What follows belongs to an exercise in optimizing a design on an open flow for small area; a production flow would make more cautious choices. Only simulation tests tie the RTL to the original design; equivalence was not proved. Some runs may be left out. An edit can pass the tests and still lose a function that they never use. Power and IR drop assume default switching activity.

<file path="flow/config.mk">
export PLATFORM = sky130hd
export DESIGN_NAME = top
export DESIGN_NICKNAME = top
export VERILOG_FILES = /design/flow/design.v
export SDC_FILE = /design/flow/constraint.sdc
export NUM_CORES = 4
export LEC_CHECK = 0
export CAP_MARGIN = 20
export CORE_MARGIN = 2
export CORE_UTILIZATION = 40
export SLEW_MARGIN = 20
</file>
<file path="flow/constraint.sdc">
create_clock -name core_clock -period 5.0 [get_ports {clk}]
set_input_delay 1.0000 -clock core_clock [delete_from_list [all_inputs] [get_ports {clk}]]
set_output_delay 1.0000 -clock core_clock [all_outputs]
set_load 0.01 [all_outputs]
</file>
<file path="flow/design.v">
module screen_driver
#(
  parameter STARTUP_WAIT = 32'd10000000,     
  parameter FRAME_WAIT = 32'd450000  
)
(
  input clk,
  input rst,
  input wire [7:0] patternByte,
  output io_sclk,
  output io_sdin,
  output io_cs,
  output io_dc,
  output io_reset,
  output  wire [9:0] pixelIndex, 
  output  reg [7:0] frameNumber
);
  localparam STATE_INIT_POWER = 3'd0;
  localparam STATE_LOAD_INIT_CMD = 3'd1;
  localparam STATE_SEND = 3'd2;
  localparam STATE_CHECK_FINISHED_INIT = 3'd3;
  localparam STATE_LOAD_DATA = 3'd4;
  localparam STATE_WAIT_FRAME = 3'd5;
  reg [2:0] state;
  reg [31:0] counter;
  reg [31:0] frameWaitCounter;
  reg spiBitPhase;
  reg dc;
  reg sclk;
  reg sdin;
  reg reset;
  reg cs;
  reg [7:0] dataToSend;
  reg [3:0] bitNumber;
  reg [9:0] pixelCounter;
  localparam SETUP_INSTRUCTIONS = 23;
  localparam [(SETUP_INSTRUCTIONS*8)-1:0]
 startupCommands = {
    8'hAE, 8'h81, 8'h7F, 8'hA6, 8'h20, 8'h00, 8'hC8, 8'h40,
    8'hA1, 8'hA8, 8'h3F, 8'hD3, 8'h00, 8'hD5, 8'h80, 8'hD9,
    8'h22, 8'hDB, 8'h20, 8'h8D, 8'h14, 8'hA4, 8'hAF
  };
  reg [7:0] commandIndex;
  assign io_sclk = sclk;
  assign io_sdin = sdin;
  assign io_dc = dc;
  assign io_reset = reset;
  assign io_cs = cs;
  assign pixelIndex = pixelCounter;   
always @(posedge clk) begin
  if (rst) begin
    state <= STATE_INIT_POWER;
    counter <= 0;
    frameWaitCounter <= 0;
    spiBitPhase <= 0;
    dc <= 1;
    sclk <= 1;
    sdin <= 0;
    reset <= 1;
    cs <= 0;
    dataToSend <= 0;
    bitNumber <= 0;
    pixelCounter <= 0;
    frameNumber <= 0;
    commandIndex <= SETUP_INSTRUCTIONS * 8;
  end else begin
    case (state)
      STATE_INIT_POWER: begin
        counter <= counter + 1;
        if (counter < STARTUP_WAIT)
          reset <= 1;
        else if (counter < STARTUP_WAIT * 2)
          reset <= 0;
        else if (counter < STARTUP_WAIT * 3)
          reset <= 1;
        else begin
          state <= STATE_LOAD_INIT_CMD;
          counter <= 0;
        end
      end
      STATE_LOAD_INIT_CMD: begin
        dc <= 0;
        dataToSend <= startupCommands[(commandIndex-1)-:8];
        bitNumber <= 7;
        cs <= 0;
        commandIndex <= commandIndex - 8;
        state <= STATE_SEND;
      end
      STATE_SEND: begin
if (spiBitPhase == 0) begin
  sclk <= 0;
  sdin <= dataToSend[bitNumber];
  spiBitPhase <= 1;
end else begin
  sclk <= 1;
  spiBitPhase <= 0;
  if (bitNumber == 0)
    state <= STATE_CHECK_FINISHED_INIT;
  else
    bitNumber <= bitNumber - 1;
end
      end
      STATE_CHECK_FINISHED_INIT: begin
  cs <= 1;
  if (dc == 0) begin  
    if (commandIndex == 0) begin
      frameNumber <= frameNumber + 1;
      pixelCounter <= 0;
      state <= STATE_LOAD_DATA;
    end else begin
      state <= STATE_LOAD_INIT_CMD;
    end
  end else begin  
    pixelCounter <= pixelCounter + 1;
    if (pixelCounter < 1023) begin  
      state <= STATE_LOAD_DATA;
    end else begin
      state <= STATE_WAIT_FRAME;
    end
  end
end
     STATE_LOAD_DATA: begin
  if (pixelCounter < 1024) begin
    cs <= 0;
    dc <= 1;
    bitNumber <= 3'd7;
    dataToSend <= patternByte;
    state <= STATE_SEND;
  end else begin
    state <= STATE_WAIT_FRAME;
  end
end
STATE_WAIT_FRAME: begin
  frameWaitCounter <= frameWaitCounter + 1;
  if (frameWaitCounter >= FRAME_WAIT) begin
    frameWaitCounter <= 0;
    frameNumber <= frameNumber + 1;
    pixelCounter <= 0;
    state <= STATE_LOAD_DATA;
  end
end
    endcase
  end
  end
endmodule
module jump_controller (
  input wire clk,        
  input wire rst,        
  input wire btn1,       
  output reg jumpOffset  
);
  parameter JUMP_DURATION = 32'd19_500_000;
  reg [31:0] jumpCounter;
  reg jumping;
  always @(posedge clk) begin
    if (rst) begin
      jumpCounter <= 0;
      jumping <= 0;
      jumpOffset <= 0;
    end
    else if (!jumping && !btn1) begin
      jumping <= 1;            
      jumpCounter <= 0;        
      jumpOffset <= 1;         
    end
    else if (jumping) begin
      if (jumpCounter < JUMP_DURATION) begin
        jumpCounter <= jumpCounter + 1;  
        jumpOffset <= 1;                 
      end else begin
        jumping <= 0;        
        jumpOffset <= 0;     
      end
    end
    else begin
      jumpOffset <= 0;  
    end
  end
endmodule
module pattern_generator (
  input  wire       clk,            
  input  wire       rst,            
  input  wire [9:0] pixelIndex,     
  input  wire [7:0] frameNumber,    
  input        jumpOffset,          
  output reg  [7:0] patternByte     
);
  wire [6:0] col = pixelIndex % 128;
  wire [2:0] row = pixelIndex / 128;
  reg [7:0] catSprite [0:31];
  initial $readmemh("cat_sprite.hex", catSprite);
  localparam CAT_X        = 40;
  localparam CAT_WIDTH    = 16;
  localparam OBS_WIDTH    = 8;
  localparam SCREEN_WIDTH = 128;
  localparam WHITE_FRAMES = 30;   
  wire [6:0] obsX     = SCREEN_WIDTH - ((frameNumber * 1) % (SCREEN_WIDTH + OBS_WIDTH));
  wire [6:0] obsXEnd  = obsX + OBS_WIDTH;
  wire horizontalOverlap = (obsX < (CAT_X + CAT_WIDTH)) && (obsXEnd > CAT_X);
  wire catOnGround       = !jumpOffset;
  reg [7:0] whiteCounter;
  reg [7:0] prevFrame;
  reg       prevFrameBit0;
  always @(posedge clk) begin
    if (rst) begin
      whiteCounter  <= 0;
      prevFrame     <= 0;
      prevFrameBit0 <= 0;
    end else begin
      prevFrameBit0 <= frameNumber[0];
      if (frameNumber[0] && !prevFrameBit0 && frameNumber != prevFrame) begin
        prevFrame <= frameNumber;
        if (horizontalOverlap && catOnGround) begin
          whiteCounter <= WHITE_FRAMES;   
        end else if (whiteCounter > 0) begin
          whiteCounter <= whiteCounter - 1;
        end
      end
    end
  end
  wire showWhite = (whiteCounter > 0);
  always @(*) begin
    if (showWhite) begin
      patternByte = 8'hFF;   
    end else if (row == 6) begin
      patternByte = 8'hF0;   
    end
    else if ((row == (jumpOffset ? 1 : 4) || row == (jumpOffset ? 2 : 5)) &&
             (col >= CAT_X && col < CAT_X + CAT_WIDTH)) begin
      patternByte = catSprite[(row - (jumpOffset ? 1 : 4)) * 16 + (col - CAT_X)];
    end
    else if (row == 5 && (col >= obsX && col < obsXEnd)) begin
      patternByte = 8'hFF;   
    end else begin
      patternByte = 8'h00;   
    end
  end
endmodule
module top #(
  parameter STARTUP_WAIT = 32'd2000,
  parameter FRAME_WAIT = 32'd4500,
  parameter JUMP_DURATION = 32'd950000
)(
  input clk,
  input rst,
  input btn1,
  output io_sclk,
  output io_sdin,
  output io_cs,
  output io_dc,
  output io_reset
);
wire jumpOffset;
wire [9:0] pixelIndex;
wire [7:0] frameNumbers;
wire [7:0] patternByte;
  screen_driver #(
    .STARTUP_WAIT(STARTUP_WAIT),
    .FRAME_WAIT(FRAME_WAIT)
  ) driver (
    .clk(clk),
    .rst(rst),
    .io_sclk(io_sclk),
    .io_sdin(io_sdin),
    .io_cs(io_cs),
    .io_dc(io_dc),
    .io_reset(io_reset),
    .pixelIndex(pixelIndex),
    .frameNumber(frameNumbers),
    .patternByte(patternByte)
  );
jump_controller #(
  .JUMP_DURATION(JUMP_DURATION)
) jump_inst (
  .clk(clk),
  .rst(rst),
  .btn1(btn1),
  .jumpOffset(jumpOffset)
);
  pattern_generator patternGen (
    .clk(clk),
    .rst(rst),
    .pixelIndex(pixelIndex),
    .frameNumber(frameNumbers),
    .patternByte(patternByte),
    .jumpOffset(jumpOffset)
  );
endmodule
</file>
<file path="flow/cat_sprite.hex">
00 e0 f0 f8 70 00 00 fc fe fe fc fc fc fe fe fe
00 0f 1f 1c 3c fc fe ff ff ff ff ff ff ff 01 00
</file>
<file path="flow/run.sh">
#!/bin/bash
# synth_recipe.tcl (not shown) runs the flow's synth.tcl, then flattens the netlist and writes it again
# the make line also repeats each setting of config.mk as NAME=value (left out here)
make -C /OpenROAD-flow-scripts/flow DESIGN_CONFIG=/design/flow/config.mk WORK_HOME=/design/flow/orfs CLKGATE_MAP_FILE= SYNTH_SCRIPT=/design/flow/synth_recipe.tcl finish
</file>
Run 1, routed metal, one colour a layer:
Scale: 4 px per um. Two of the layers only.
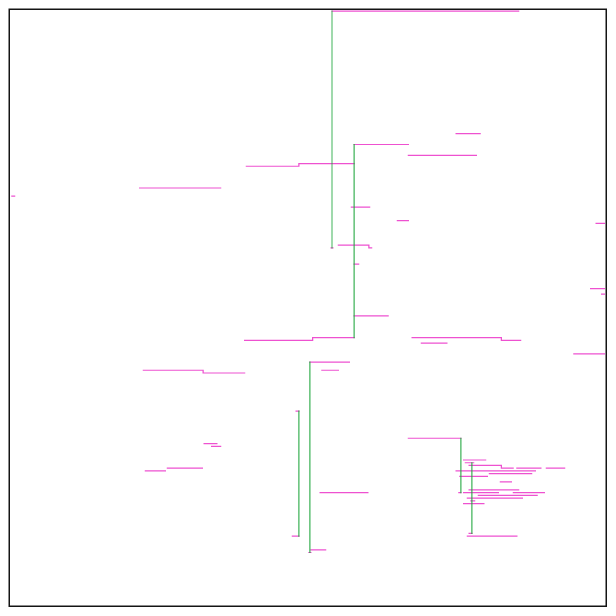
magenta -> M3  # wire length 471 um
green -> M4  # wire length 218 um

Run 1, port wiring:
Scale: 4 px per um.
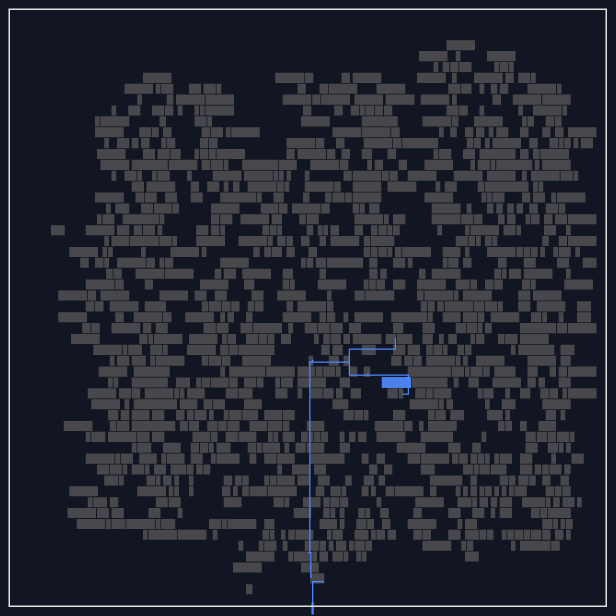
blue -> io_dc  # bits 1, direction output, edge south, end cells 1, buffers 1, wire 115 um

==> summary.txt, run 1 <==
Synth area leader=dfxtp_1; post-synthesis area per instance=8.47 um^2; Max stage delay on crit path=0.51 ns; Critical Path, Cell by Cell=inv_1, ha_1, nand2_1, o211ai_2, xor2_1, inv_1, ha_1, inv_1, ha_1, nand2_1, a21oi_1, o221ai_1, nand3b_1, a31oi_1, or3_1; placed cells=1,230; GRT Total Usage=16.0%; final setup margin=1.51 ns; Die Span X=149 um; Seq/Total Area, Yosys=37.7%; FFs w/ async S/R, synth=0%; Hold Buf Count CTS=0; DR top layer=met4; I/O pins=8; largest delay contributor family on the critical path=adder cells; Met3 Wirelength=471 um; Final Max Tran Viols=0; WL met2=7620 um; drt first pass iters=5; clk_skew=0.00776 ns; critical-path maximum fanout=9; Post-synth EDFFs=0; Final GP Congestion=0.824; die area=0.0222 mm^2; vias per std cell=5.33; Final period util=69.9%; Layout area overhead=10.3%; Synth top area share=37.7%; MaxCap Viol Count=0; Routed WL=17,200 um; type of origin of the critical path=flip-flop; Slew @ Worst Pin=1.03 ns; first-pass GRT wire length=29,800 um; Hold Fails Final Rpt=0; Crit-path slowest cell=dfxtp_1; hold_sp=jump_inst.jumpCounter[24]; placement row count=53; Main synth FF type=dfxtp_1; R2R Setup Slk=1.51 ns; Area contributors post-synth=dfxtp_1 (38%), nor2_1 (5.7%), xor2_1 (5.6%); #FFs+latches synth=158; Unique masters post-synth=84; Setup crit end kind=flip-flop; RR Endpoint=driver.dataToSend[3]; total CTS buffers=17; gr ovfl total=0; synthesized area=0.00840 mm^2; CTS tree=built; IR drop worst, VDD=135 uV; clock buffer depth=2; Worst EP required=5.30 ns; hold_ws=0.458 ns; worst skew pair latency=0.42 ns; drt wl/cell=13.6 um; hold path depth=1; core box area=0.0208 mm^2; Reg2Reg Depth=15; Finished Layout Cells=1,262; number of remaining DRC errors=0; Power Density=292 mW/mm^2; commonest cells in the synthesized netlist=dfxtp_1 (158), nor2_1 (127), nand2_1 (67); Final min period=3.49 ns; largest net degree at the start of global routing=44; post-route setup TNS=0 ns; status=finished clean; detailed router's first-iteration violation count=295; starting density of the core=40.3%; crit path kind=reg -> reg; root buffer cell=clkbuf_16; die height=149 um
Run 1, gate-type map:
Scale: 3 px per um.
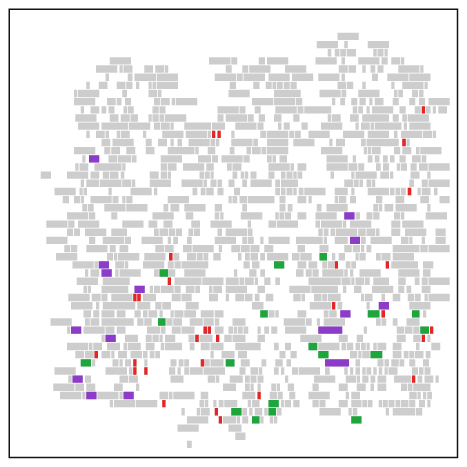
red -> inv cells  # cells 29, most used inv_1
purple -> mux cells  # cells 15, most used mux2i_1
green -> non-inverting ao/oa cells  # cells 18, most used a21o_1

Run 1, CTS result over the die:
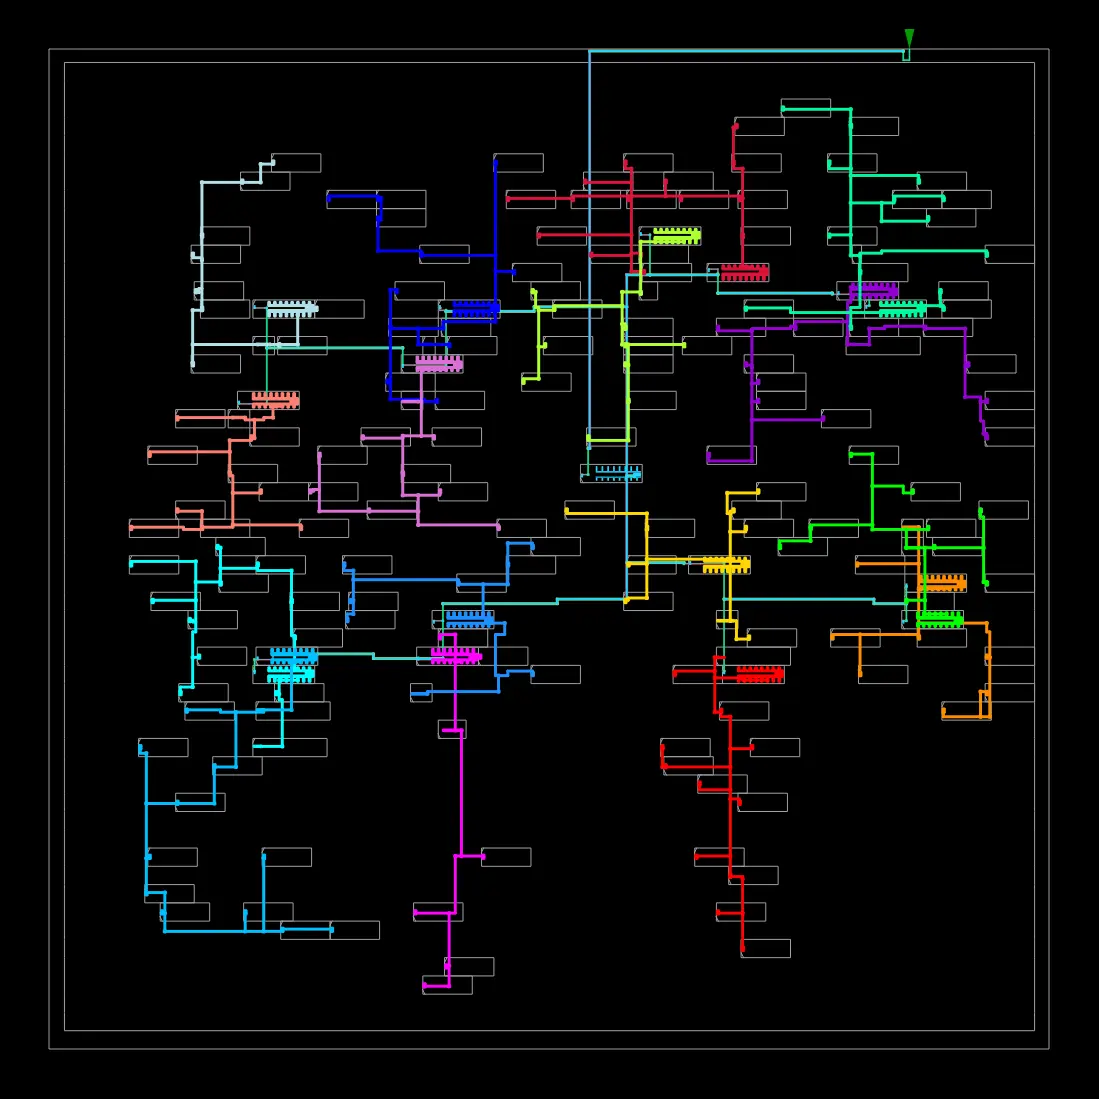
clock sinks: 158
H-tree levels: 4

-- run 1: cell type report --
type / count / area [um^2] / share of cell area, %
multi-input cells: 756 / 4900 / 53.0
inverters: 29 / 109 / 1.18
clock inverters: 14 / 205 / 2.22
flip-flops and latches: 158 / 3160 / 34.2
repair buffers: 12 / 103 / 1.11
clock buffers: 18 / 429 / 4.64
well taps: 275 / 344 / 3.72
-- run 1: where the power goes --
group / leakage (nW) / internal, mW / switching [mW]
Clock: 0.308 / 0.847 / 0.541
Sequential: 1.27 / 1.26 / 0.00498
Combinational: 1.96 / 0.0136 / 0.0320
-- run 1: worst reg2reg max path: stages (launching register included) --
cell      delay [ns]
dfxtp_1         0.51
inv_1           0.13
ha_1            0.30
nand2_1         0.08
o211ai_2        0.18
xor2_1          0.38
inv_1           0.08
ha_1            0.28
inv_1           0.04
ha_1            0.28
nand2_1         0.05
a21oi_1         0.14
o221ai_1        0.18
nand3b_1        0.22
a31oi_1         0.14
or3_1           0.38
-- run 1: stage by stage --
stage | cell area (um^2) | power (mW)
after floorplan | 8400 | 1.33
after global placement | 8620 | 1.34
final | 9260 | 2.70
after detailed placement | 8620 | 1.34
after global routing | 9260 | 2.80
after CTS | 9260 | 2.73
-- run 1: sequential cells by signal, summed over array words and instances (netlist names), 3 cells and up --
register,flops
driver.commandIndex,5
patternGen.whiteCounter,8
driver.dataToSend,8
driver.bitNumber,4
driver.frameWaitCounter,32
driver.state,3
driver.pixelCounter,10
driver.counter,32
jump_inst.jumpCounter,32
driver.frameNumber,8
patternGen.prevFrame,8
-- run 1: logic make-up (layout without fill, tap and decap cells) --
family          count (synthesis)  after routing  synth area share [%]
flops                         158            158                  37.7
mux                            15             15                  2.09
simple gates                  430            430                  27.3
xor+xnor                       86             86                  9.33
compound gates                193            193                  15.0
fa+ha+maj                      32             32                  4.77
buf+inv                        77             73                  3.92
-- run 1: metal layers --
layer  vias to the layer above  GRT usage, %
li1                       3494             -
met1                      3125          22.3
met2                        90          25.1
met3                        15          3.33
met4                         0          4.14
met5                         -             0
-- run 1: worst max-delay path by stage --
stage                          start              endpoint  slack [ns]  cells after the start
2_1_floorplan  driver.frameNumber[3]  driver.dataToSend[3]        1.87                     15
3_3_place_gp   driver.frameNumber[3]  driver.dataToSend[3]        1.66                     15
3_5_place_dp   driver.frameNumber[3]  driver.dataToSend[3]        1.53                     15
4_1_cts        driver.frameNumber[3]  driver.dataToSend[3]        1.49                     15
5_1_grt        driver.frameNumber[3]  driver.dataToSend[3]        1.11                     15
6_report       driver.frameNumber[3]  driver.dataToSend[3]        1.51                     15
-- run 1: cells in the final DEF, fill, tap and decap left out, drive strengths merged, types with 15 or more instances in the layout --
master	Yosys	routed
nand2	69	69
nor2	129	129
a31oi	16	16
nor3	27	27
xnor2	31	31
and3	29	29
inv	28	33
dfxtp	158	158
clkbuf	25	18
nand4	17	17
nand3	24	24
ha	32	32
nor4	15	15
xor2	54	54
o21ai	35	35
a21oi	62	62
and2	36	36
--- run 2 (changed files replaced; the others as in run 1) ---
==> flow/design.v <==
module screen_driver #(
  parameter STARTUP_WAIT = 32'd10000000,
  parameter FRAME_WAIT = 32'd450000
)(
  input  clk,
  input  rst,
  input  jumpOffset,
  output io_sclk,
  output io_sdin,
  output io_cs,
  output io_dc,
  output io_reset
);
  localparam [1:0] M_INIT = 2'd0, M_CMD = 2'd1, M_DATA = 2'd2, M_WAIT = 2'd3;
  localparam integer INIT_LEN   = 3 * STARTUP_WAIT + 1;
  localparam integer SLOT0      = (18 - INIT_LEN % 18) % 18;
  localparam integer INIT_BYTES = (INIT_LEN + SLOT0) / 18;
  localparam integer BYTE0      = 1024 - INIT_BYTES;
  localparam integer RLO = STARTUP_WAIT + 1 + SLOT0;
  localparam integer RHI = 2 * STARTUP_WAIT + SLOT0;
  localparam integer RLO_B = BYTE0 + RLO / 18, RLO_S = RLO % 18;
  localparam integer RHI_B = BYTE0 + RHI / 18, RHI_S = RHI % 18;
  localparam integer WAIT_B = FRAME_WAIT / 18, WAIT_S = FRAME_WAIT % 18;
  localparam SETUP_INSTRUCTIONS = 23;
  localparam [(SETUP_INSTRUCTIONS*8)-1:0] startupCommands = {
    8'hAE, 8'h81, 8'h7F, 8'hA6, 8'h20, 8'h00, 8'hC8, 8'h40,
    8'hA1, 8'hA8, 8'h3F, 8'hD3, 8'h00, 8'hD5, 8'h80, 8'hD9,
    8'h22, 8'hDB, 8'h20, 8'h8D, 8'h14, 8'hA4, 8'hAF
  };
  reg [1:0] mode;
  reg [4:0] slot;
  reg [9:0] index;
  reg [7:0] frameNumber;
  reg       jumpLatched;
  reg       sdin;
  wire inInit = (mode == M_INIT);
  wire inCmd  = (mode == M_CMD);
  wire inData = (mode == M_DATA);
  wire inWait = (mode == M_WAIT);
  wire sending = inCmd | inData;
  wire slotFirst = (slot == 5'd0);
  wire slotLast  = (slot == 5'd17);
  wire lastIndex = (index == 10'd1023);
  wire cmdEnd  = inCmd & (index == SETUP_INSTRUCTIONS) & slotFirst;
  wire waitEnd = inWait & (index == WAIT_B) & (slot == WAIT_S);
  wire [2:0] bitSel = ~slot[3:1];
  wire [7:0] cmdByte = startupCommands[(SETUP_INSTRUCTIONS*8-1) - index[4:0]*8 -: 8];
  wire whiteTrigger = inData & (index == 10'd0) & slotLast & frameNumber[0];
  wire patternBit;
  pattern_generator patternGen (
    .clk(clk),
    .rst(rst),
    .pixelIndex(index),
    .frameNumber(frameNumber),
    .jumpOffset(jumpLatched),
    .bitSel(bitSel),
    .update(whiteTrigger),
    .patternBit(patternBit)
  );
  always @(posedge clk) begin
    if (slotFirst)
      jumpLatched <= jumpOffset;
    if (rst) begin
      mode <= M_INIT;
      slot <= SLOT0;
      index <= BYTE0;
      frameNumber <= 0;
      sdin <= 0;
    end else begin
      slot <= (slotLast | waitEnd) ? 5'd0 : slot + 5'd1;
      if (cmdEnd | waitEnd)
        index <= 0;
      else if (slotLast)
        index <= index + 10'd1;
      if (cmdEnd | waitEnd)
        frameNumber <= frameNumber + 8'd1;
      if (lastIndex & slotLast & inInit)
        mode <= M_CMD;
      if (lastIndex & slotLast & inData)
        mode <= M_WAIT;
      if (cmdEnd | waitEnd)
        mode <= M_DATA;
      if (sending & slot[0] & ~slot[4])
        sdin <= inCmd ? cmdByte[bitSel] : patternBit;
    end
  end
  wire resetLow = inInit &
                  ((index > RLO_B) | ((index == RLO_B) & (slot >= RLO_S))) &
                  ((index < RHI_B) | ((index == RHI_B) & (slot <= RHI_S)));
  assign io_sclk  = ~(sending & ~slot[0] & ~slotFirst);
  assign io_sdin  = sdin;
  assign io_cs    = inWait | (slotFirst & (inData | (inCmd & (index != 0))));
  assign io_dc    = ~(inCmd & ~(slotFirst & (index == 0)));
  assign io_reset = ~resetLow;
endmodule
module jump_controller #(
  parameter JUMP_DURATION = 32'd19_500_000
)(
  input wire clk,
  input wire rst,
  input wire btn1,
  output reg jumpOffset
);
  function [19:0] lfsr_step(input [19:0] s);
    lfsr_step = {s[18:0], ~(s[19] ^ s[16])};
  endfunction
  function [419:0] map_compose(input [419:0] f, input [419:0] g);
    integer i, j;
    reg [19:0] v, r;
    begin
      for (j = 0; j <= 20; j = j + 1) begin
        v = g[20*j +: 20];
        r = (j == 20) ? f[400 +: 20] : 20'd0;
        for (i = 0; i < 20; i = i + 1)
          if (v[i]) r = r ^ f[20*i +: 20];
        map_compose[20*j +: 20] = r;
      end
    end
  endfunction
  function [19:0] lfsr_after(input integer n);
    integer j, k;
    reg [419:0] p, acc;
    begin
      for (j = 0; j < 20; j = j + 1) begin
        acc[20*j +: 20] = 20'd1 << j;
        p[20*j +: 20] = lfsr_step(20'd1 << j) ^ lfsr_step(20'd0);
      end
      acc[400 +: 20] = 20'd0;
      p[400 +: 20] = lfsr_step(20'd0);
      for (k = 0; k < 31; k = k + 1) begin
        if ((n >> k) & 1)
          acc = map_compose(p, acc);
        p = map_compose(p, p);
      end
      lfsr_after = acc[400 +: 20];
    end
  endfunction
  localparam [19:0] LFSR_END = lfsr_after(JUMP_DURATION);
  reg [19:0] lfsr;
  always @(posedge clk) begin
    lfsr <= jumpOffset ? lfsr_step(lfsr) : 20'd0;
    if (rst)
      jumpOffset <= 1'b0;
    else if (jumpOffset)
      jumpOffset <= (lfsr != LFSR_END);
    else
      jumpOffset <= !btn1;
  end
endmodule
module pattern_generator (
  input  wire       clk,
  input  wire       rst,
  input  wire [9:0] pixelIndex,
  input  wire [7:0] frameNumber,
  input  wire       jumpOffset,
  input  wire [2:0] bitSel,
  input  wire       update,
  output wire       patternBit
);
  wire [6:0] col = pixelIndex[6:0];
  wire [2:0] row = pixelIndex[9:7];
  reg [7:0] catSprite [0:31];
  initial $readmemh("cat_sprite.hex", catSprite);
  localparam CAT_X        = 40;
  localparam CAT_WIDTH    = 16;
  localparam OBS_WIDTH    = 8;
  localparam SCREEN_WIDTH = 128;
  localparam WHITE_FRAMES = 30;
  wire [7:0] frameMod = (frameNumber >= SCREEN_WIDTH + OBS_WIDTH) ?
                        frameNumber - (SCREEN_WIDTH + OBS_WIDTH) : frameNumber;
  wire [6:0] obsX    = SCREEN_WIDTH - frameMod;
  wire [6:0] obsXEnd = obsX + OBS_WIDTH;
  wire horizontalOverlap = (obsX < (CAT_X + CAT_WIDTH)) && (obsXEnd > CAT_X);
  reg [4:0] whiteCounter;
  always @(posedge clk) begin
    if (rst)
      whiteCounter <= 0;
    else if (update) begin
      if (horizontalOverlap && !jumpOffset)
        whiteCounter <= WHITE_FRAMES;
      else if (whiteCounter != 0)
        whiteCounter <= whiteCounter - 1;
    end
  end
  wire showWhite = (whiteCounter != 0);
  wire catRows = (row == (jumpOffset ? 1 : 4)) || (row == (jumpOffset ? 2 : 5));
  wire catCols = (col >= CAT_X) && (col < CAT_X + CAT_WIDTH);
  wire [4:0] spriteAddr = {row != (jumpOffset ? 3'd1 : 3'd4), col[3:0] - 4'd8};
  wire [7:0] spriteByte = catSprite[spriteAddr];
  reg [7:0] patternByte;
  always @(*) begin
    if (showWhite)
      patternByte = 8'hFF;
    else if (row == 6)
      patternByte = 8'hF0;
    else if (catRows && catCols)
      patternByte = spriteByte;
    else if (row == 5 && (col >= obsX && col < obsXEnd))
      patternByte = 8'hFF;
    else
      patternByte = 8'h00;
  end
  assign patternBit = patternByte[bitSel];
endmodule
module top #(
  parameter STARTUP_WAIT = 32'd2000,
  parameter FRAME_WAIT = 32'd4500,
  parameter JUMP_DURATION = 32'd950000
)(
  input clk,
  input rst,
  input btn1,
  output io_sclk,
  output io_sdin,
  output io_cs,
  output io_dc,
  output io_reset
);
  wire jumpOffset;
  jump_controller #(
    .JUMP_DURATION(JUMP_DURATION)
  ) jump_inst (
    .clk(clk),
    .rst(rst),
    .btn1(btn1),
    .jumpOffset(jumpOffset)
  );
  screen_driver #(
    .STARTUP_WAIT(STARTUP_WAIT),
    .FRAME_WAIT(FRAME_WAIT)
  ) driver (
    .clk(clk),
    .rst(rst),
    .jumpOffset(jumpOffset),
    .io_sclk(io_sclk),
    .io_sdin(io_sdin),
    .io_cs(io_cs),
    .io_dc(io_dc),
    .io_reset(io_reset)
  );
endmodule
==> run 2 against run 1 <==
Effect of this change:
- hold slack gained 0.010 ns
- via count shrank 43%
- fmax shrank 16%
- critical endpoint is now io_reset
- highest routed layer unchanged
==> summary.txt, run 2 <==
die height=107 um; Final Max Tran Viols=0; largest net degree at the start of global routing=30; Hold Buf Count CTS=0; FFs w/ async S/R, synth=0%; post-route setup TNS=0 ns; vias in the first global route=3,566; vias per std cell=5.97; MaxCap Viol Count=0; critical-path maximum fanout=22; Slew @ Worst Pin=0.841 ns; max reg flops=20; commonest cells in the synthesized netlist=dfxtp_1 (52), ha_1 (36), nand2_1 (34), nor2_1 (34), inv_1 (31); placement row count=37; total CTS buffers=5; Reg power frac=58.1%; status=finished clean; Pint=561 uW; Layout area overhead=4.90%; Synth top area share=24.7%; Clock power frac=34.9%; CTS tree=built; #FFs+latches synth=53; Sw Ratio=27.6%; Setup crit end kind=primary output; Final min period=4.15 ns; drt first pass iters=5; Top Registers=jump_inst.lfsr x20, driver.index x10, driver.frameNumber x8; Main synth FF type=dfxtp_1; root buffer cell=clkbuf_8; most flop-heavy register=jump_inst.lfsr; first-pass GRT wire length=17,600 um; Final period util=83.1%; Power Density=175 mW/mm^2; number of remaining DRC errors=0; clk_skew=0.0128 ns; GRT Total Usage=18.9%; die area=0.0114 mm^2; Die Span X=107 um; crit path kind=reg -> out; Hold Fails Final Rpt=0; Post-synth EDFFs=1; synthesized area=0.00421 mm^2; part of the power in combinational logic=7.0%; I/O pins=8; IR drop worst, VDD=264 uV; Multi-input gate area=0.00284 mm^2; register area=0.00107 mm^2; core box area=0.0103 mm^2; starting density of the core=41.0%; Worst EP required=4.00 ns; Seq/Total Area, Yosys=25.4%; clock buffer depth=2; gr ovfl total=0; Synth Warn #=3; clock sinks=53; Area contributors post-synth=dfxtp_1 (25%), ha_1 (11%), and2_1 (3.4%); Syn Nets=557; sw power=214 uW; detailed router's first-iteration violation count=328; Routed WL=10,400 um; hold_ws=0.468 ns; Unique masters post-synth=77
==> run 2: power groups by stage <==
stage | Sequential [mW] | Combinational [mW] | Clock, mW
after detailed placement | 0.459 | 0.0537 | 0
final | 0.450 | 0.0543 | 0.271
after CTS | 0.450 | 0.0542 | 0.281
after floorplan | 0.446 | 0.0505 | 0
after global placement | 0.459 | 0.0535 | 0
after global routing | 0.453 | 0.0611 | 0.298
==> run 2: critical path, stage by stage, from the launching register on <==
cell and delay (ns):
dfxtp_1 0.88, inv_1 0.36, ha_1 0.37, nor2b_1 0.16, a31oi_1 0.14, o41ai_1 0.08, a21oi_1 0.16, o2111ai_1 0.15
clkdlybuf4s50_1 0.53
==> run 2: kinds of logic (layout without fill, tap and decap cells) <==
family                   count (synthesis)  after routing  synth area share, %
flip-flops                              53             53                 25.4
XOR/XNOR                                32             32                 7.34
AND/OR/NAND/NOR                        197            197                 26.9
multiplexers                             2              2                0.505
adder cells (fa/ha/maj)                 36             36                 10.7
buffers and inverters                   69             53                 7.16
AO/OA/AOI/OAI                          129            129                 22.0
==> run 2: metrics by stage <==
stage | utilization (%) | total power, mW | instance area (um^2) | setup slack, ns | instances
after floorplan | - | 0.496 | 4210 | 1.70 | 518
after detailed placement | 42.0 | 0.513 | 4310 | 1.28 | 630
after CTS | 43.0 | 0.785 | 4420 | 0.906 | 638
final | 43.0 | 0.775 | 4420 | 0.846 | 638
after global routing | 43.0 | 0.812 | 4420 | 0.675 | 638
after global placement | 42.0 | 0.512 | 4310 | 1.32 | 630
==> run 2: worst paths after layout <==
check                          start            endpoint  slack (ns)  cells past startpoint
setup reg to reg     driver.index[0]         driver.sdin        1.24                      9
setup / recovery     driver.index[0]            io_reset        0.85                      8
hold reg to reg   jump_inst.lfsr[11]  jump_inst.lfsr[12]        0.47                      1
hold / removal    jump_inst.lfsr[11]  jump_inst.lfsr[12]        0.47                      1
==> run 2: cell type report <==
class	count	share of cell area [%]
timing repair buffer	13	2.61
sequential	53	24.3
clock inverter	3	0.765
inverter	32	2.72
clock buffer	5	1.56
tap	136	3.85
multi-input combinational	396	64.2
==> run 2: metal layers <==
layer	global-route usage, %	part of all wire, %	routed length (um)	vias up
met5	0	0	0	-
li1	-	-	-	1842
met1	26.1	46	4820	1803
met2	30.8	47	4870	145
met4	5.01	1.7	174	0
met3	2.74	5.5	572	20
Run 2, gate-type map:
Scale: 4 px per um.
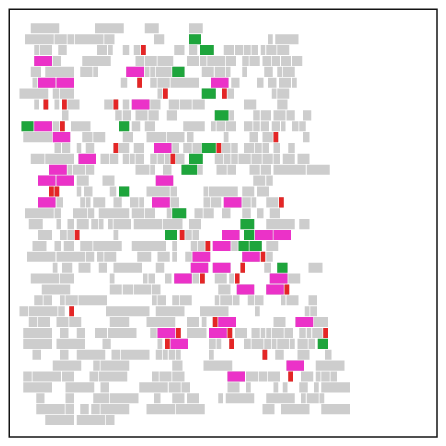
green -> non-inverting ao/oa cells  # cells 19, most used o21a_1
red -> inv cells  # cells 32, most used inv_1
magenta -> fa/ha/maj cells  # cells 36, most used ha_1
commonest non-fill, non-tap cell in the layout: dfxtp_1
Finished Layout Cells: 638

Run 2, port wiring:
Scale: 6 px per um.
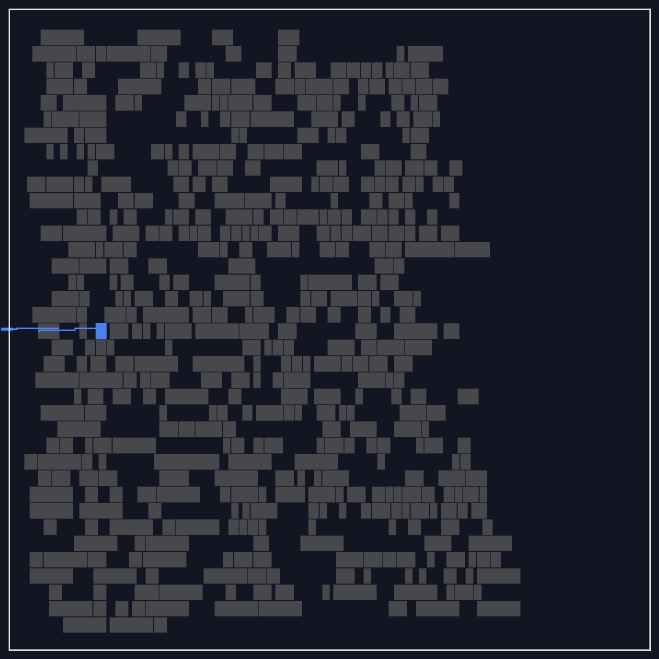
blue -> io_dc  # bits 1, direction output, edge west, end cells 1, buffers 1, wire 19.0 um

==> run 3: a larger rewrite; changed files in full <==
removed: flow/run.sh
==> flow/design.v <==
module screen_driver #(
  parameter STARTUP_WAIT = 32'd10000000,
  parameter FRAME_WAIT = 32'd450000
)(
  input  clk,
  input  rst,
  input  jumpOffset,
  output io_sclk,
  output io_sdin,
  output io_cs,
  output io_dc,
  output io_reset
);
  localparam [1:0] M_INIT = 2'b00, M_CMD = 2'b01, M_DATA = 2'b11, M_WAIT = 2'b10;
  localparam [1:0] SEG_X = 2'b01, SEG_Y = 2'b11, SEG_Z = 2'b00;
  localparam integer INIT_LEN   = 3 * STARTUP_WAIT + 1;
  localparam integer SLOT0      = (18 - INIT_LEN % 18) % 18;
  localparam integer INIT_BYTES = (INIT_LEN + SLOT0) / 18;
  localparam integer BYTE0      = 1024 - INIT_BYTES;
  localparam integer RSET = STARTUP_WAIT + SLOT0;
  localparam integer RCLR = 2 * STARTUP_WAIT + SLOT0;
  localparam integer RSET_B = BYTE0 + RSET / 18, RSET_S = RSET % 18;
  localparam integer RCLR_B = BYTE0 + RCLR / 18, RCLR_S = RCLR % 18;
  localparam integer WAIT_B = FRAME_WAIT / 18, WAIT_S = FRAME_WAIT % 18;
  localparam SETUP_INSTRUCTIONS = 23;
  localparam [(SETUP_INSTRUCTIONS*8)-1:0] startupCommands = {
    8'hAE, 8'h81, 8'h7F, 8'hA6, 8'h20, 8'h00, 8'hC8, 8'h40,
    8'hA1, 8'hA8, 8'h3F, 8'hD3, 8'h00, 8'hD5, 8'h80, 8'hD9,
    8'h22, 8'hDB, 8'h20, 8'h8D, 8'h14, 8'hA4, 8'hAF
  };
  function [9:0] inc10(input [9:0] a);
    integer i;
    reg c;
    begin
      c = 1'b1;
      for (i = 0; i < 10; i = i + 1) begin
        inc10[i] = a[i] ^ c;
        c = c & a[i];
      end
    end
  endfunction
  function [6:0] dec7(input [6:0] a);
    integer i;
    reg b;
    begin
      b = 1'b1;
      for (i = 0; i < 7; i = i + 1) begin
        dec7[i] = a[i] ^ b;
        b = b & ~a[i];
      end
    end
  endfunction
  reg [1:0] mode;
  reg [4:0] slot;
  reg [9:0] index;
  reg [6:0] obsX;
  reg [1:0] seg;
  reg       jumpLatched;
  reg       sdin;
  reg       resetLow;
  wire inInit = (mode == M_INIT);
  wire inCmd  = (mode == M_CMD);
  wire inData = (mode == M_DATA);
  wire inWait = (mode == M_WAIT);
  wire sending = mode[0];
  wire slotFirst = (slot == 5'd0);
  wire slotLast  = (slot == 5'd17);
  wire lastWrap  = (index == 10'd1023) & slotLast;
  wire cmdEnd  = inCmd & (index == SETUP_INSTRUCTIONS) & slotFirst;
  wire waitEnd = inWait & (index == WAIT_B) & (slot == WAIT_S);
  wire newFrame = cmdEnd | waitEnd;
  wire [2:0] bitSel = ~slot[3:1];
  reg [7:0] cmdByte;
  always @(*) begin
    case (index[4:0])
      5'd0: cmdByte = 8'hAE;
      5'd1: cmdByte = 8'h81;
      5'd2: cmdByte = 8'h7F;
      5'd3: cmdByte = 8'hA6;
      5'd4: cmdByte = 8'h20;
      5'd5: cmdByte = 8'h00;
      5'd6: cmdByte = 8'hC8;
      5'd7: cmdByte = 8'h40;
      5'd8: cmdByte = 8'hA1;
      5'd9: cmdByte = 8'hA8;
      5'd10: cmdByte = 8'h3F;
      5'd11: cmdByte = 8'hD3;
      5'd12: cmdByte = 8'h00;
      5'd13: cmdByte = 8'hD5;
      5'd14: cmdByte = 8'h80;
      5'd15: cmdByte = 8'hD9;
      5'd16: cmdByte = 8'h22;
      5'd17: cmdByte = 8'hDB;
      5'd18: cmdByte = 8'h20;
      5'd19: cmdByte = 8'h8D;
      5'd20: cmdByte = 8'h14;
      5'd21: cmdByte = 8'hA4;
      5'd22: cmdByte = 8'hAF;
      default: cmdByte = 8'hxx;
    endcase
  end
  wire whiteTrigger = inData & (index == 10'd0) & slotLast & obsX[0];
  wire patternBit;
  pattern_generator patternGen (
    .clk(clk),
    .rst(rst),
    .pixelIndex(index),
    .obsX(obsX),
    .jumpOffset(jumpLatched),
    .bitSel(bitSel),
    .update(whiteTrigger),
    .patternBit(patternBit)
  );
  wire [4:0] slotNext = (slot[0] ? {slot[4:1] + 4'd1, 1'b0} : {slot[4:1], 1'b1});
  always @(posedge clk) begin
    if (slotFirst)
      jumpLatched <= jumpOffset;
    if (rst) begin
      mode <= M_INIT;
      slot <= SLOT0;
      index <= BYTE0;
      obsX <= 0;
      seg <= SEG_Z;
      sdin <= 0;
      resetLow <= 0;
    end else begin
      slot <= (slotLast | waitEnd) ? 5'd0 : slotNext;
      if (newFrame)
        index <= 0;
      else if (slotLast)
        index <= inc10(index);
      if (newFrame) begin
        if ((seg == SEG_Y && obsX == 7'd121) || (seg == SEG_Z && obsX == 7'd9))
          obsX <= 0;
        else
          obsX <= dec7(obsX);
        if (obsX == 0)
          seg <= (seg == SEG_Z) ? SEG_X : (seg == SEG_X) ? SEG_Y : SEG_Z;
      end
      if (lastWrap & ~mode[1])
        mode[0] <= 1'b1;
      if (lastWrap & mode[1])
        mode[0] <= 1'b0;
      if (waitEnd)
        mode[0] <= 1'b1;
      if (cmdEnd)
        mode[1] <= 1'b1;
      if (sending & slot[0] & ~slot[4])
        sdin <= inCmd ? cmdByte[bitSel] : patternBit;
      if (inInit & (index == RSET_B) & (slot == RSET_S))
        resetLow <= 1'b1;
      if ((index == RCLR_B) & (slot == RCLR_S))
        resetLow <= 1'b0;
    end
  end
  assign io_sclk  = ~(sending & ~slot[0] & ~slotFirst);
  assign io_sdin  = sdin;
  assign io_cs    = inWait | (slotFirst & (mode[1] | (index != 0)) & sending);
  assign io_dc    = ~(inCmd & ~(slotFirst & (index == 0)));
  assign io_reset = ~resetLow;
endmodule
module jump_controller #(
  parameter JUMP_DURATION = 32'd19_500_000
)(
  input wire clk,
  input wire rst,
  input wire btn1,
  output reg jumpOffset
);
  localparam [19:0] ODD = 20'haaaaa;
  function [19:0] lfsr_step(input [19:0] s);
    lfsr_step = {s[18:0], ~(s[19] ^ s[16])};
  endfunction
  function [419:0] map_compose(input [419:0] f, input [419:0] g);
    integer i, j;
    reg [19:0] v, r;
    begin
      for (j = 0; j <= 20; j = j + 1) begin
        v = g[20*j +: 20];
        r = (j == 20) ? f[400 +: 20] : 20'd0;
        for (i = 0; i < 20; i = i + 1)
          if (v[i]) r = r ^ f[20*i +: 20];
        map_compose[20*j +: 20] = r;
      end
    end
  endfunction
  function [19:0] lfsr_after(input integer n);
    integer j, k;
    reg [419:0] p, acc;
    begin
      for (j = 0; j < 20; j = j + 1) begin
        acc[20*j +: 20] = 20'd1 << j;
        p[20*j +: 20] = lfsr_step(20'd1 << j) ^ lfsr_step(20'd0);
      end
      acc[400 +: 20] = 20'd0;
      p[400 +: 20] = lfsr_step(20'd0);
      for (k = 0; k < 31; k = k + 1) begin
        if ((n >> k) & 1)
          acc = map_compose(p, acc);
        p = map_compose(p, p);
      end
      lfsr_after = acc[400 +: 20];
    end
  endfunction
  localparam [19:0] LFSR_END = lfsr_after(JUMP_DURATION);
  reg [19:0] lfsrQ;
  wire [19:0] lfsr = lfsrQ ^ ODD;
  always @(posedge clk) begin
    lfsrQ <= (jumpOffset ? lfsr_step(lfsr) : 20'd0) ^ ODD;
    if (rst)
      jumpOffset <= 1'b0;
    else if (jumpOffset)
      jumpOffset <= (lfsr != LFSR_END);
    else
      jumpOffset <= !btn1;
  end
endmodule
module pattern_generator (
  input  wire       clk,
  input  wire       rst,
  input  wire [9:0] pixelIndex,
  input  wire [6:0] obsX,
  input  wire       jumpOffset,
  input  wire [2:0] bitSel,
  input  wire       update,
  output wire       patternBit
);
  wire [6:0] col = pixelIndex[6:0];
  wire [2:0] row = pixelIndex[9:7];
  reg [7:0] catSprite [0:31];
  initial $readmemh("cat_sprite.hex", catSprite);
  localparam CAT_X        = 40;
  localparam CAT_WIDTH    = 16;
  localparam WHITE_FRAMES = 30;
  wire horizontalOverlap = ~obsX[6] & obsX[5] & ~(obsX[4] & obsX[3]);
  reg [4:0] whiteCounter;
  always @(posedge clk) begin
    if (rst)
      whiteCounter <= 0;
    else if (update) begin
      if (horizontalOverlap && !jumpOffset)
        whiteCounter <= WHITE_FRAMES;
      else if (whiteCounter != 0)
        whiteCounter <= whiteCounter - 5'd1;
    end
  end
  reg [7:0] diff;
  integer i;
  reg b;
  always @(*) begin
    b = 1'b0;
    for (i = 0; i < 7; i = i + 1) begin
      diff[i] = col[i] ^ obsX[i] ^ b;
      b = (~col[i] & (obsX[i] | b)) | (obsX[i] & b);
    end
    diff[7] = b;
  end
  wire obstacle = (diff[7:3] == 5'd0) & ~(obsX[6:3] == 4'b1111);
  wire showWhite = (whiteCounter != 0);
  wire [2:0] catRow0 = jumpOffset ? 3'd1 : 3'd4;
  wire catRows = (row == catRow0) || (row == catRow0 + 3'd1);
  wire catCols = (col >= CAT_X) && (col < CAT_X + CAT_WIDTH);
  wire [6:0] catCol = col - CAT_X;
  wire [4:0] spriteAddr = {row != catRow0, catCol[3:0]};
  wire [7:0] spriteByte = catSprite[spriteAddr];
  reg [7:0] patternByte;
  always @(*) begin
    if (showWhite)
      patternByte = 8'hFF;
    else if (row == 6)
      patternByte = 8'hF0;
    else if (catRows && catCols)
      patternByte = spriteByte;
    else if (row == 5 && obstacle)
      patternByte = 8'hFF;
    else
      patternByte = 8'h00;
  end
  assign patternBit = patternByte[bitSel];
endmodule
module top #(
  parameter STARTUP_WAIT = 32'd2000,
  parameter FRAME_WAIT = 32'd4500,
  parameter JUMP_DURATION = 32'd950000
)(
  input clk,
  input rst,
  input btn1,
  output io_sclk,
  output io_sdin,
  output io_cs,
  output io_dc,
  output io_reset
);
  wire jumpOffset;
  jump_controller #(
    .JUMP_DURATION(JUMP_DURATION)
  ) jump_inst (
    .clk(clk),
    .rst(rst),
    .btn1(btn1),
    .jumpOffset(jumpOffset)
  );
  screen_driver #(
    .STARTUP_WAIT(STARTUP_WAIT),
    .FRAME_WAIT(FRAME_WAIT)
  ) driver (
    .clk(clk),
    .rst(rst),
    .jumpOffset(jumpOffset),
    .io_sclk(io_sclk),
    .io_sdin(io_sdin),
    .io_cs(io_cs),
    .io_dc(io_dc),
    .io_reset(io_reset)
  );
endmodule
==> flow/flow/run.sh <==
#!/bin/bash
# Own layout flow: the standard flow, except that after the standard
# synthesis the combinational logic is mapped again by ABC with an
# area-oriented script (the standard synthesis maps for speed). Registers,
# their names and cell types are left exactly as the standard synthesis made
# them. Each tool's output goes to a log file of its own in this folder.
set -euo pipefail

WORK=$(pwd)
FLOWDIR=$WORK/flow
RES=$WORK/orfs/results/$FLOW_PLATFORM/top/base
LIB=$FLOW_HOME/platforms/$FLOW_PLATFORM/lib/sky130_fd_sc_hd__tt_025C_1v80.lib
YOSYS=$(command -v yosys || echo "$FLOW_HOME/../tools/install/yosys/bin/yosys")

# 1. the standard synthesis, unchanged.
bash standard.sh synth > "$WORK/log_1_standard_synth.log" 2>&1
cp "$RES/1_2_yosys.v" "$WORK/standard_1_2_yosys.v"

# 2. Map the combinational logic again for area. Flip-flop cells are kept
#    as black boxes, so their instances stay as they are.
DONT_USE=""
for c in $(grep -o 'sky130_fd_sc_hd__\(lpflow\|probe\)[a-z0-9_]*' "$LIB" | sort -u); do
  DONT_USE="$DONT_USE -dont_use $c"
done
cat > "$WORK/remap.ys" <<EOS
read_liberty -ignore_miss_func $LIB
blackbox sky130_fd_sc_hd__df* sky130_fd_sc_hd__edf* sky130_fd_sc_hd__sdf* sky130_fd_sc_hd__sedf* sky130_fd_sc_hd__dl* sky130_fd_sc_hd__sdl*
read_verilog $WORK/standard_1_2_yosys.v
hierarchy -check -top $FLOW_TOP
flatten
opt -purge
abc -liberty $LIB $DONT_USE -script $FLOWDIR/area.abc
opt_clean -purge
hilomap -singleton -hicell sky130_fd_sc_hd__conb_1 HI -locell sky130_fd_sc_hd__conb_1 LO
splitnets
opt_clean -purge
tee -o $WORK/remap_stat.txt stat -liberty $LIB
write_verilog -noattr -nohex -nodec $WORK/remapped_1_2_yosys.v
EOS
"$YOSYS" -s "$WORK/remap.ys" > "$WORK/log_2_remap.log" 2>&1

# Use the remapped netlist only if it keeps every flip-flop instance.
n_std=$(grep -c 'sky130_fd_sc_hd__\(df\|edf\|sdf\|sedf\)' "$WORK/standard_1_2_yosys.v" || true)
n_new=$(grep -c 'sky130_fd_sc_hd__\(df\|edf\|sdf\|sedf\)' "$WORK/remapped_1_2_yosys.v" || true)
if [[ "$n_std" == "$n_new" ]]; then
  cp "$WORK/remapped_1_2_yosys.v" "$RES/1_2_yosys.v"
  touch "$RES/1_2_yosys.v"
else
  echo "remap changed the flip-flops ($n_std -> $n_new); keeping the standard netlist" >> "$WORK/log_2_remap.log"
fi

# 3. The rest of the standard flow, from the netlist on.
bash standard.sh > "$WORK/log_3_standard_layout.log" 2>&1
==> flow/flow/area.abc <==
strash; ifraig; dc2; dch -f; amap; strash; dch -f; amap; topo
==> flow/standard.sh <==
#!/bin/bash
# synth_recipe.tcl (not shown) runs the flow's synth.tcl, then flattens the netlist and writes it again
# the make line also repeats each setting of config.mk as NAME=value (left out here)
make -C /OpenROAD-flow-scripts/flow DESIGN_CONFIG=/design/flow/config.mk WORK_HOME=/design/flow/orfs CLKGATE_MAP_FILE= SYNTH_SCRIPT=/design/flow/synth_recipe.tcl "${@:-finish}"
==> run 3 against run 2 <==
Effect of this change:
- power shrank 4.5%
- sequential power is essentially flat
- setup slack better by 0.58 ns
- clock power fell by 7.4%
- via count down 27%
- fmax grew 16%
- global-route usage up 2.2 points
- critical path type unchanged
- largest cell class unchanged
- largest power group unchanged
==> summary.txt, run 3 <==
detailed router's first-iteration violation count=164; IR drop worst, VDD=160 uV; Worst EP required=4.00 ns; Mapped Cells=388; max reg flops=20; WL met2=3530 um; hold_ws=0.396 ns; die height=86.7 um; via count=2,799; post-synthesis area per instance=7.05 um^2; gr ovfl total=0; I/O pins=8; Final min period=3.57 ns; Nets=405; post-cts sizing count=0; Crit path buffers/inverters=2; Final GP Congestion=1.02; Hold Fails Final Rpt=0; fmax=0.280 GHz; drt wl/cell=15.5 um; Final Max Tran Viols=0; Worst EP arrival=2.57 ns; clk_skew=0.00807 ns; status=finished clean; Synth Warn #=3; Met3 Wirelength=281 um; critical-path maximum fanout=9; largest net degree at the start of global routing=19; Post-CTS Setup Repair Bufs=0; Buffers on Ports=7; starting density of the core=40.7%; total CTS buffers=5; root buffer cell=clkbuf_8; DR top layer=met4; MaxCap Viol Count=0; Layout area overhead=9.57%; post-route setup TNS=0 ns; vias in the first global route=2,574; Setup crit end kind=primary output; Critical Path, Cell by Cell=nor2_1, nand2_1, nor3_1, clkinv_1, o21ai_0, clkdlybuf4s50_1; Top Registers=jump_inst.lfsrQ x20, driver.index x10, driver.obsX x7; worst skew pair latency=0.31 ns; Syn Nets=391; vias per std cell=5.80; RSZ-0062 raised after global routing=no; Placement Cell Area=0.00290 mm^2; most flop-heavy register=jump_inst.lfsrQ; Routed WL=7480 um; largest delay contributor family on the critical path=simple AND/OR/NAND/NOR gates; Crit-path slowest cell=clkdlybuf4s50_1; synthesized area=0.00273 mm^2; GRT Total Usage=21.1%; Final period util=71.5%; clock sinks=55; Final Instance Area=0.00300 mm^2; Hold Buf Count CTS=0; DRT met1 WL=3450 um; die area=0.00751 mm^2; type of origin of the critical path=flip-flop; Slew @ Worst Pin=0.966 ns; most frequent cells in the layout=nor2_1 (86), dfxtp_1 (54), clkinv_1 (49); drt first pass iters=5; placement row count=30; placed cells=475; crit path kind=reg -> out; Max stage delay on crit path=0.56 ns; number of remaining DRC errors=0; core box area=0.00672 mm^2; first-pass GRT wire length=12,600 um; clock buffer depth=2; H-tree levels=2; Reg clk slew, reported paths=0.10 ns; Power Density=247 mW/mm^2; CTS tree=built; share of layout cells above drive strength 1=1.99%; Die Span X=86.7 um
## run 3: cell type report
type | instances | area [um^2] | area share [%]
multi-input cells | 284 | 1440 | 48.0
flip-flops and latches | 55 | 1110 | 37.1
inverters | 49 | 184 | 6.14
well taps | 80 | 100 | 3.34
repair buffers | 7 | 70.1 | 2.34
clock buffers | 5 | 68.8 | 2.30
clock inverters | 3 | 22.5 | 0.752
## run 3: final timing paths
| kind | start | to | slack (ns) | cells after the start |
|---|---|---|---|---|
| setup / recovery | driver.slot[1] | io_dc | 1.43 | 6 |
| hold / removal | jump_inst.lfsrQ[4] | jump_inst.lfsrQ[5] | 0.40 | 1 |
| setup reg to reg | driver.index[0] | driver.sdin | 2.05 | 12 |
| hold reg to reg | jump_inst.lfsrQ[4] | jump_inst.lfsrQ[5] | 0.40 | 1 |
## run 3: layer usage
layer | up-vias | GRT usage, %
li1 | 1413 | -
met1 | 1286 | 27.9
met2 | 79 | 34.1
met3 | 21 | 3.33
met4 | 0 | 9.09
met5 | - | 0
## run 3: where the power goes
| group | leakage [nW] | internal (mW) | switching (mW) | total, mW |
|---|---|---|---|---|
| Combinational | 0.485 | 0.0124 | 0.0256 | 0.0380 |
| Clock | 0.0485 | 0.101 | 0.150 | 0.251 |
| Sequential | 0.447 | 0.445 | 0.00718 | 0.452 |
| Total | 0.981 | 0.558 | 0.183 | 0.740 |
## run 3: metrics by stage
step | power [mW] | worst slack, ns | util [%]
3_3_place_gp | 0.500 | 1.88 | 43.2
2_1_floorplan | 0.486 | 2.58 | -
6_report | 0.740 | 1.43 | 44.6
4_1_cts | 0.749 | 1.42 | 44.6
3_5_place_dp | 0.499 | 1.77 | 43.2
5_1_grt | 0.770 | 1.15 | 44.6
Run 3, gate-type map:
Scale: 6 px per um.
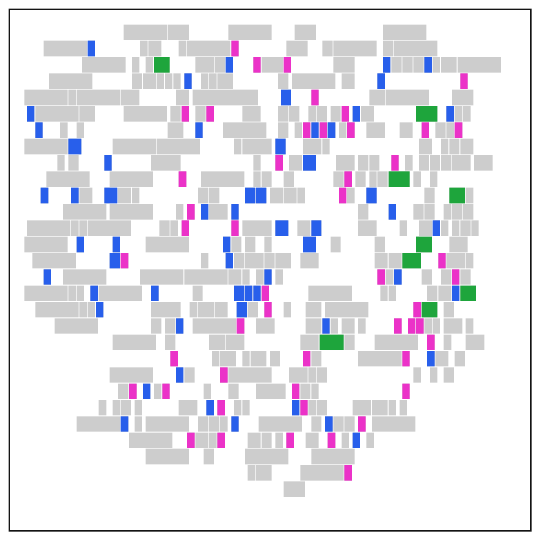
blue -> nand cells  # cells 58, most used nand2_1
magenta -> inv cells  # cells 49, most used clkinv_1
green -> non-inverting ao/oa cells  # cells 9, most used o21a_1
commonest non-fill, non-tap cell in the layout: nor2_1
multi-input combinational area share: 48.0%
Finished Layout Cells: 483

Run 3, placement by cell class:
Scale: 6 px per um. Fill, decap, tap and diode cells in grey.
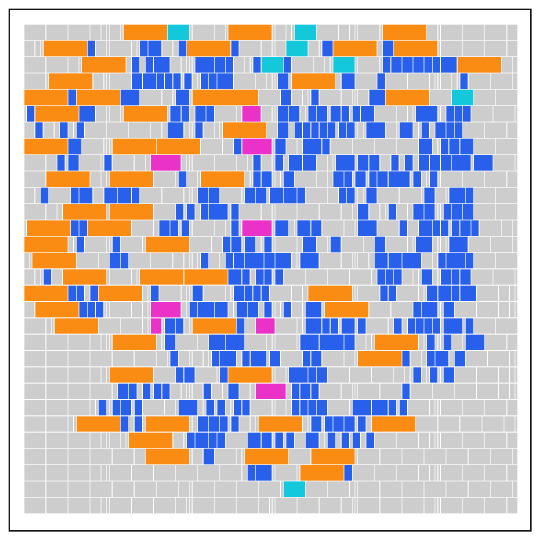
magenta -> clock drivers and dummy loads  # cells 8, share of their area 3.2%
orange -> sequential cells  # cells 55, share of their area 38%
cyan -> remaining buffers and delay cells  # cells 7, share of their area 2.4%
blue -> remaining logic cells  # cells 333, share of their area 56%

--- run 4 (diff from run 3) ---
--- a/flow/flow/run.sh
+++ b/flow/flow/run.sh
@@ -50,4 +50,9 @@
 fi
 
-# 3. The rest of the standard flow, from the netlist on.
-bash standard.sh > "$WORK/log_3_standard_layout.log" 2>&1
+# 3. The rest of the standard flow, from the netlist on. Every port still
+#    gets a buffer, but the smallest one; the clock tree uses small buffers
+#    and no dummy loads.
+bash standard.sh \
+  "BUFFER_PORTS_ARGS=-buffer_cell sky130_fd_sc_hd__buf_1" \
+  "CTS_ARGS=-sink_clustering_enable -repair_clock_nets -dont_use_dummy_load -buf_list {sky130_fd_sc_hd__clkbuf_2 sky130_fd_sc_hd__clkbuf_4 sky130_fd_sc_hd__clkbuf_8}" \
+  finish > "$WORK/log_3_standard_layout.log" 2>&1
--- a/flow/config.mk
+++ b/flow/config.mk
@@ -8,4 +8,4 @@
 export CAP_MARGIN = 20
 export CORE_MARGIN = 2
-export CORE_UTILIZATION = 40
+export CORE_UTILIZATION = 70
 export SLEW_MARGIN = 20
==> run 4 against run 3 <==
Effect of this change:
- clock power fell by 11%
- die area fell by 41%
- design area fell by 3.6%
- sequential share of layout area rose by 1.4 points
- largest cell class unchanged
- wire length fell by 1.3%
- critical path depth did not move
- clock-buffer cell count did not move
- still clean on timing, DRC and antenna
- non-clock buffer count did not move
- critical path type unchanged
==> summary.txt, run 4 <==
status=finished clean; critical-path maximum fanout=9; Worst EP required=4.00 ns; drt first pass iters=9; Reg clk slew, reported paths=0.09 ns; Final GP Congestion=1.03; GRT Total Usage=36.0%; Min-Delay Path Class=reg -> reg; Worst slew margin=25.6%; total CTS buffers=5; Inserted Diodes=0; Setup crit end kind=primary output; hold_ws=0.388 ns; Mapped Cells=388; share of layout cells above drive strength 1=1.25%; die area=0.00442 mm^2; Nets=405; vias in the first global route=2,651; Hold Fails Final Rpt=0; Die Span X=66.5 um; post-synthesis area per instance=7.05 um^2; number of remaining DRC errors=0; Setup-failing EPs final=0; post-route setup TNS=0 ns; initial antenna violation count=0; detailed router's first-iteration violation count=332; R2R Setup Slk=2.08 ns; root buffer cell=clkbuf_8; H-tree levels=2; Slew @ Worst Pin=1.11 ns; register area=0.00111 mm^2; clk_skew=0.0207 ns; Final min period=3.20 ns; Top Registers=jump_inst.lfsrQ x20, driver.index x10, driver.obsX x7; Final HPWL DP=5440 um; placement row count=22; starting density of the core=73.6%; most flop-heavy register=jump_inst.lfsrQ; Worst EP arrival=2.20 ns; Layout area overhead=5.68%; post-cts sizing count=0; largest net degree at the start of global routing=18; Final Max Tran Viols=0; Power Density=247 mW/mm^2; drt wl/cell=16.5 um; DRT antenna net count=0; CTS tree=built; Hold Buf Count CTS=0; first-pass GRT wire length=12,300 um; via count=2,925; vias per std cell=6.53; Final period util=63.9%; Post-CTS Setup Repair Bufs=0; Syn Nets=391; worst skew pair latency=0.31 ns; most frequent cells in the layout=nor2_1 (86), dfxtp_1 (54), clkinv_1 (49); gr ovfl total=0; Routed WL=7380 um; type of origin of the critical path=flip-flop; clock sinks=55; Synth Warn #=3; fmax=0.313 GHz; Multi-input gate area=0.00144 mm^2; clock buffer depth=2; crit path kind=reg -> out; synthesized area=0.00273 mm^2; core box area=0.00372 mm^2; commonest non-fill, non-tap cell in the layout=nor2_1; die height=66.5 um; Pleak=0.949 nW; RSZ-0062 raised after global routing=no; MaxCap Viol Count=0; IR drop worst, VDD=212 uV; max reg flops=20
==> run 4: cell types whose count changed in the layout (fill, tap and decap cells not counted) <==
cell	change
clkinv_2	-1
clkdlybuf4s50_1	-7
inv_6	-1
clkinv_4	-1
buf_1	+7
==> run 4: report_power, final <==
part	total (mW)	switching [mW]	internal (mW)	leakage (nW)
clock	0.224	0.133	0.0908	0.0359
sequential	0.452	0.00763	0.444	0.447
combinational	0.0368	0.0254	0.0114	0.466
==> run 4: final cells by class <==
class	count	share of cell area, %
clock buffer	5	2.38
inverter	49	6.37
multi-input combinational	284	49.8
sequential	55	38.5
tap	48	2.08
timing repair buffer	7	0.909
==> run 4: critical path, cell delays in order, from the launching register on <==
cell and delay, ns:
dfxtp_1 0.40, nor2_1 0.33, nand2_1 0.14, nor3_1 0.43
clkinv_1 0.19, o21ai_0 0.24, buf_1 0.18
==> run 4: worst paths after layout <==
check / from / end / cells past startpoint
worst min register to register: jump_inst.lfsrQ[4] / jump_inst.lfsrQ[5] / 1
worst max-delay path: driver.slot[1] / io_dc / 6
worst max register to register: driver.index[2] / driver.sdin / 10
worst min-delay path: jump_inst.lfsrQ[4] / jump_inst.lfsrQ[5] / 1
==> run 4: per-stage QoR <==
step | setup WS [ns] | util, % | area, um^2 | instances | power (mW)
after floorplan | 2.58 | - | 2730 | 388 | 0.486
after global placement | 2.13 | 75.9 | 2820 | 443 | 0.497
final | 1.80 | 77.7 | 2890 | 448 | 0.713
after detailed placement | 2.16 | 75.9 | 2820 | 443 | 0.497
after CTS | 1.87 | 77.7 | 2890 | 448 | 0.707
after global routing | 1.62 | 77.7 | 2890 | 448 | 0.731
==> run 4: per-layer routing <==
| metal | part of all wire [%] | vias to the layer above | GRT usage (%) | wire length (um) |
|---|---|---|---|---|
| li1 | - | 1397 | - | - |
| met3 | 9.5 | 38 | 7.09 | 699 |
| met1 | 43 | 1298 | 49.3 | 3170 |
| met4 | 2.7 | 0 | 12.0 | 201 |
| met5 | 0 | - | 0 | 0 |
| met2 | 45 | 192 | 57.0 | 3310 |
Run 4, placed standard cells:
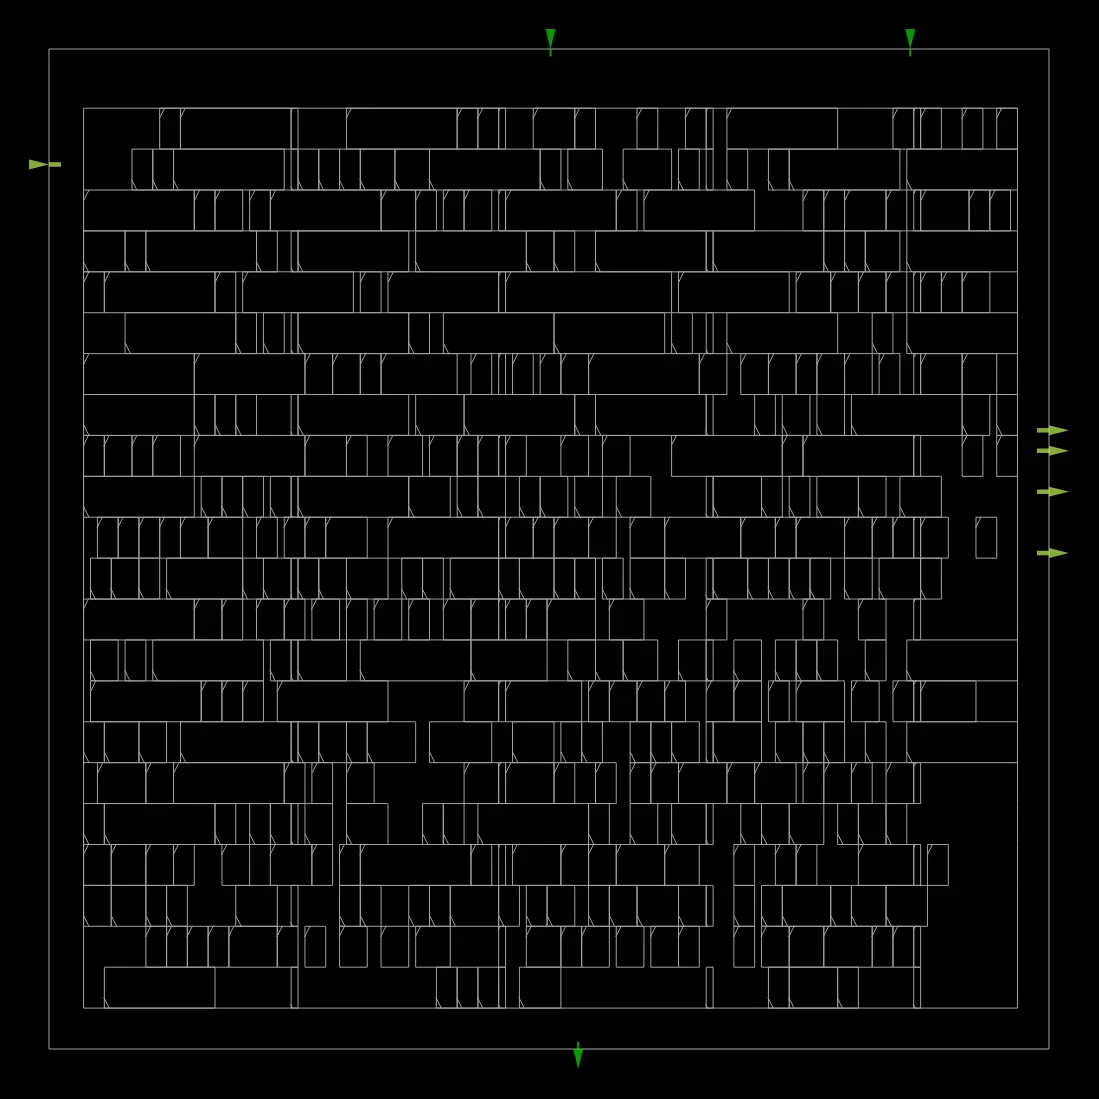
Finished Layout Cells: 448
Finished Core Util: 77.7%
fillcell total: 278
tapcell count: 48

Run 4, port wiring:
Scale: 10 px per um.
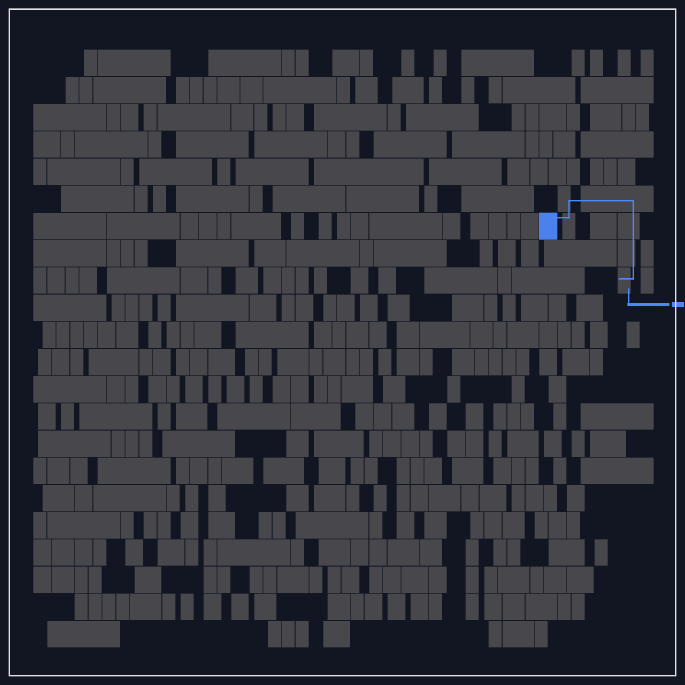
Buffers on Ports: 7
I/O pins: 8

--- run 5 (diff from run 4) ---
--- a/flow/flow/run.sh
+++ b/flow/flow/run.sh
@@ -55,4 +55,4 @@
 bash standard.sh \
   "BUFFER_PORTS_ARGS=-buffer_cell sky130_fd_sc_hd__buf_1" \
-  "CTS_ARGS=-sink_clustering_enable -repair_clock_nets -dont_use_dummy_load -buf_list {sky130_fd_sc_hd__clkbuf_2 sky130_fd_sc_hd__clkbuf_4 sky130_fd_sc_hd__clkbuf_8}" \
+  "CTS_ARGS=-sink_clustering_enable -repair_clock_nets -dont_use_dummy_load -buf_list sky130_fd_sc_hd__clkbuf_8 -root_buf sky130_fd_sc_hd__clkbuf_8 -sink_clustering_size 30 -sink_clustering_max_diameter 300" \
   finish > "$WORK/log_3_standard_layout.log" 2>&1
==> run 5 against run 4 <==
Effect of this change:
- core utilization did not move
- clock-buffer cell count did not move
- cell count did not move
- global-route usage did not move
- fmax did not move
- design area did not move
- critical endpoint unchanged
- power did not move
- first-iteration DRC count did not move
- combinational power barely moved
- sequential share of layout area did not move
- non-clock buffer count did not move
==> summary.txt, run 5 <==
Final HPWL DP=5440 um; CP Launch Point=driver.slot[1]; first-pass GRT wire length=12,300 um; Nets=405; RSZ-0062 raised after global routing=no; crit path kind=reg -> out; die area=0.00442 mm^2; Crit Reg-Reg Startpoint=driver.index[2]; Buffers on Ports=7; fmax=0.313 GHz; critical-path maximum fanout=9; vias in the first global route=2,651; IR drop worst, VDD=212 uV; sw power=166 uW; drt first pass iters=9; vias per std cell=6.53; Top Registers=jump_inst.lfsrQ x20, driver.index x10, driver.obsX x7; total power=713 uW; worst skew pair latency=0.31 ns; Setup crit end kind=primary output; Layout area overhead=5.68%; Final Max Tran Viols=0; number of remaining DRC errors=0; most frequent cells in the layout=nor2_1 (86), dfxtp_1 (54), clkinv_1 (49); Slew @ Worst Pin=1.11 ns; status=finished clean; max reg flops=20; hold_sp=jump_inst.lfsrQ[4]; fillcell total=278; Crit. path cell count=6; Final period util=63.9%; Pint=547 uW; detailed router's first-iteration violation count=332; post-cts sizing count=0; largest delay contributor family on the critical path=simple AND/OR/NAND/NOR gates; Hold Buf Count CTS=0; Hold Fails Final Rpt=0; Final min period=3.20 ns; clk_skew=0.0207 ns; GRT Total Usage=36.0%; Routed WL=7380 um; die height=66.5 um; Syn Nets=391; Pleak=0.949 nW; part of the power in combinational logic=5.2%; post-synthesis area per instance=7.05 um^2; Crit-path slowest cell=nor3_1; DRT antenna net count=0; H-tree levels=2; core box area=0.00372 mm^2; Post-CTS Setup Repair Bufs=0; post-route setup TNS=0 ns; drt wl/cell=16.5 um; clock sinks=55; Setup-failing EPs final=0; CTS tree=built; Inserted Diodes=0; Power Density=247 mW/mm^2; clock buffer depth=2; Max stage delay on crit path=0.43 ns; Sw Ratio=23.3%; gr ovfl total=0; Min-Delay Path Class=reg -> reg; initial antenna violation count=0; most flop-heavy register=jump_inst.lfsrQ; Mapped Cells=388; I/O pins=8; Worst EP required=4.00 ns; Critical Path, Cell by Cell=nor2_1, nand2_1, nor3_1, clkinv_1, o21ai_0, buf_1; MaxCap Viol Count=0; Die Span X=66.5 um; starting density of the core=73.6%; Worst slew margin=25.6%; Synth Warn #=3; type of origin of the critical path=flip-flop; commonest non-fill, non-tap cell in the layout=nor2_1; hold path depth=1; Crit path buffers/inverters=2; Reg2Reg Depth=10; Clock power frac=31.4%; Worst EP arrival=2.20 ns; largest net degree at the start of global routing=18; Reg clk slew, reported paths=0.09 ns; synthesized area=0.00273 mm^2; share of layout cells above drive strength 1=1.25%; Final GP Congestion=1.03; Reg power frac=63.4%; placement row count=22; via count=2,925
## run 5: per-layer routing
metal | routed length, um | track usage, % | vias up | share of wire, %
met3 | 699 | 7.09 | 38 | 9.5
met5 | 0 | 0 | - | 0
met2 | 3310 | 57.0 | 192 | 45
met1 | 3170 | 49.3 | 1298 | 43
met4 | 201 | 12.0 | 0 | 2.7
li1 | - | - | 1397 | -
## run 5: path summary, 6_finish.rpt
| kind | to | slack [ns] |
|---|---|---|
| worst max-delay path | io_dc | 1.80 |
| worst min-delay path | jump_inst.lfsrQ[5] | 0.39 |
| worst max register to register | driver.sdin | 2.08 |
| worst min register to register | jump_inst.lfsrQ[5] | 0.39 |
## run 5: cell type report
class                   instances  area [um^2]  share of cell area [%]
clock buffers                   5         68.8                    2.38
inverters                      49          184                    6.37
repair buffers                  7         26.3                   0.909
well taps                      48         60.1                    2.08
multi-input cells             284         1440                    49.8
flip-flops and latches         55         1110                    38.5
## run 5: power groups by stage
stage,clock network (mW),registers [mW],logic (mW)
floorplan,0,0.460,0.0259
finish,0.224,0.452,0.0368
CTS,0.219,0.452,0.0357
global route,0.238,0.453,0.0408
global placement,0,0.462,0.0351
detailed placement,0,0.462,0.0355
## run 5: worst reg2reg max path, cell delays in order, from the launching register on
cell and delay [ns]:
dfxtp_1 0.65, clkinv_1 0.42, o21ai_0 0.43, o21ai_0 0.19, o21ai_0 0.18, o211a_1 0.21, nor3_1 0.05, a2111oi_0 0.37
nor3_1 0.10, a31oi_1 0.17, o21bai_1 0.12
## run 5: per-stage QoR
stage / area, um^2 / utilization [%] / std cells / setup slack [ns] / hold WS [ns]
6_report: 2890 / 77.7 / 448 / 1.80 / 0.388
5_1_grt: 2890 / 77.7 / 448 / 1.62 / 0.403
4_1_cts: 2890 / 77.7 / 448 / 1.87 / 0.388
3_5_place_dp: 2820 / 75.9 / 443 / 2.16 / 0.368
3_3_place_gp: 2820 / 75.9 / 443 / 2.13 / 0.363
2_1_floorplan: 2730 / - / 388 / 2.58 / 0.358
Run 5, CTS result over the die:
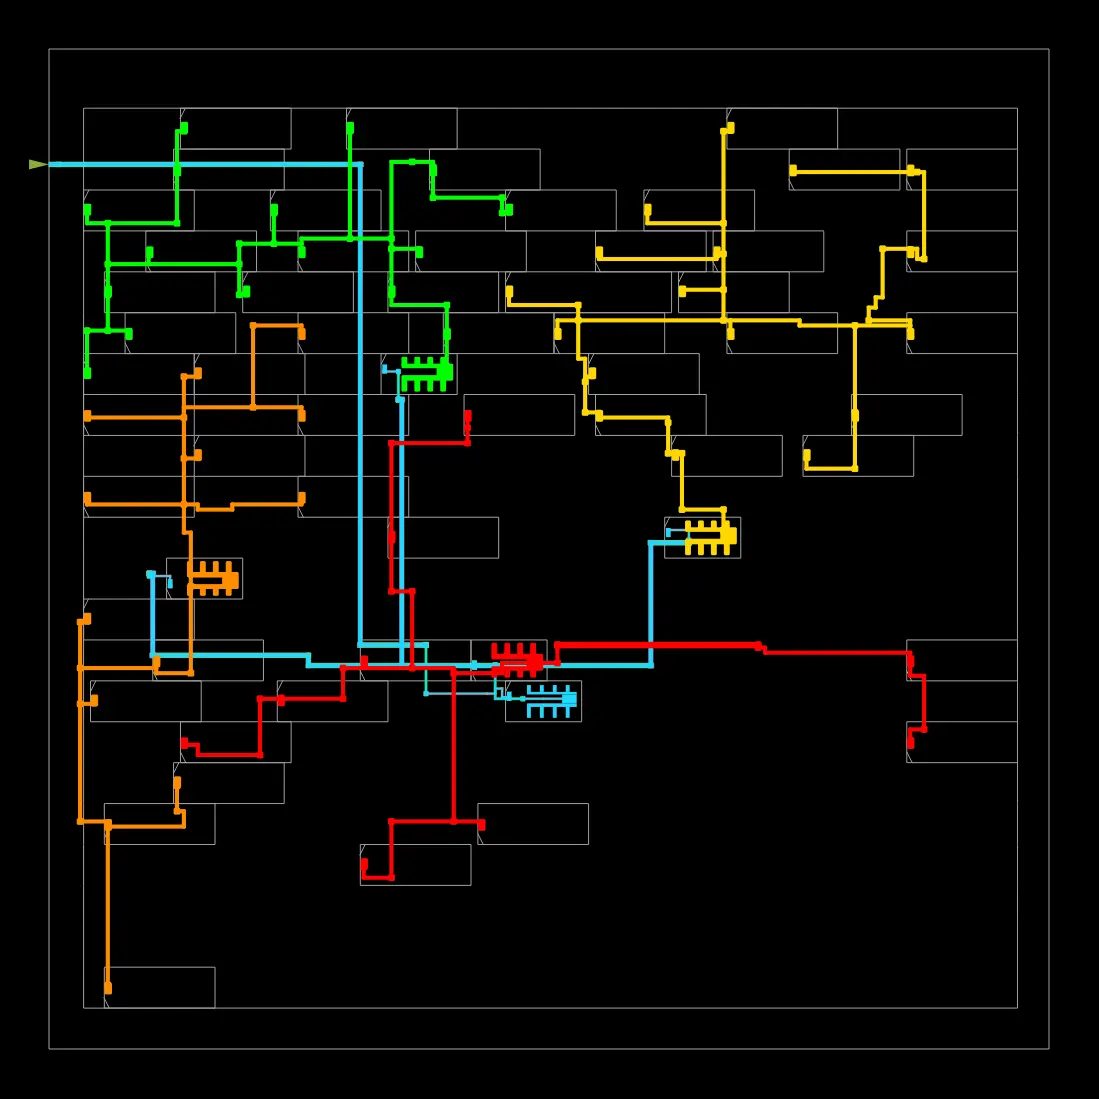
root buffer cell: clkbuf_8
total CTS buffers: 5

Run 5, routed metal, one colour a layer:
Scale: 12 px per um. Two of the layers only.
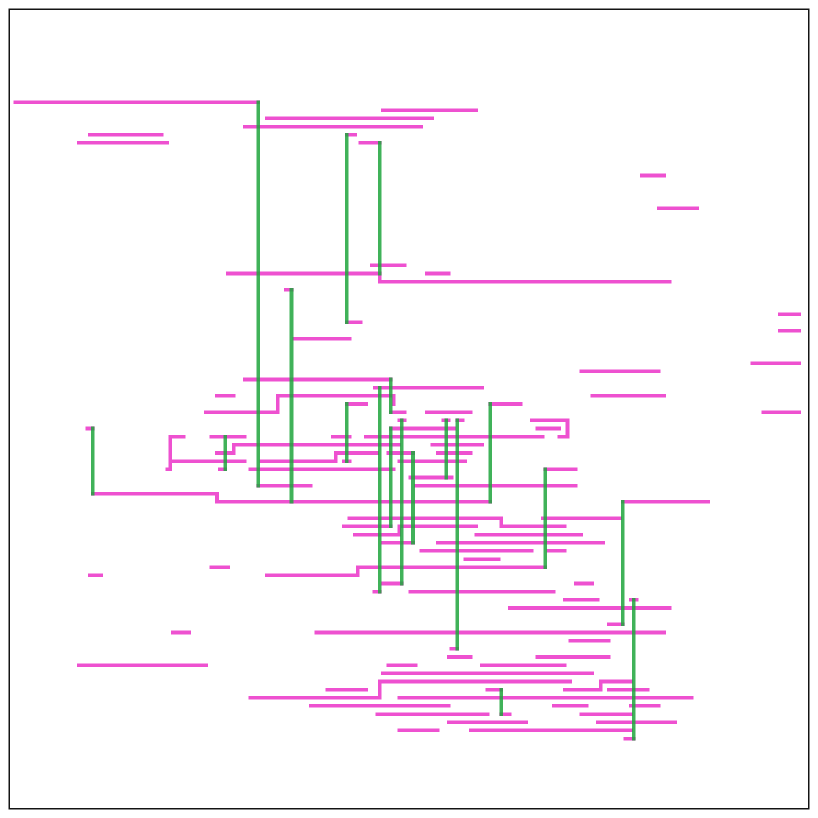
magenta -> M3  # wire length 699 um
green -> M4  # wire length 202 um

--- run 6 (diff from run 5) ---
--- a/flow/flow/run.sh
+++ b/flow/flow/run.sh
@@ -55,4 +55,4 @@
 bash standard.sh \
   "BUFFER_PORTS_ARGS=-buffer_cell sky130_fd_sc_hd__buf_1" \
-  "CTS_ARGS=-sink_clustering_enable -repair_clock_nets -dont_use_dummy_load -buf_list sky130_fd_sc_hd__clkbuf_8 -root_buf sky130_fd_sc_hd__clkbuf_8 -sink_clustering_size 30 -sink_clustering_max_diameter 300" \
+  "CTS_ARGS=-sink_clustering_enable -repair_clock_nets -dont_use_dummy_load -buf_list sky130_fd_sc_hd__clkbuf_16 -root_buf sky130_fd_sc_hd__clkbuf_16 -sink_clustering_size 60 -sink_clustering_max_diameter 300" \
   finish > "$WORK/log_3_standard_layout.log" 2>&1
==> run 6 against run 5 <==
Effect of this change:
- clock skew fell by 0.0077 ns
- sequential cell count unchanged
- sequential power barely moved
- still clean on timing, DRC and antenna
- sequential share of layout area fell by 0.74 points
- hold slack worse by 0.0063 ns
- highest routed layer unchanged
==> summary.txt, run 6 <==
status=finished clean; Hold Buf Count CTS=0; core box area=0.00372 mm^2; share of layout cells above drive strength 1=1.25%; Worst EP required=4.00 ns; post-route setup TNS=0 ns; CP Launch Point=driver.slot[1]; number of remaining DRC errors=0; vias in the first global route=2,739; Worst slew margin=24.5%; IR drop worst, VDD=335 uV; commonest non-fill, non-tap cell in the layout=nor2_1; Final GP Congestion=1.03; hold_sp=jump_inst.lfsrQ[4]; post-cts sizing count=0; Final HPWL DP=5440 um; Slew @ Worst Pin=1.12 ns; drt wl/cell=17.3 um; die height=66.5 um; Worst EP arrival=2.18 ns; fillcell total=267; Mapped Cells=388; Crit path buffers/inverters=2; worst slack at placement=2.16 ns; initial antenna violation count=0; most flop-heavy register=jump_inst.lfsrQ; drt first pass iters=5; DRT antenna net count=0; starting density of the core=73.6%; crit path kind=reg -> out; largest delay contributor family on the critical path=simple AND/OR/NAND/NOR gates; post-synthesis area per instance=7.05 um^2; register area=0.00111 mm^2; die area=0.00442 mm^2; worst skew pair latency=0.29 ns; I/O pins=8; Max stage delay on crit path=0.44 ns; critical-path maximum fanout=9; Final period util=63.6%; Die Span X=66.5 um; H-tree levels=2; RSZ-0062 raised after global routing=no; via count=2,974; Min-Delay Path Class=reg -> reg; clock buffer depth=2; first-pass GRT wire length=12,800 um; fmax=0.314 GHz; Setup crit end kind=primary output; Crit-path slowest cell=nor3_1; CTS tree=built; total CTS buffers=5; vias per std cell=6.64; Critical Path, Cell by Cell=nor2_1, nand2_1, nor3_1, clkinv_1, o21ai_0, buf_1; max reg flops=20; Synth Warn #=3; MaxCap Viol Count=0; placement row count=22; Post-CTS Setup Repair Bufs=0; gr ovfl total=0; largest net degree at the start of global routing=18; Power Density=276 mW/mm^2; Reg clk slew, reported paths=0.06 ns; Buffers on Ports=7; detailed router's first-iteration violation count=478; synthesized area=0.00273 mm^2; Syn Nets=391; final setup margin=1.82 ns; type of origin of the critical path=flip-flop; Top Registers=jump_inst.lfsrQ x20, driver.index x10, driver.obsX x7; Hold Fails Final Rpt=0
==> run 6: path summary, 6_finish.rpt <==
kind,end,slack (ns),cells after the start
max,io_dc,1.82,6
min,jump_inst.lfsrQ[5],0.38,1
max reg2reg,driver.sdin,2.01,10
min reg2reg,jump_inst.lfsrQ[5],0.38,1
==> run 6: cell type report <==
class,instances,share of cell area (%)
clock buffer,5,4.25
inverter,49,6.24
multi-input combinational,284,48.9
sequential,55,37.7
tap,48,2.04
timing repair buffer,7,0.892
==> run 6: metal layers <==
layer | vias to the layer above | track usage, % | share of wire, % | routed length, um
met2 | 211 | 60.6 | 45 | 3490
met4 | 0 | 10.2 | 2.6 | 203
li1 | 1403 | - | - | -
met5 | - | 0 | 0 | 0
met3 | 32 | 7.43 | 9.7 | 756
met1 | 1328 | 51.6 | 43 | 3320
==> run 6: where the power goes <==
| group | internal [mW] | leakage, nW | total, mW | switching, mW |
|---|---|---|---|---|
| Sequential | 0.445 | 0.447 | 0.452 | 0.00768 |
| Clock | 0.177 | 0.0616 | 0.322 | 0.145 |
| Combinational | 0.0114 | 0.466 | 0.0370 | 0.0256 |
| Total | 0.634 | 0.974 | 0.812 | 0.178 |
==> run 6: worst register-to-register path, delay by kind of cell, from the launching register on <==
family / cells / cell delay, ns
AO/OA/AOI/OAI: 7 / 1.70
buffers and inverters: 1 / 0.43
flip-flops: 1 / 0.64
AND/OR/NAND/NOR: 2 / 0.15
==> run 6: per-stage QoR <==
stage               hold slack (ns)  cell area, um^2  std cells  util (%)  power (mW)
detailed placement            0.368             2820        443      75.9       0.497
CTS                           0.382             2950        448      79.3       0.802
global placement              0.363             2820        443      75.9       0.497
floorplan                     0.358             2730        388         -       0.486
global route                  0.396             2950        448      79.3       0.829
finish                        0.382             2950        448      79.3       0.812
Run 6, CTS result over the die:
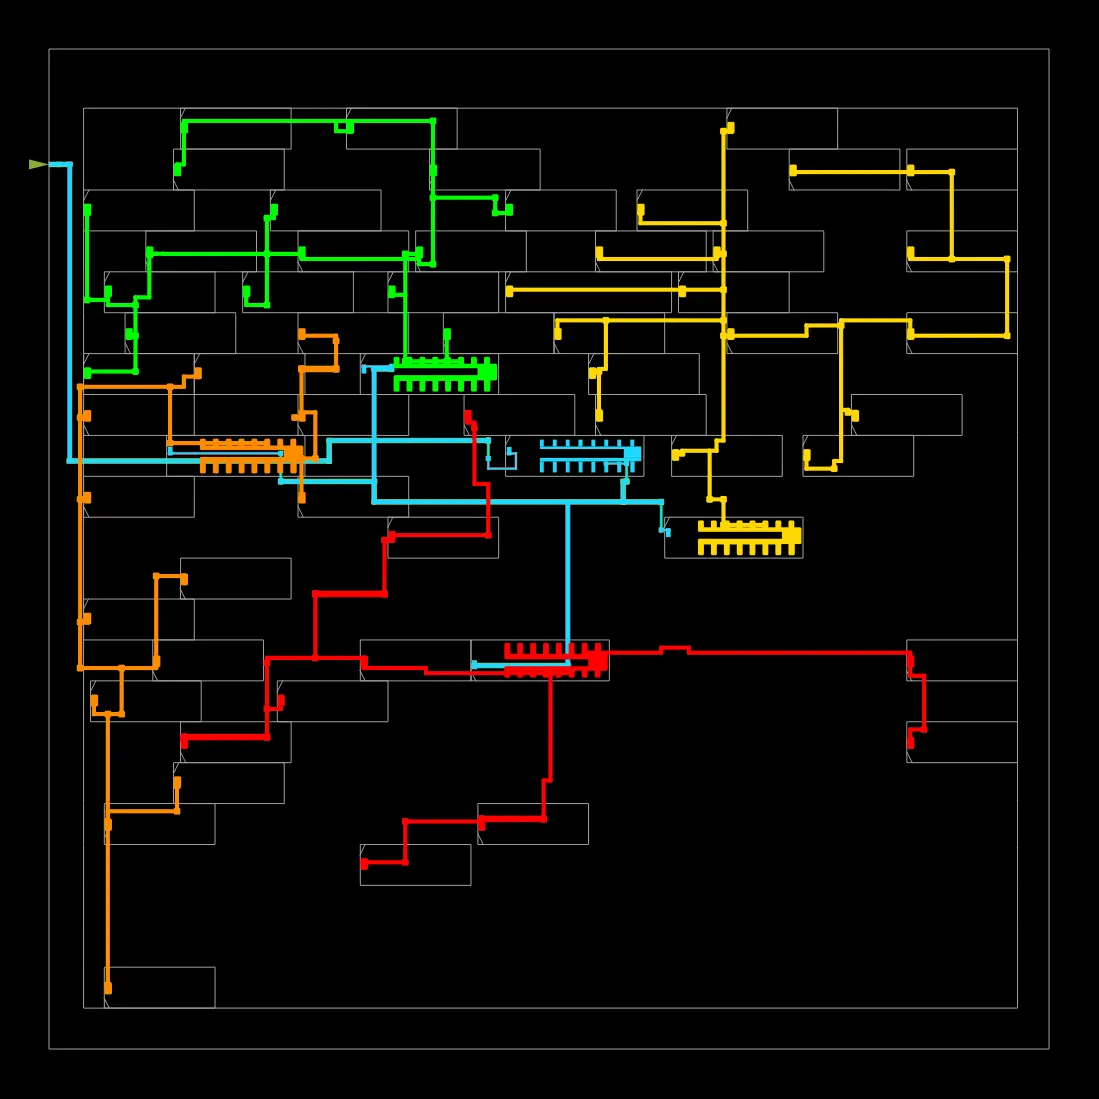
clock sinks: 55
root buffer cell: clkbuf_16
Seq cells: 55

Run 6, gate-type map:
Scale: 8 px per um.
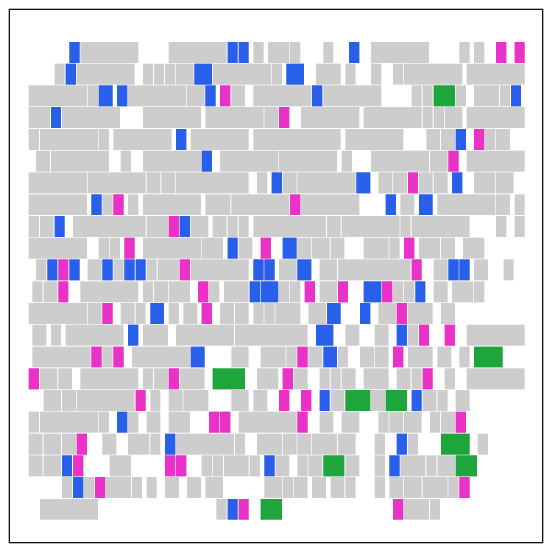
magenta -> inv cells  # cells 49, most used clkinv_1
green -> non-inverting ao/oa cells  # cells 9, most used o21a_1
blue -> nand cells  # cells 58, most used nand2_1, where spread over the die
multi-input combinational area share: 48.9%

--- run 7 (diff from run 6) ---
--- a/flow/flow/run.sh
+++ b/flow/flow/run.sh
@@ -55,4 +55,4 @@
 bash standard.sh \
   "BUFFER_PORTS_ARGS=-buffer_cell sky130_fd_sc_hd__buf_1" \
-  "CTS_ARGS=-sink_clustering_enable -repair_clock_nets -dont_use_dummy_load -buf_list sky130_fd_sc_hd__clkbuf_16 -root_buf sky130_fd_sc_hd__clkbuf_16 -sink_clustering_size 60 -sink_clustering_max_diameter 300" \
+  "CTS_ARGS=-sink_clustering_enable -repair_clock_nets -dont_use_dummy_load -buf_list sky130_fd_sc_hd__clkbuf_16 -root_buf sky130_fd_sc_hd__clkbuf_16 -sink_clustering_size 60 -sink_clustering_max_diameter 500 -sink_buffer_max_cap_derate 1.0" \
   finish > "$WORK/log_3_standard_layout.log" 2>&1
==> run 7 against run 6 <==
Effect of this change:
- critical endpoint unchanged
- clock power about the same
- via count unchanged
- power unchanged
- cell count unchanged
- register-to-register slack about the same
- largest power group unchanged
- wire length unchanged
- die area unchanged
- still clean
- combinational power about the same
- non-clock buffer count unchanged
==> summary.txt, run 7 <==
CTS tree=built; Buffers on Ports=7; post-cts sizing count=0; Final period util=63.6%; clock sinks=55; clk_skew=0.0130 ns; H-tree levels=2; Clock power frac=39.7%; I/O pins=8; fmax=0.314 GHz; Final Max Tran Viols=0; IR drop worst, VDD=335 uV; root buffer cell=clkbuf_16; Pint=634 uW; GRT Total Usage=37.7%; die area=0.00442 mm^2; number of remaining DRC errors=0; Synth Warn #=3; most frequent cells in the layout=nor2_1 (86), dfxtp_1 (54), clkinv_1 (49); largest net degree at the start of global routing=18; critical-path maximum fanout=9; Pleak=0.974 nW; Worst EP arrival=2.18 ns; die height=66.5 um; drt first pass iters=5; Die Span X=66.5 um; Slew @ Worst Pin=1.12 ns; Setup-failing EPs final=0; detailed router's first-iteration violation count=478; gr ovfl total=0; Routed WL=7770 um; total CTS buffers=5; Placement Cell Area=0.00282 mm^2; max reg flops=20; Final Instance Area=0.00295 mm^2; Post-CTS Setup Repair Bufs=0; Top Registers=jump_inst.lfsrQ x20, driver.index x10, driver.obsX x7; Hold Fails Final Rpt=0; Min-Delay Path Class=reg -> reg; post-synthesis area per instance=7.05 um^2; Power Density=276 mW/mm^2; Reg power frac=55.7%; Inserted Diodes=0; post-route setup TNS=0 ns; crit path kind=reg -> out; clock buffer depth=2; Finished Layout Cells=448; Setup crit end kind=primary output; Reg2Reg Depth=10; most flop-heavy register=jump_inst.lfsrQ; type of origin of the critical path=flip-flop; Reg clk slew, reported paths=0.06 ns; RSZ-0062 raised after global routing=no; status=finished clean; via count=2,974; vias in the first global route=2,739; Final min period=3.18 ns; DRT antenna net count=0; Syn Nets=391; first-pass GRT wire length=12,800 um; Hold Buf Count CTS=0; drt wl/cell=17.3 um; worst skew pair latency=0.29 ns; initial antenna violation count=0; Final HPWL DP=5440 um; Sw Ratio=21.9%; Layout area overhead=7.73%; MaxCap Viol Count=0; sw power=178 uW; Mapped Cells=388; Nets=405; synthesized area=0.00273 mm^2; part of the power in combinational logic=4.6%; commonest non-fill, non-tap cell in the layout=nor2_1; share of layout cells above drive strength 1=1.25%; Worst EP required=4.00 ns; placed cells=443; starting density of the core=73.6%; Worst slew margin=24.5%; hold path depth=1; Final GP Congestion=1.03; vias per std cell=6.64
run 7: area by class of cell:
cell class | count | area (um^2) | share of cell area (%)
Sequential cell | 55 | 1110 | 37.7
Clock buffer | 5 | 125 | 4.25
Tap cell | 48 | 60.1 | 2.04
Multi-Input combinational cell | 284 | 1440 | 48.9
Timing Repair Buffer | 7 | 26.3 | 0.892
Inverter | 49 | 184 | 6.24
run 7: path summary, 6_finish.rpt:
path	from	slack, ns	end
max	driver.slot[1]	1.82	io_dc
min	jump_inst.lfsrQ[4]	0.38	jump_inst.lfsrQ[5]
max reg2reg	driver.index[2]	2.01	driver.sdin
min reg2reg	jump_inst.lfsrQ[4]	0.38	jump_inst.lfsrQ[5]
run 7: critical path: stages (launching register included):
cell,delay [ns]
dfxtp_1,0.40
nor2_1,0.33
nand2_1,0.13
nor3_1,0.44
clkinv_1,0.19
o21ai_0,0.22
buf_1,0.17
run 7: layer usage:
layer	GRT usage (%)	vias up	part of all wire, %
li1	-	1403	-
met1	51.6	1328	43
met2	60.6	211	45
met3	7.43	32	9.7
met4	10.2	0	2.6
met5	0	-	0
run 7: stage by stage:
step                worst slack, ns  total power [mW]  utilization, %  hold WS [ns]
floorplan                      2.58             0.486               -         0.358
global placement               2.13             0.497            75.9         0.363
detailed placement             2.16             0.497            75.9         0.368
CTS                            1.87             0.802            79.3         0.382
global route                   1.64             0.829            79.3         0.396
finish                         1.82             0.812            79.3         0.382
run 7: power groups by stage:
stage / clock network [mW] / registers (mW) / logic (mW)
global placement: 0 / 0.462 / 0.0351
finish: 0.322 / 0.452 / 0.0370
global route: 0.335 / 0.453 / 0.0412
CTS: 0.314 / 0.452 / 0.0359
floorplan: 0 / 0.460 / 0.0259
detailed placement: 0 / 0.462 / 0.0355
Run 7, placed standard cells:
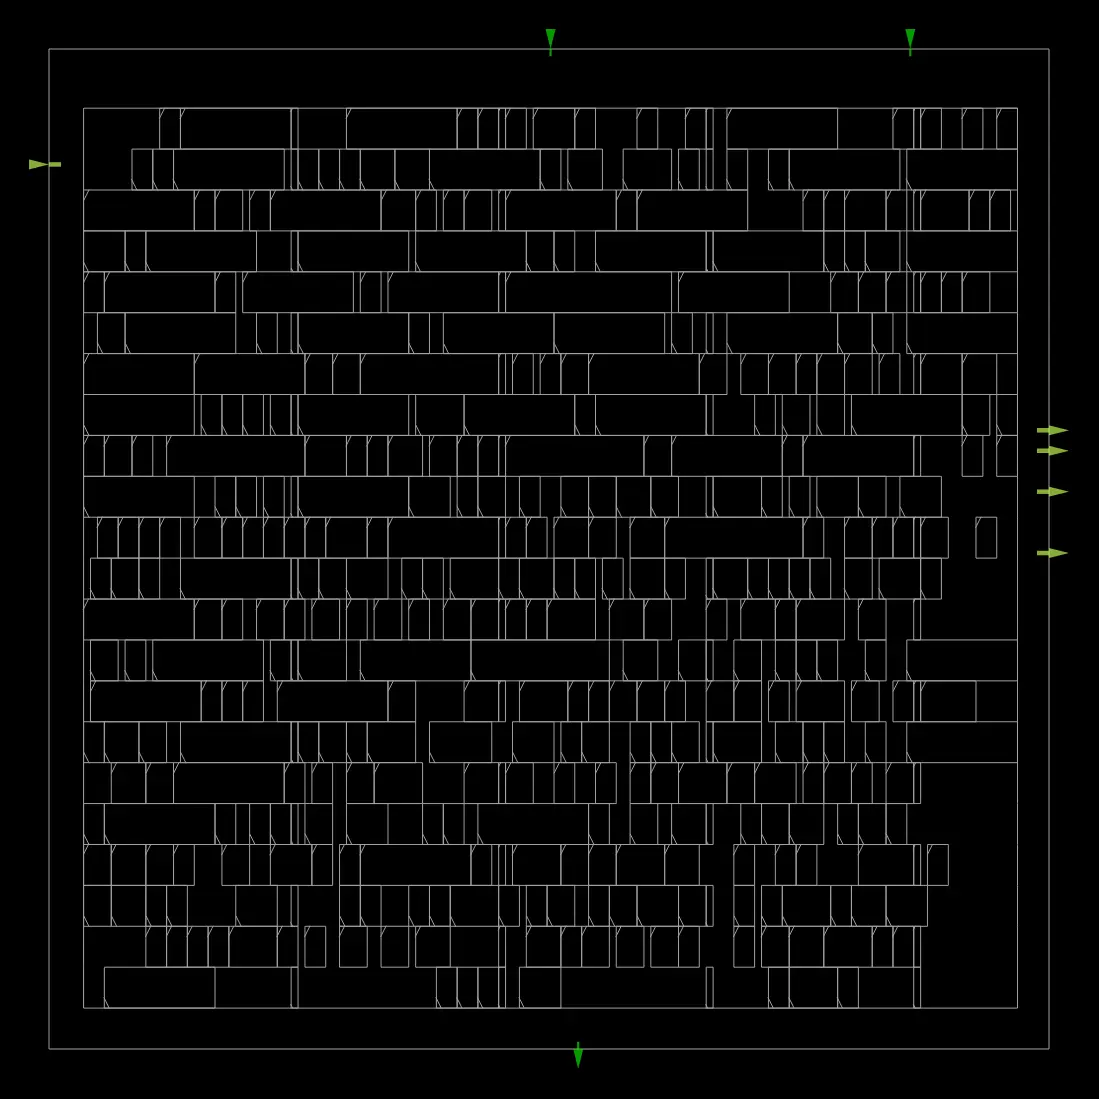
placement row count: 22
Finished Core Util: 79.3%
core box area: 0.00372 mm^2
fillcell total: 267
fraction of area in registers: 37.7%

Run 7, placement by cell class:
Scale: 8 px per um. Fill, decap, tap and diode cells in grey.
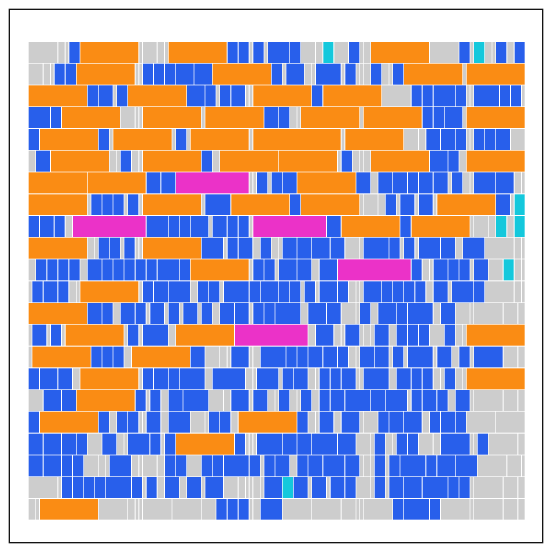
blue -> remaining logic cells  # cells 333, share of their area 56%
cyan -> remaining buffers and delay cells  # cells 7, share of their area 0.91%
orange -> sequential cells  # cells 55, share of their area 39%
magenta -> clock-net drivers  # cells 5, share of their area 4.3%

--- run 8 (diff from run 7) ---
--- a/flow/flow/run.sh
+++ b/flow/flow/run.sh
@@ -55,4 +55,4 @@
 bash standard.sh \
   "BUFFER_PORTS_ARGS=-buffer_cell sky130_fd_sc_hd__buf_1" \
-  "CTS_ARGS=-sink_clustering_enable -repair_clock_nets -dont_use_dummy_load -buf_list sky130_fd_sc_hd__clkbuf_16 -root_buf sky130_fd_sc_hd__clkbuf_16 -sink_clustering_size 60 -sink_clustering_max_diameter 500 -sink_buffer_max_cap_derate 1.0" \
+  "CTS_ARGS=-sink_clustering_enable -repair_clock_nets -dont_use_dummy_load -buf_list sky130_fd_sc_hd__clkbuf_8 -root_buf sky130_fd_sc_hd__clkbuf_8 -sink_clustering_size 30 -sink_clustering_max_diameter 500 -sink_buffer_max_cap_derate 0.5" \
   finish > "$WORK/log_3_standard_layout.log" 2>&1
==> run 8 against run 7 <==
Effect of this change:
- synthesized cell count stayed put
- combinational power hardly changed
- cell count stayed put
- wire length is 5.0% lower
- hold slack better by 0.0063 ns
- fmax is 0.45% lower
- sequential cell count stayed put
- power is 12% lower
- still clean on timing, DRC and antenna
- critical endpoint unchanged
- clock-buffer cell count stayed put
- area after synthesis stayed put
==> summary.txt, run 8 <==
Final Max Tran Viols=0; crit path kind=reg -> out; Critical Path, Cell by Cell=nor2_1, nand2_1, nor3_1, clkinv_1, o21ai_0, buf_1; Die Span X=66.5 um; Final min period=3.20 ns; initial antenna violation count=0; post-route setup TNS=0 ns; drt wl/cell=16.5 um; CTS tree=built; RSZ-0062 raised after global routing=no; Setup-failing EPs final=0; Hold Fails Final Rpt=0; register area=0.00111 mm^2; Worst slew margin=25.6%; DRT antenna net count=0; I/O pins=8; post-cts sizing count=0; Reg clk slew, reported paths=0.09 ns; max reg flops=20; clock sinks=55; synthesized area=0.00273 mm^2; fmax=0.313 GHz; Worst EP required=4.00 ns; GRT Total Usage=36.0%; largest net degree at the start of global routing=18; Setup crit end kind=primary output; final setup margin=1.80 ns; Top Registers=jump_inst.lfsrQ x20, driver.index x10, driver.obsX x7; clk_skew=0.0207 ns; detailed router's first-iteration violation count=332; Worst EP arrival=2.20 ns; Pleak=0.949 nW; vias in the first global route=2,651; MaxCap Viol Count=0; Inserted Diodes=0; most flop-heavy register=jump_inst.lfsrQ; IR drop worst, VDD=212 uV; critical-path maximum fanout=9; Post-CTS Setup Repair Bufs=0; clock buffer depth=2; H-tree levels=2; core box area=0.00372 mm^2; starting density of the core=73.6%; Nets=405; Final GP Congestion=1.03; status=finished clean; Synth Warn #=3; die height=66.5 um; Final period util=63.9%; type of origin of the critical path=flip-flop; commonest non-fill, non-tap cell in the layout=nor2_1; gr ovfl total=0; Slew @ Worst Pin=1.11 ns; Routed WL=7380 um; drt first pass iters=9; Finished Layout Cells=448; worst skew pair latency=0.31 ns; fillcell total=278; Final HPWL DP=5440 um; post-synthesis area per instance=7.05 um^2; total CTS buffers=5; die area=0.00442 mm^2; number of remaining DRC errors=0; worst slack at placement=2.16 ns; first-pass GRT wire length=12,300 um; Multi-input gate area=0.00144 mm^2; Syn Nets=391; Layout area overhead=5.68%; Mapped Cells=388; vias per std cell=6.53; most frequent cells in the layout=nor2_1 (86), dfxtp_1 (54), clkinv_1 (49); Buffers on Ports=7; placement row count=22; Power Density=247 mW/mm^2; Hold Buf Count CTS=0; root buffer cell=clkbuf_8; Crit-path slowest cell=nor3_1; placed cells=443; Max stage delay on crit path=0.43 ns; Min-Delay Path Class=reg -> reg; share of layout cells above drive strength 1=1.25%; via count=2,925
[run 8: critical path: cells and delay by family, from the launching register on]
family | cells | cell delay (ns)
simple gates | 3 | 0.90
flops | 1 | 0.40
buf+inv | 2 | 0.37
compound gates | 1 | 0.24
[run 8: final cells by class]
cell class,instances,area share [%]
clock buffers,5,2.38
inverters,49,6.37
multi-input cells,284,49.8
flip-flops and latches,55,38.5
well taps,48,2.08
repair buffers,7,0.909
[run 8: power by group]
| group | switching, mW | leakage, nW | total (mW) | internal (mW) |
|---|---|---|---|---|
| Combinational | 0.0254 | 0.466 | 0.0368 | 0.0114 |
| Sequential | 0.00763 | 0.447 | 0.452 | 0.444 |
| Clock | 0.133 | 0.0359 | 0.224 | 0.0908 |
[run 8: per-stage QoR]
step,instance area (um^2),hold WS (ns),total power [mW]
after global placement,2820,0.363,0.497
after floorplan,2730,0.358,0.486
final,2890,0.388,0.713
after global routing,2890,0.403,0.731
after CTS,2890,0.388,0.707
after detailed placement,2820,0.368,0.497
[run 8: routing by layer]
metal  part of all wire, %  wire length, um  track usage (%)
met4                   2.7              201             12.0
met3                   9.5              699             7.09
met2                    45             3310             57.0
met5                     0                0                0
met1                    43             3170             49.3
[run 8: path summary, 6_finish.rpt]
check	from	depth (start not counted)	slack, ns	to
worst max-delay path	driver.slot[1]	6	1.80	io_dc
worst min-delay path	jump_inst.lfsrQ[4]	1	0.39	jump_inst.lfsrQ[5]
worst max register to register	driver.index[2]	10	2.08	driver.sdin
worst min register to register	jump_inst.lfsrQ[4]	1	0.39	jump_inst.lfsrQ[5]
Run 8, gate-type map:
Scale: 8 px per um.
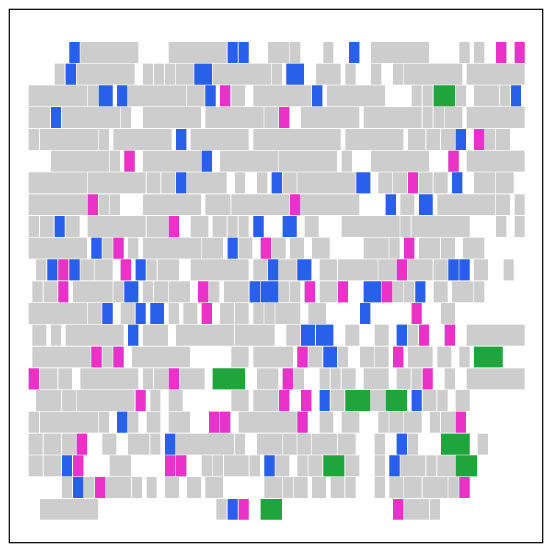
multi-input combinational area share: 49.8%

Run 8, placement by cell class:
Scale: 8 px per um. Fill, decap, tap and diode cells in grey.
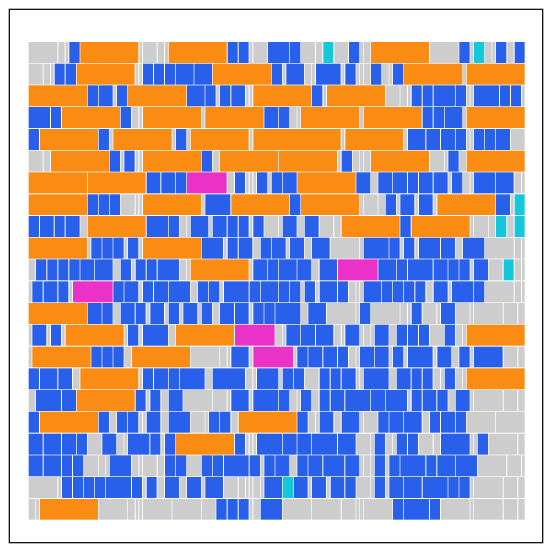
cyan -> remaining buffers and delay cells  # cells 7, share of their area 0.93%
blue -> remaining logic cells  # cells 333, share of their area 57%
magenta -> clock-net drivers  # cells 5, share of their area 2.4%
orange -> sequential cells  # cells 55, share of their area 39%
Final Instance Area: 0.00289 mm^2
Finished Core Util: 77.7%
fraction of area in registers: 38.5%

--- run 9 (diff from run 8) ---
==> flow/run.sh (new file) <==
#!/bin/bash
# synth_recipe.tcl (not shown) runs the flow's synth.tcl, then flattens the netlist and writes it again
# the make line also repeats each setting of config.mk as NAME=value (left out here)
make -C /OpenROAD-flow-scripts/flow DESIGN_CONFIG=/design/flow/config.mk WORK_HOME=/design/flow/orfs CLKGATE_MAP_FILE= SYNTH_SCRIPT=/design/flow/synth_recipe.tcl finish
--- a/flow/config.mk
+++ b/flow/config.mk
@@ -8,4 +8,4 @@
 export CAP_MARGIN = 20
 export CORE_MARGIN = 2
-export CORE_UTILIZATION = 70
+export CORE_UTILIZATION = 40
 export SLEW_MARGIN = 20
removed: flow/flow/run.sh
removed: flow/flow/area.abc
removed: flow/standard.sh
==> run 9 against run 8 <==
Effect of this change:
- still clean
- clock skew down 0.014 ns
- synthesized cell count increased by 2.6%
- global-route usage is 17 points lower
- non-clock buffer count increased by 5
- largest power group unchanged
==> summary.txt, run 9 <==
initial antenna violation count=0; Unique masters post-synth=64; Min-Delay Path Class=reg -> reg; Final HPWL DP=5730 um; placed cells=496; Buffers on Ports=7; vias in the first global route=2,699; Power Density=219 mW/mm^2; via count=2,813; Inserted Diodes=0; mux cell area share after synthesis=2.42%; clk_skew=0.00674 ns; Reg power frac=59.3%; #FFs+latches synth=55; Reg2Reg Depth=15; die area=0.00903 mm^2; Final period util=89.4%; total power=781 uW; I/O pins=8; number of remaining DRC errors=0; sw power=207 uW; clock sinks=55; compound-gate portion of the synthesized area=17.9%; Main synth FF type=dfxtp_1; first-pass GRT wire length=13,400 um; Hold Buf Count CTS=0; Reg clk slew, reported paths=0.11 ns; hold_sp=jump_inst.lfsrQ[18]; post-cts sizing count=0; starting density of the core=40.7%; R2R Setup Slk=0.53 ns; root buffer cell=clkbuf_8; Post-synth EDFFs=1; Worst slew margin=39.0%; vias per std cell=5.58; status=finished clean; Clock power frac=34.6%; Final min period=4.47 ns; Pint=573 uW; Synth Area in Adders=12.9%; drt wl/cell=15.5 um; gr ovfl total=0; register area=0.00111 mm^2; hold path depth=1; Sw Ratio=26.6%; Synth top area share=32.6%; Finished Core Util=43.9%; most flop-heavy register=jump_inst.lfsrQ; Layout area overhead=7.70%; IR drop worst, VDD=171 uV; Pleak=1.34 nW; Crit Reg-Reg Startpoint=driver.index[1]; Worst EP required=5.22 ns; RSZ-0062 raised after global routing=no; Final Max Tran Viols=0; GRT Total Usage=18.8%; hold worst-path end=jump_inst.lfsrQ[19]; largest family of logic cells by synthesized area=simple AND/OR/NAND/NOR gates; most frequent cell after synthesis=dfxtp_1; commonest cells in the synthesized netlist=dfxtp_1 (54), nand2_1 (53), nor2_1 (33); max reg flops=20; largest net degree at the start of global routing=27; core box area=0.00813 mm^2; Final Instance Area=0.00357 mm^2; Post-CTS Setup Repair Bufs=0; drt first pass iters=4; Post-Synth Simple-Gate Area=25.6%; Top Registers=jump_inst.lfsrQ x20, driver.index x10, driver.obsX x7; Slew @ Worst Pin=0.908 ns; DRT antenna net count=0; Final GP Congestion=0.975; Die Span X=95.0 um; detailed router's first-iteration violation count=219; total CTS buffers=5; placement row count=33; Setup crit end kind=flip-flop; Worst EP arrival=4.70 ns; Mapped Cells=398; Setup-failing EPs final=0; synthesized area=0.00331 mm^2; type of origin of the critical path=flip-flop; post-route setup TNS=0 ns; fmax=0.224 GHz; Placement Cell Area=0.00347 mm^2; die height=95.0 um; Synth Warn #=3; Hold Fails Final Rpt=0; share of layout cells above drive strength 1=6.27%; Syn Nets=432; Nets=432; Multi-input gate area=0.00203 mm^2; clock buffer depth=2; RR Endpoint=driver.sdin; crit path kind=reg -> reg; MaxCap Viol Count=0; worst skew pair latency=0.31 ns; Synth area leader=dfxtp_1; fillcell total=804; Seq/Total Area, Yosys=33.5%; Area contributors post-synth=dfxtp_1 (33%), ha_1 (10%), nand2_1 (6.0%); post-synthesis area per instance=8.32 um^2; H-tree levels=2; Post-Synth XOR/XNOR Area=2.38%; critical-path maximum fanout=12; CTS tree=built; part of the power in combinational logic=6.1%; most frequent cells in the layout=dfxtp_1 (54), nand2_1 (53), nor2_1 (33); Routed WL=7820 um; FFs w/ async S/R, synth=0%
[run 9: cell count changes in the layout (fill, tap and decap cells not counted), moves of 7 or more]
cell             change
nor2b_1             +10
o21ai_0             -16
clkinv_1            -48
nor3_1              -15
nor2_1              -53
buf_1                -7
nand2b_1             +9
mux2i_1              +8
nand2_1              +9
ha_1                +27
clkdlybuf4s50_1      +7
inv_1               +21
[run 9: critical path, stage by stage (launching register included)]
cell and delay (ns):
dfxtp_1 0.56, inv_1 0.20, maj3_1 0.35, o21ai_0 0.07, o21ai_0 0.15, fa_1 0.48, fa_1 0.46, fa_1 0.43
inv_1 0.09, fa_1 0.38, nand4b_1 0.16, a2111oi_0 0.36, nand2_1 0.14, a21oi_1 0.17, a211oi_1 0.08, o41ai_2 0.30
[run 9: kinds of logic (layout without fill, tap and decap cells)]
family,count (synthesis),count (layout)
simple gates,164,164
xor+xnor,9,9
flops,55,55
compound gates,88,88
buf+inv,42,43
fa+ha+maj,32,32
mux,8,8
[run 9: routing by layer]
layer | vias up | part of all wire (%) | wire [um] | global-route usage [%]
li1 | 1414 | - | - | -
met1 | 1288 | 46 | 3570 | 24.9
met2 | 91 | 45 | 3530 | 30.7
met3 | 20 | 6.3 | 493 | 3.79
met4 | 0 | 3.0 | 235 | 6.04
met5 | - | 0 | 0 | 0
[run 9: layout make-up]
| cell class | instances | area share, % |
|---|---|---|
| clock buffers | 5 | 1.93 |
| clock inverters | 3 | 0.947 |
| inverters | 23 | 2.42 |
| multi-input cells | 301 | 56.9 |
| flip-flops and latches | 55 | 31.1 |
| well taps | 105 | 3.68 |
| repair buffers | 12 | 3.02 |
[run 9: worst max-delay path by stage]
| stage | startpoint | endpoint |
|---|---|---|
| 3_5_place_dp | driver.index[1] | driver.sdin |
| 4_1_cts | driver.index[1] | driver.sdin |
| 3_3_place_gp | driver.index[1] | driver.sdin |
| 5_1_grt | driver.index[1] | driver.sdin |
| 6_report | driver.index[1] | driver.sdin |
| 2_1_floorplan | driver.index[1] | driver.sdin |
[run 9: through the flow]
stage	setup slack (ns)	hold WS, ns
finish	0.528	0.402
global route	0.0965	0.417
CTS	0.482	0.405
detailed placement	0.547	0.375
global placement	0.703	0.369
floorplan	0.970	0.361
[run 9: power by group through the flow]
stage,clock [mW],combinational [mW],sequential [mW]
global route,0.292,0.0534,0.466
floorplan,0,0.0472,0.459
detailed placement,0,0.0469,0.473
finish,0.270,0.0472,0.463
CTS,0.277,0.0472,0.463
global placement,0,0.0467,0.473
Run 9, routed metal, one colour a layer:
Scale: 8 px per um. Two of the layers only.
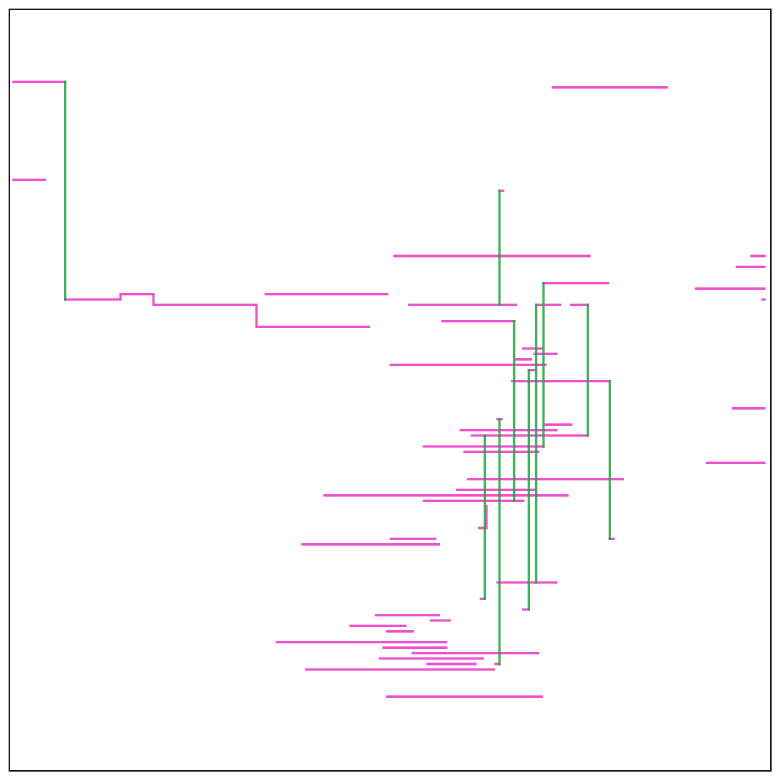
green -> M4  # wire length 236 um
magenta -> M3  # wire length 494 um

Run 9, gate-type map:
Scale: 4 px per um.
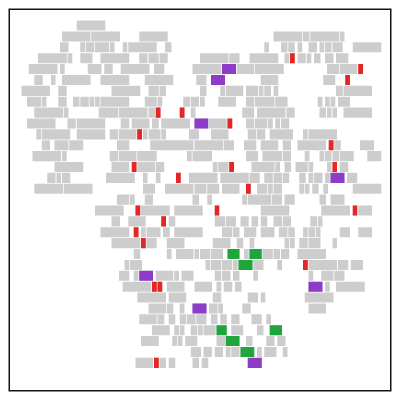
red -> inv cells  # cells 23, most used inv_1
purple -> mux cells  # cells 8, most used mux2i_1
green -> non-inverting ao/oa cells  # cells 7, most used o31a_1
multi-input combinational area share: 56.9%
Finished Layout Cells: 504
commonest non-fill, non-tap cell in the layout: dfxtp_1


==> gallery <==
Placement by cell class.
image #1
Scale: 3 px per um. Fill, decap, tap and diode cells in grey.
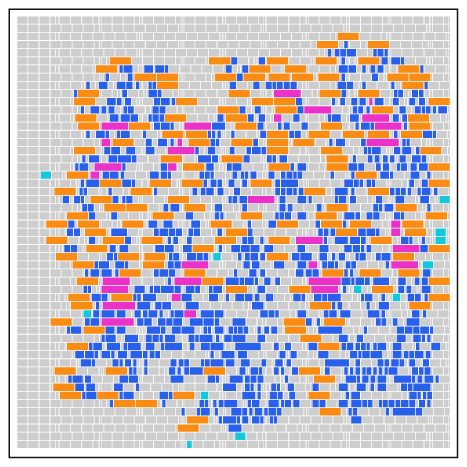
image #2
Scale: 4 px per um. Fill, decap, tap and diode cells in grey.
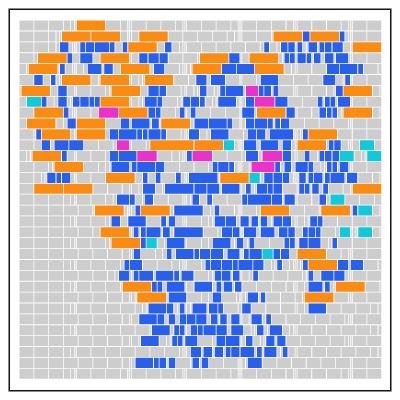
image #3
Scale: 4 px per um. Fill, decap, tap and diode cells in grey.
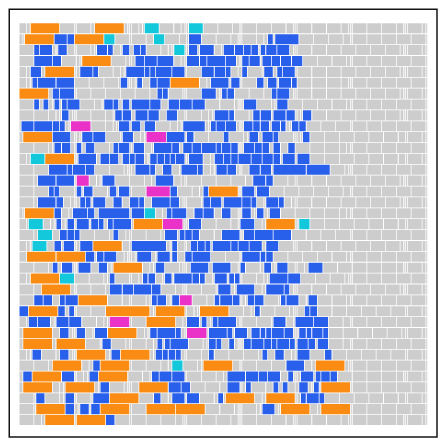
- most sequential cells: image #1
- most cells: image #1
run 1: image #1
run 9: image #2
run 2: image #3

Key to image #3:
blue -> remaining logic cells  # cells 428, share of their area 70%
cyan -> remaining buffers and delay cells  # cells 13, share of their area 2.7%
magenta -> clock drivers and dummy loads  # cells 8, share of their area 2.4%
orange -> sequential cells  # cells 53, share of their area 25%


==> screenshots <==
Port wiring.
(a)
Scale: 10 px per um.
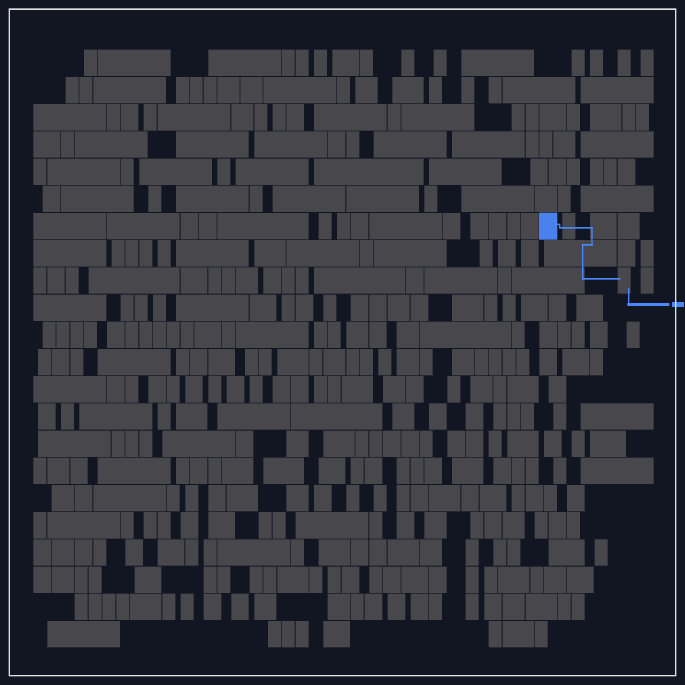
(b)
Scale: 8 px per um.
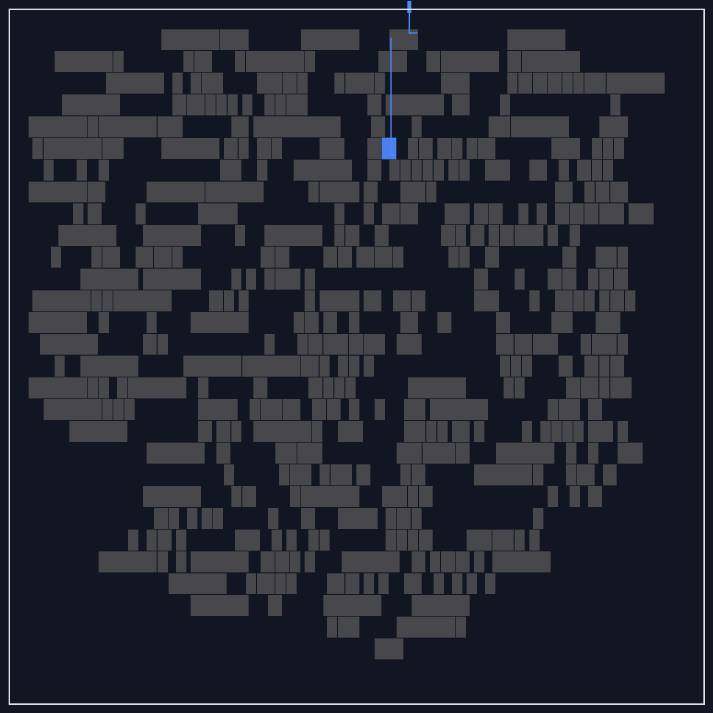
(c)
Scale: 8 px per um.
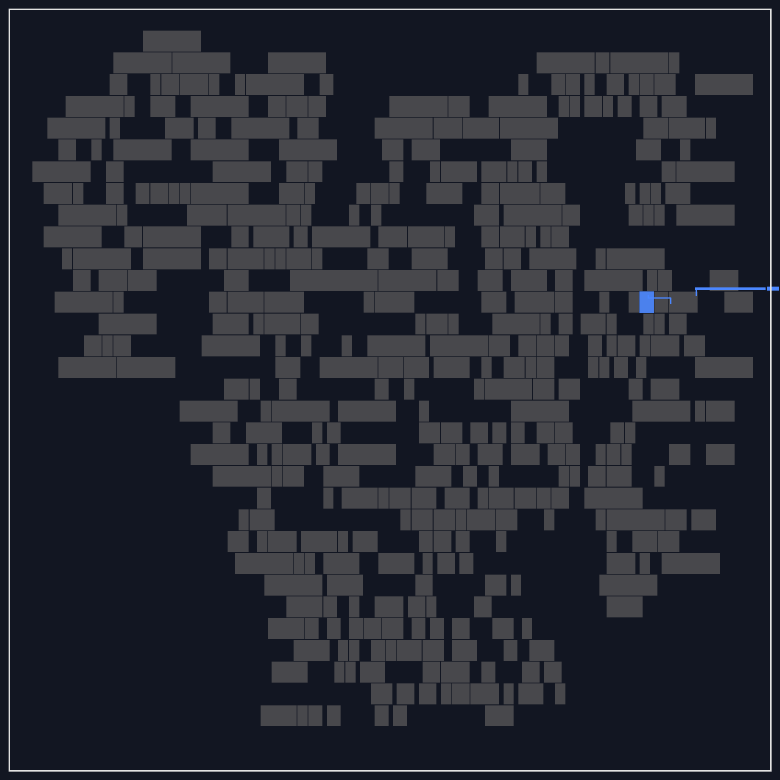
(c): run 9
(a): run 7
(b): run 3
The one with the smallest die is (a).

-- static timing again, ports no longer ideal --
Ports are ideal in the flow. The routed layouts listed here were re-timed in OpenROAD.
Step 1 assumes that a clkbuf_16 drives the clock port and a buf_2 every other input.
Step 2 times the ports against the registers' clock, not the clock port: input delays grow and output delays shrink by t, the midpoint of the rising clock arrivals with the driver on.
Three values: no drivers, after step 1, after step 2; two values: the first two.
| run | shift t [ns] | setup WS [ns] | worst register clock-pin slew, ns | worst slew at a driven data input, ns | pins driven straight from the clock port |
|---|---|---|---|---|---|
| run 1 | 0.453 | 1.506 / 1.506 / 1.506 | 0.07 / 0.07 | 0.03 | 1 |
| run 2 | 0.350 | 0.846 / 0.817 / 1.167 | 0.11 / 0.11 | 0.04 | 1 |
| run 3 | 0.336 | 1.426 / 1.397 / 1.733 | 0.10 / 0.10 | 0.03 | 1 |
| run 4 | 0.333 | 1.805 / 1.775 / 2.081 | 0.10 / 0.10 | 0.03 | 1 |
| run 5 | 0.333 | 1.805 / 1.775 / 2.081 | 0.10 / 0.10 | 0.03 | 1 |
| run 6 | 0.317 | 1.819 / 1.788 / 2.008 | 0.07 / 0.07 | 0.03 | 1 |
| run 7 | 0.317 | 1.819 / 1.788 / 2.008 | 0.07 / 0.07 | 0.03 | 1 |
| run 8 | 0.333 | 1.805 / 1.775 / 2.081 | 0.10 / 0.10 | 0.03 | 1 |
| run 9 | 0.341 | 0.528 / 0.528 / 0.528 | 0.11 / 0.11 | 0.03 | 1 |
After both steps every run listed still meets setup and hold.
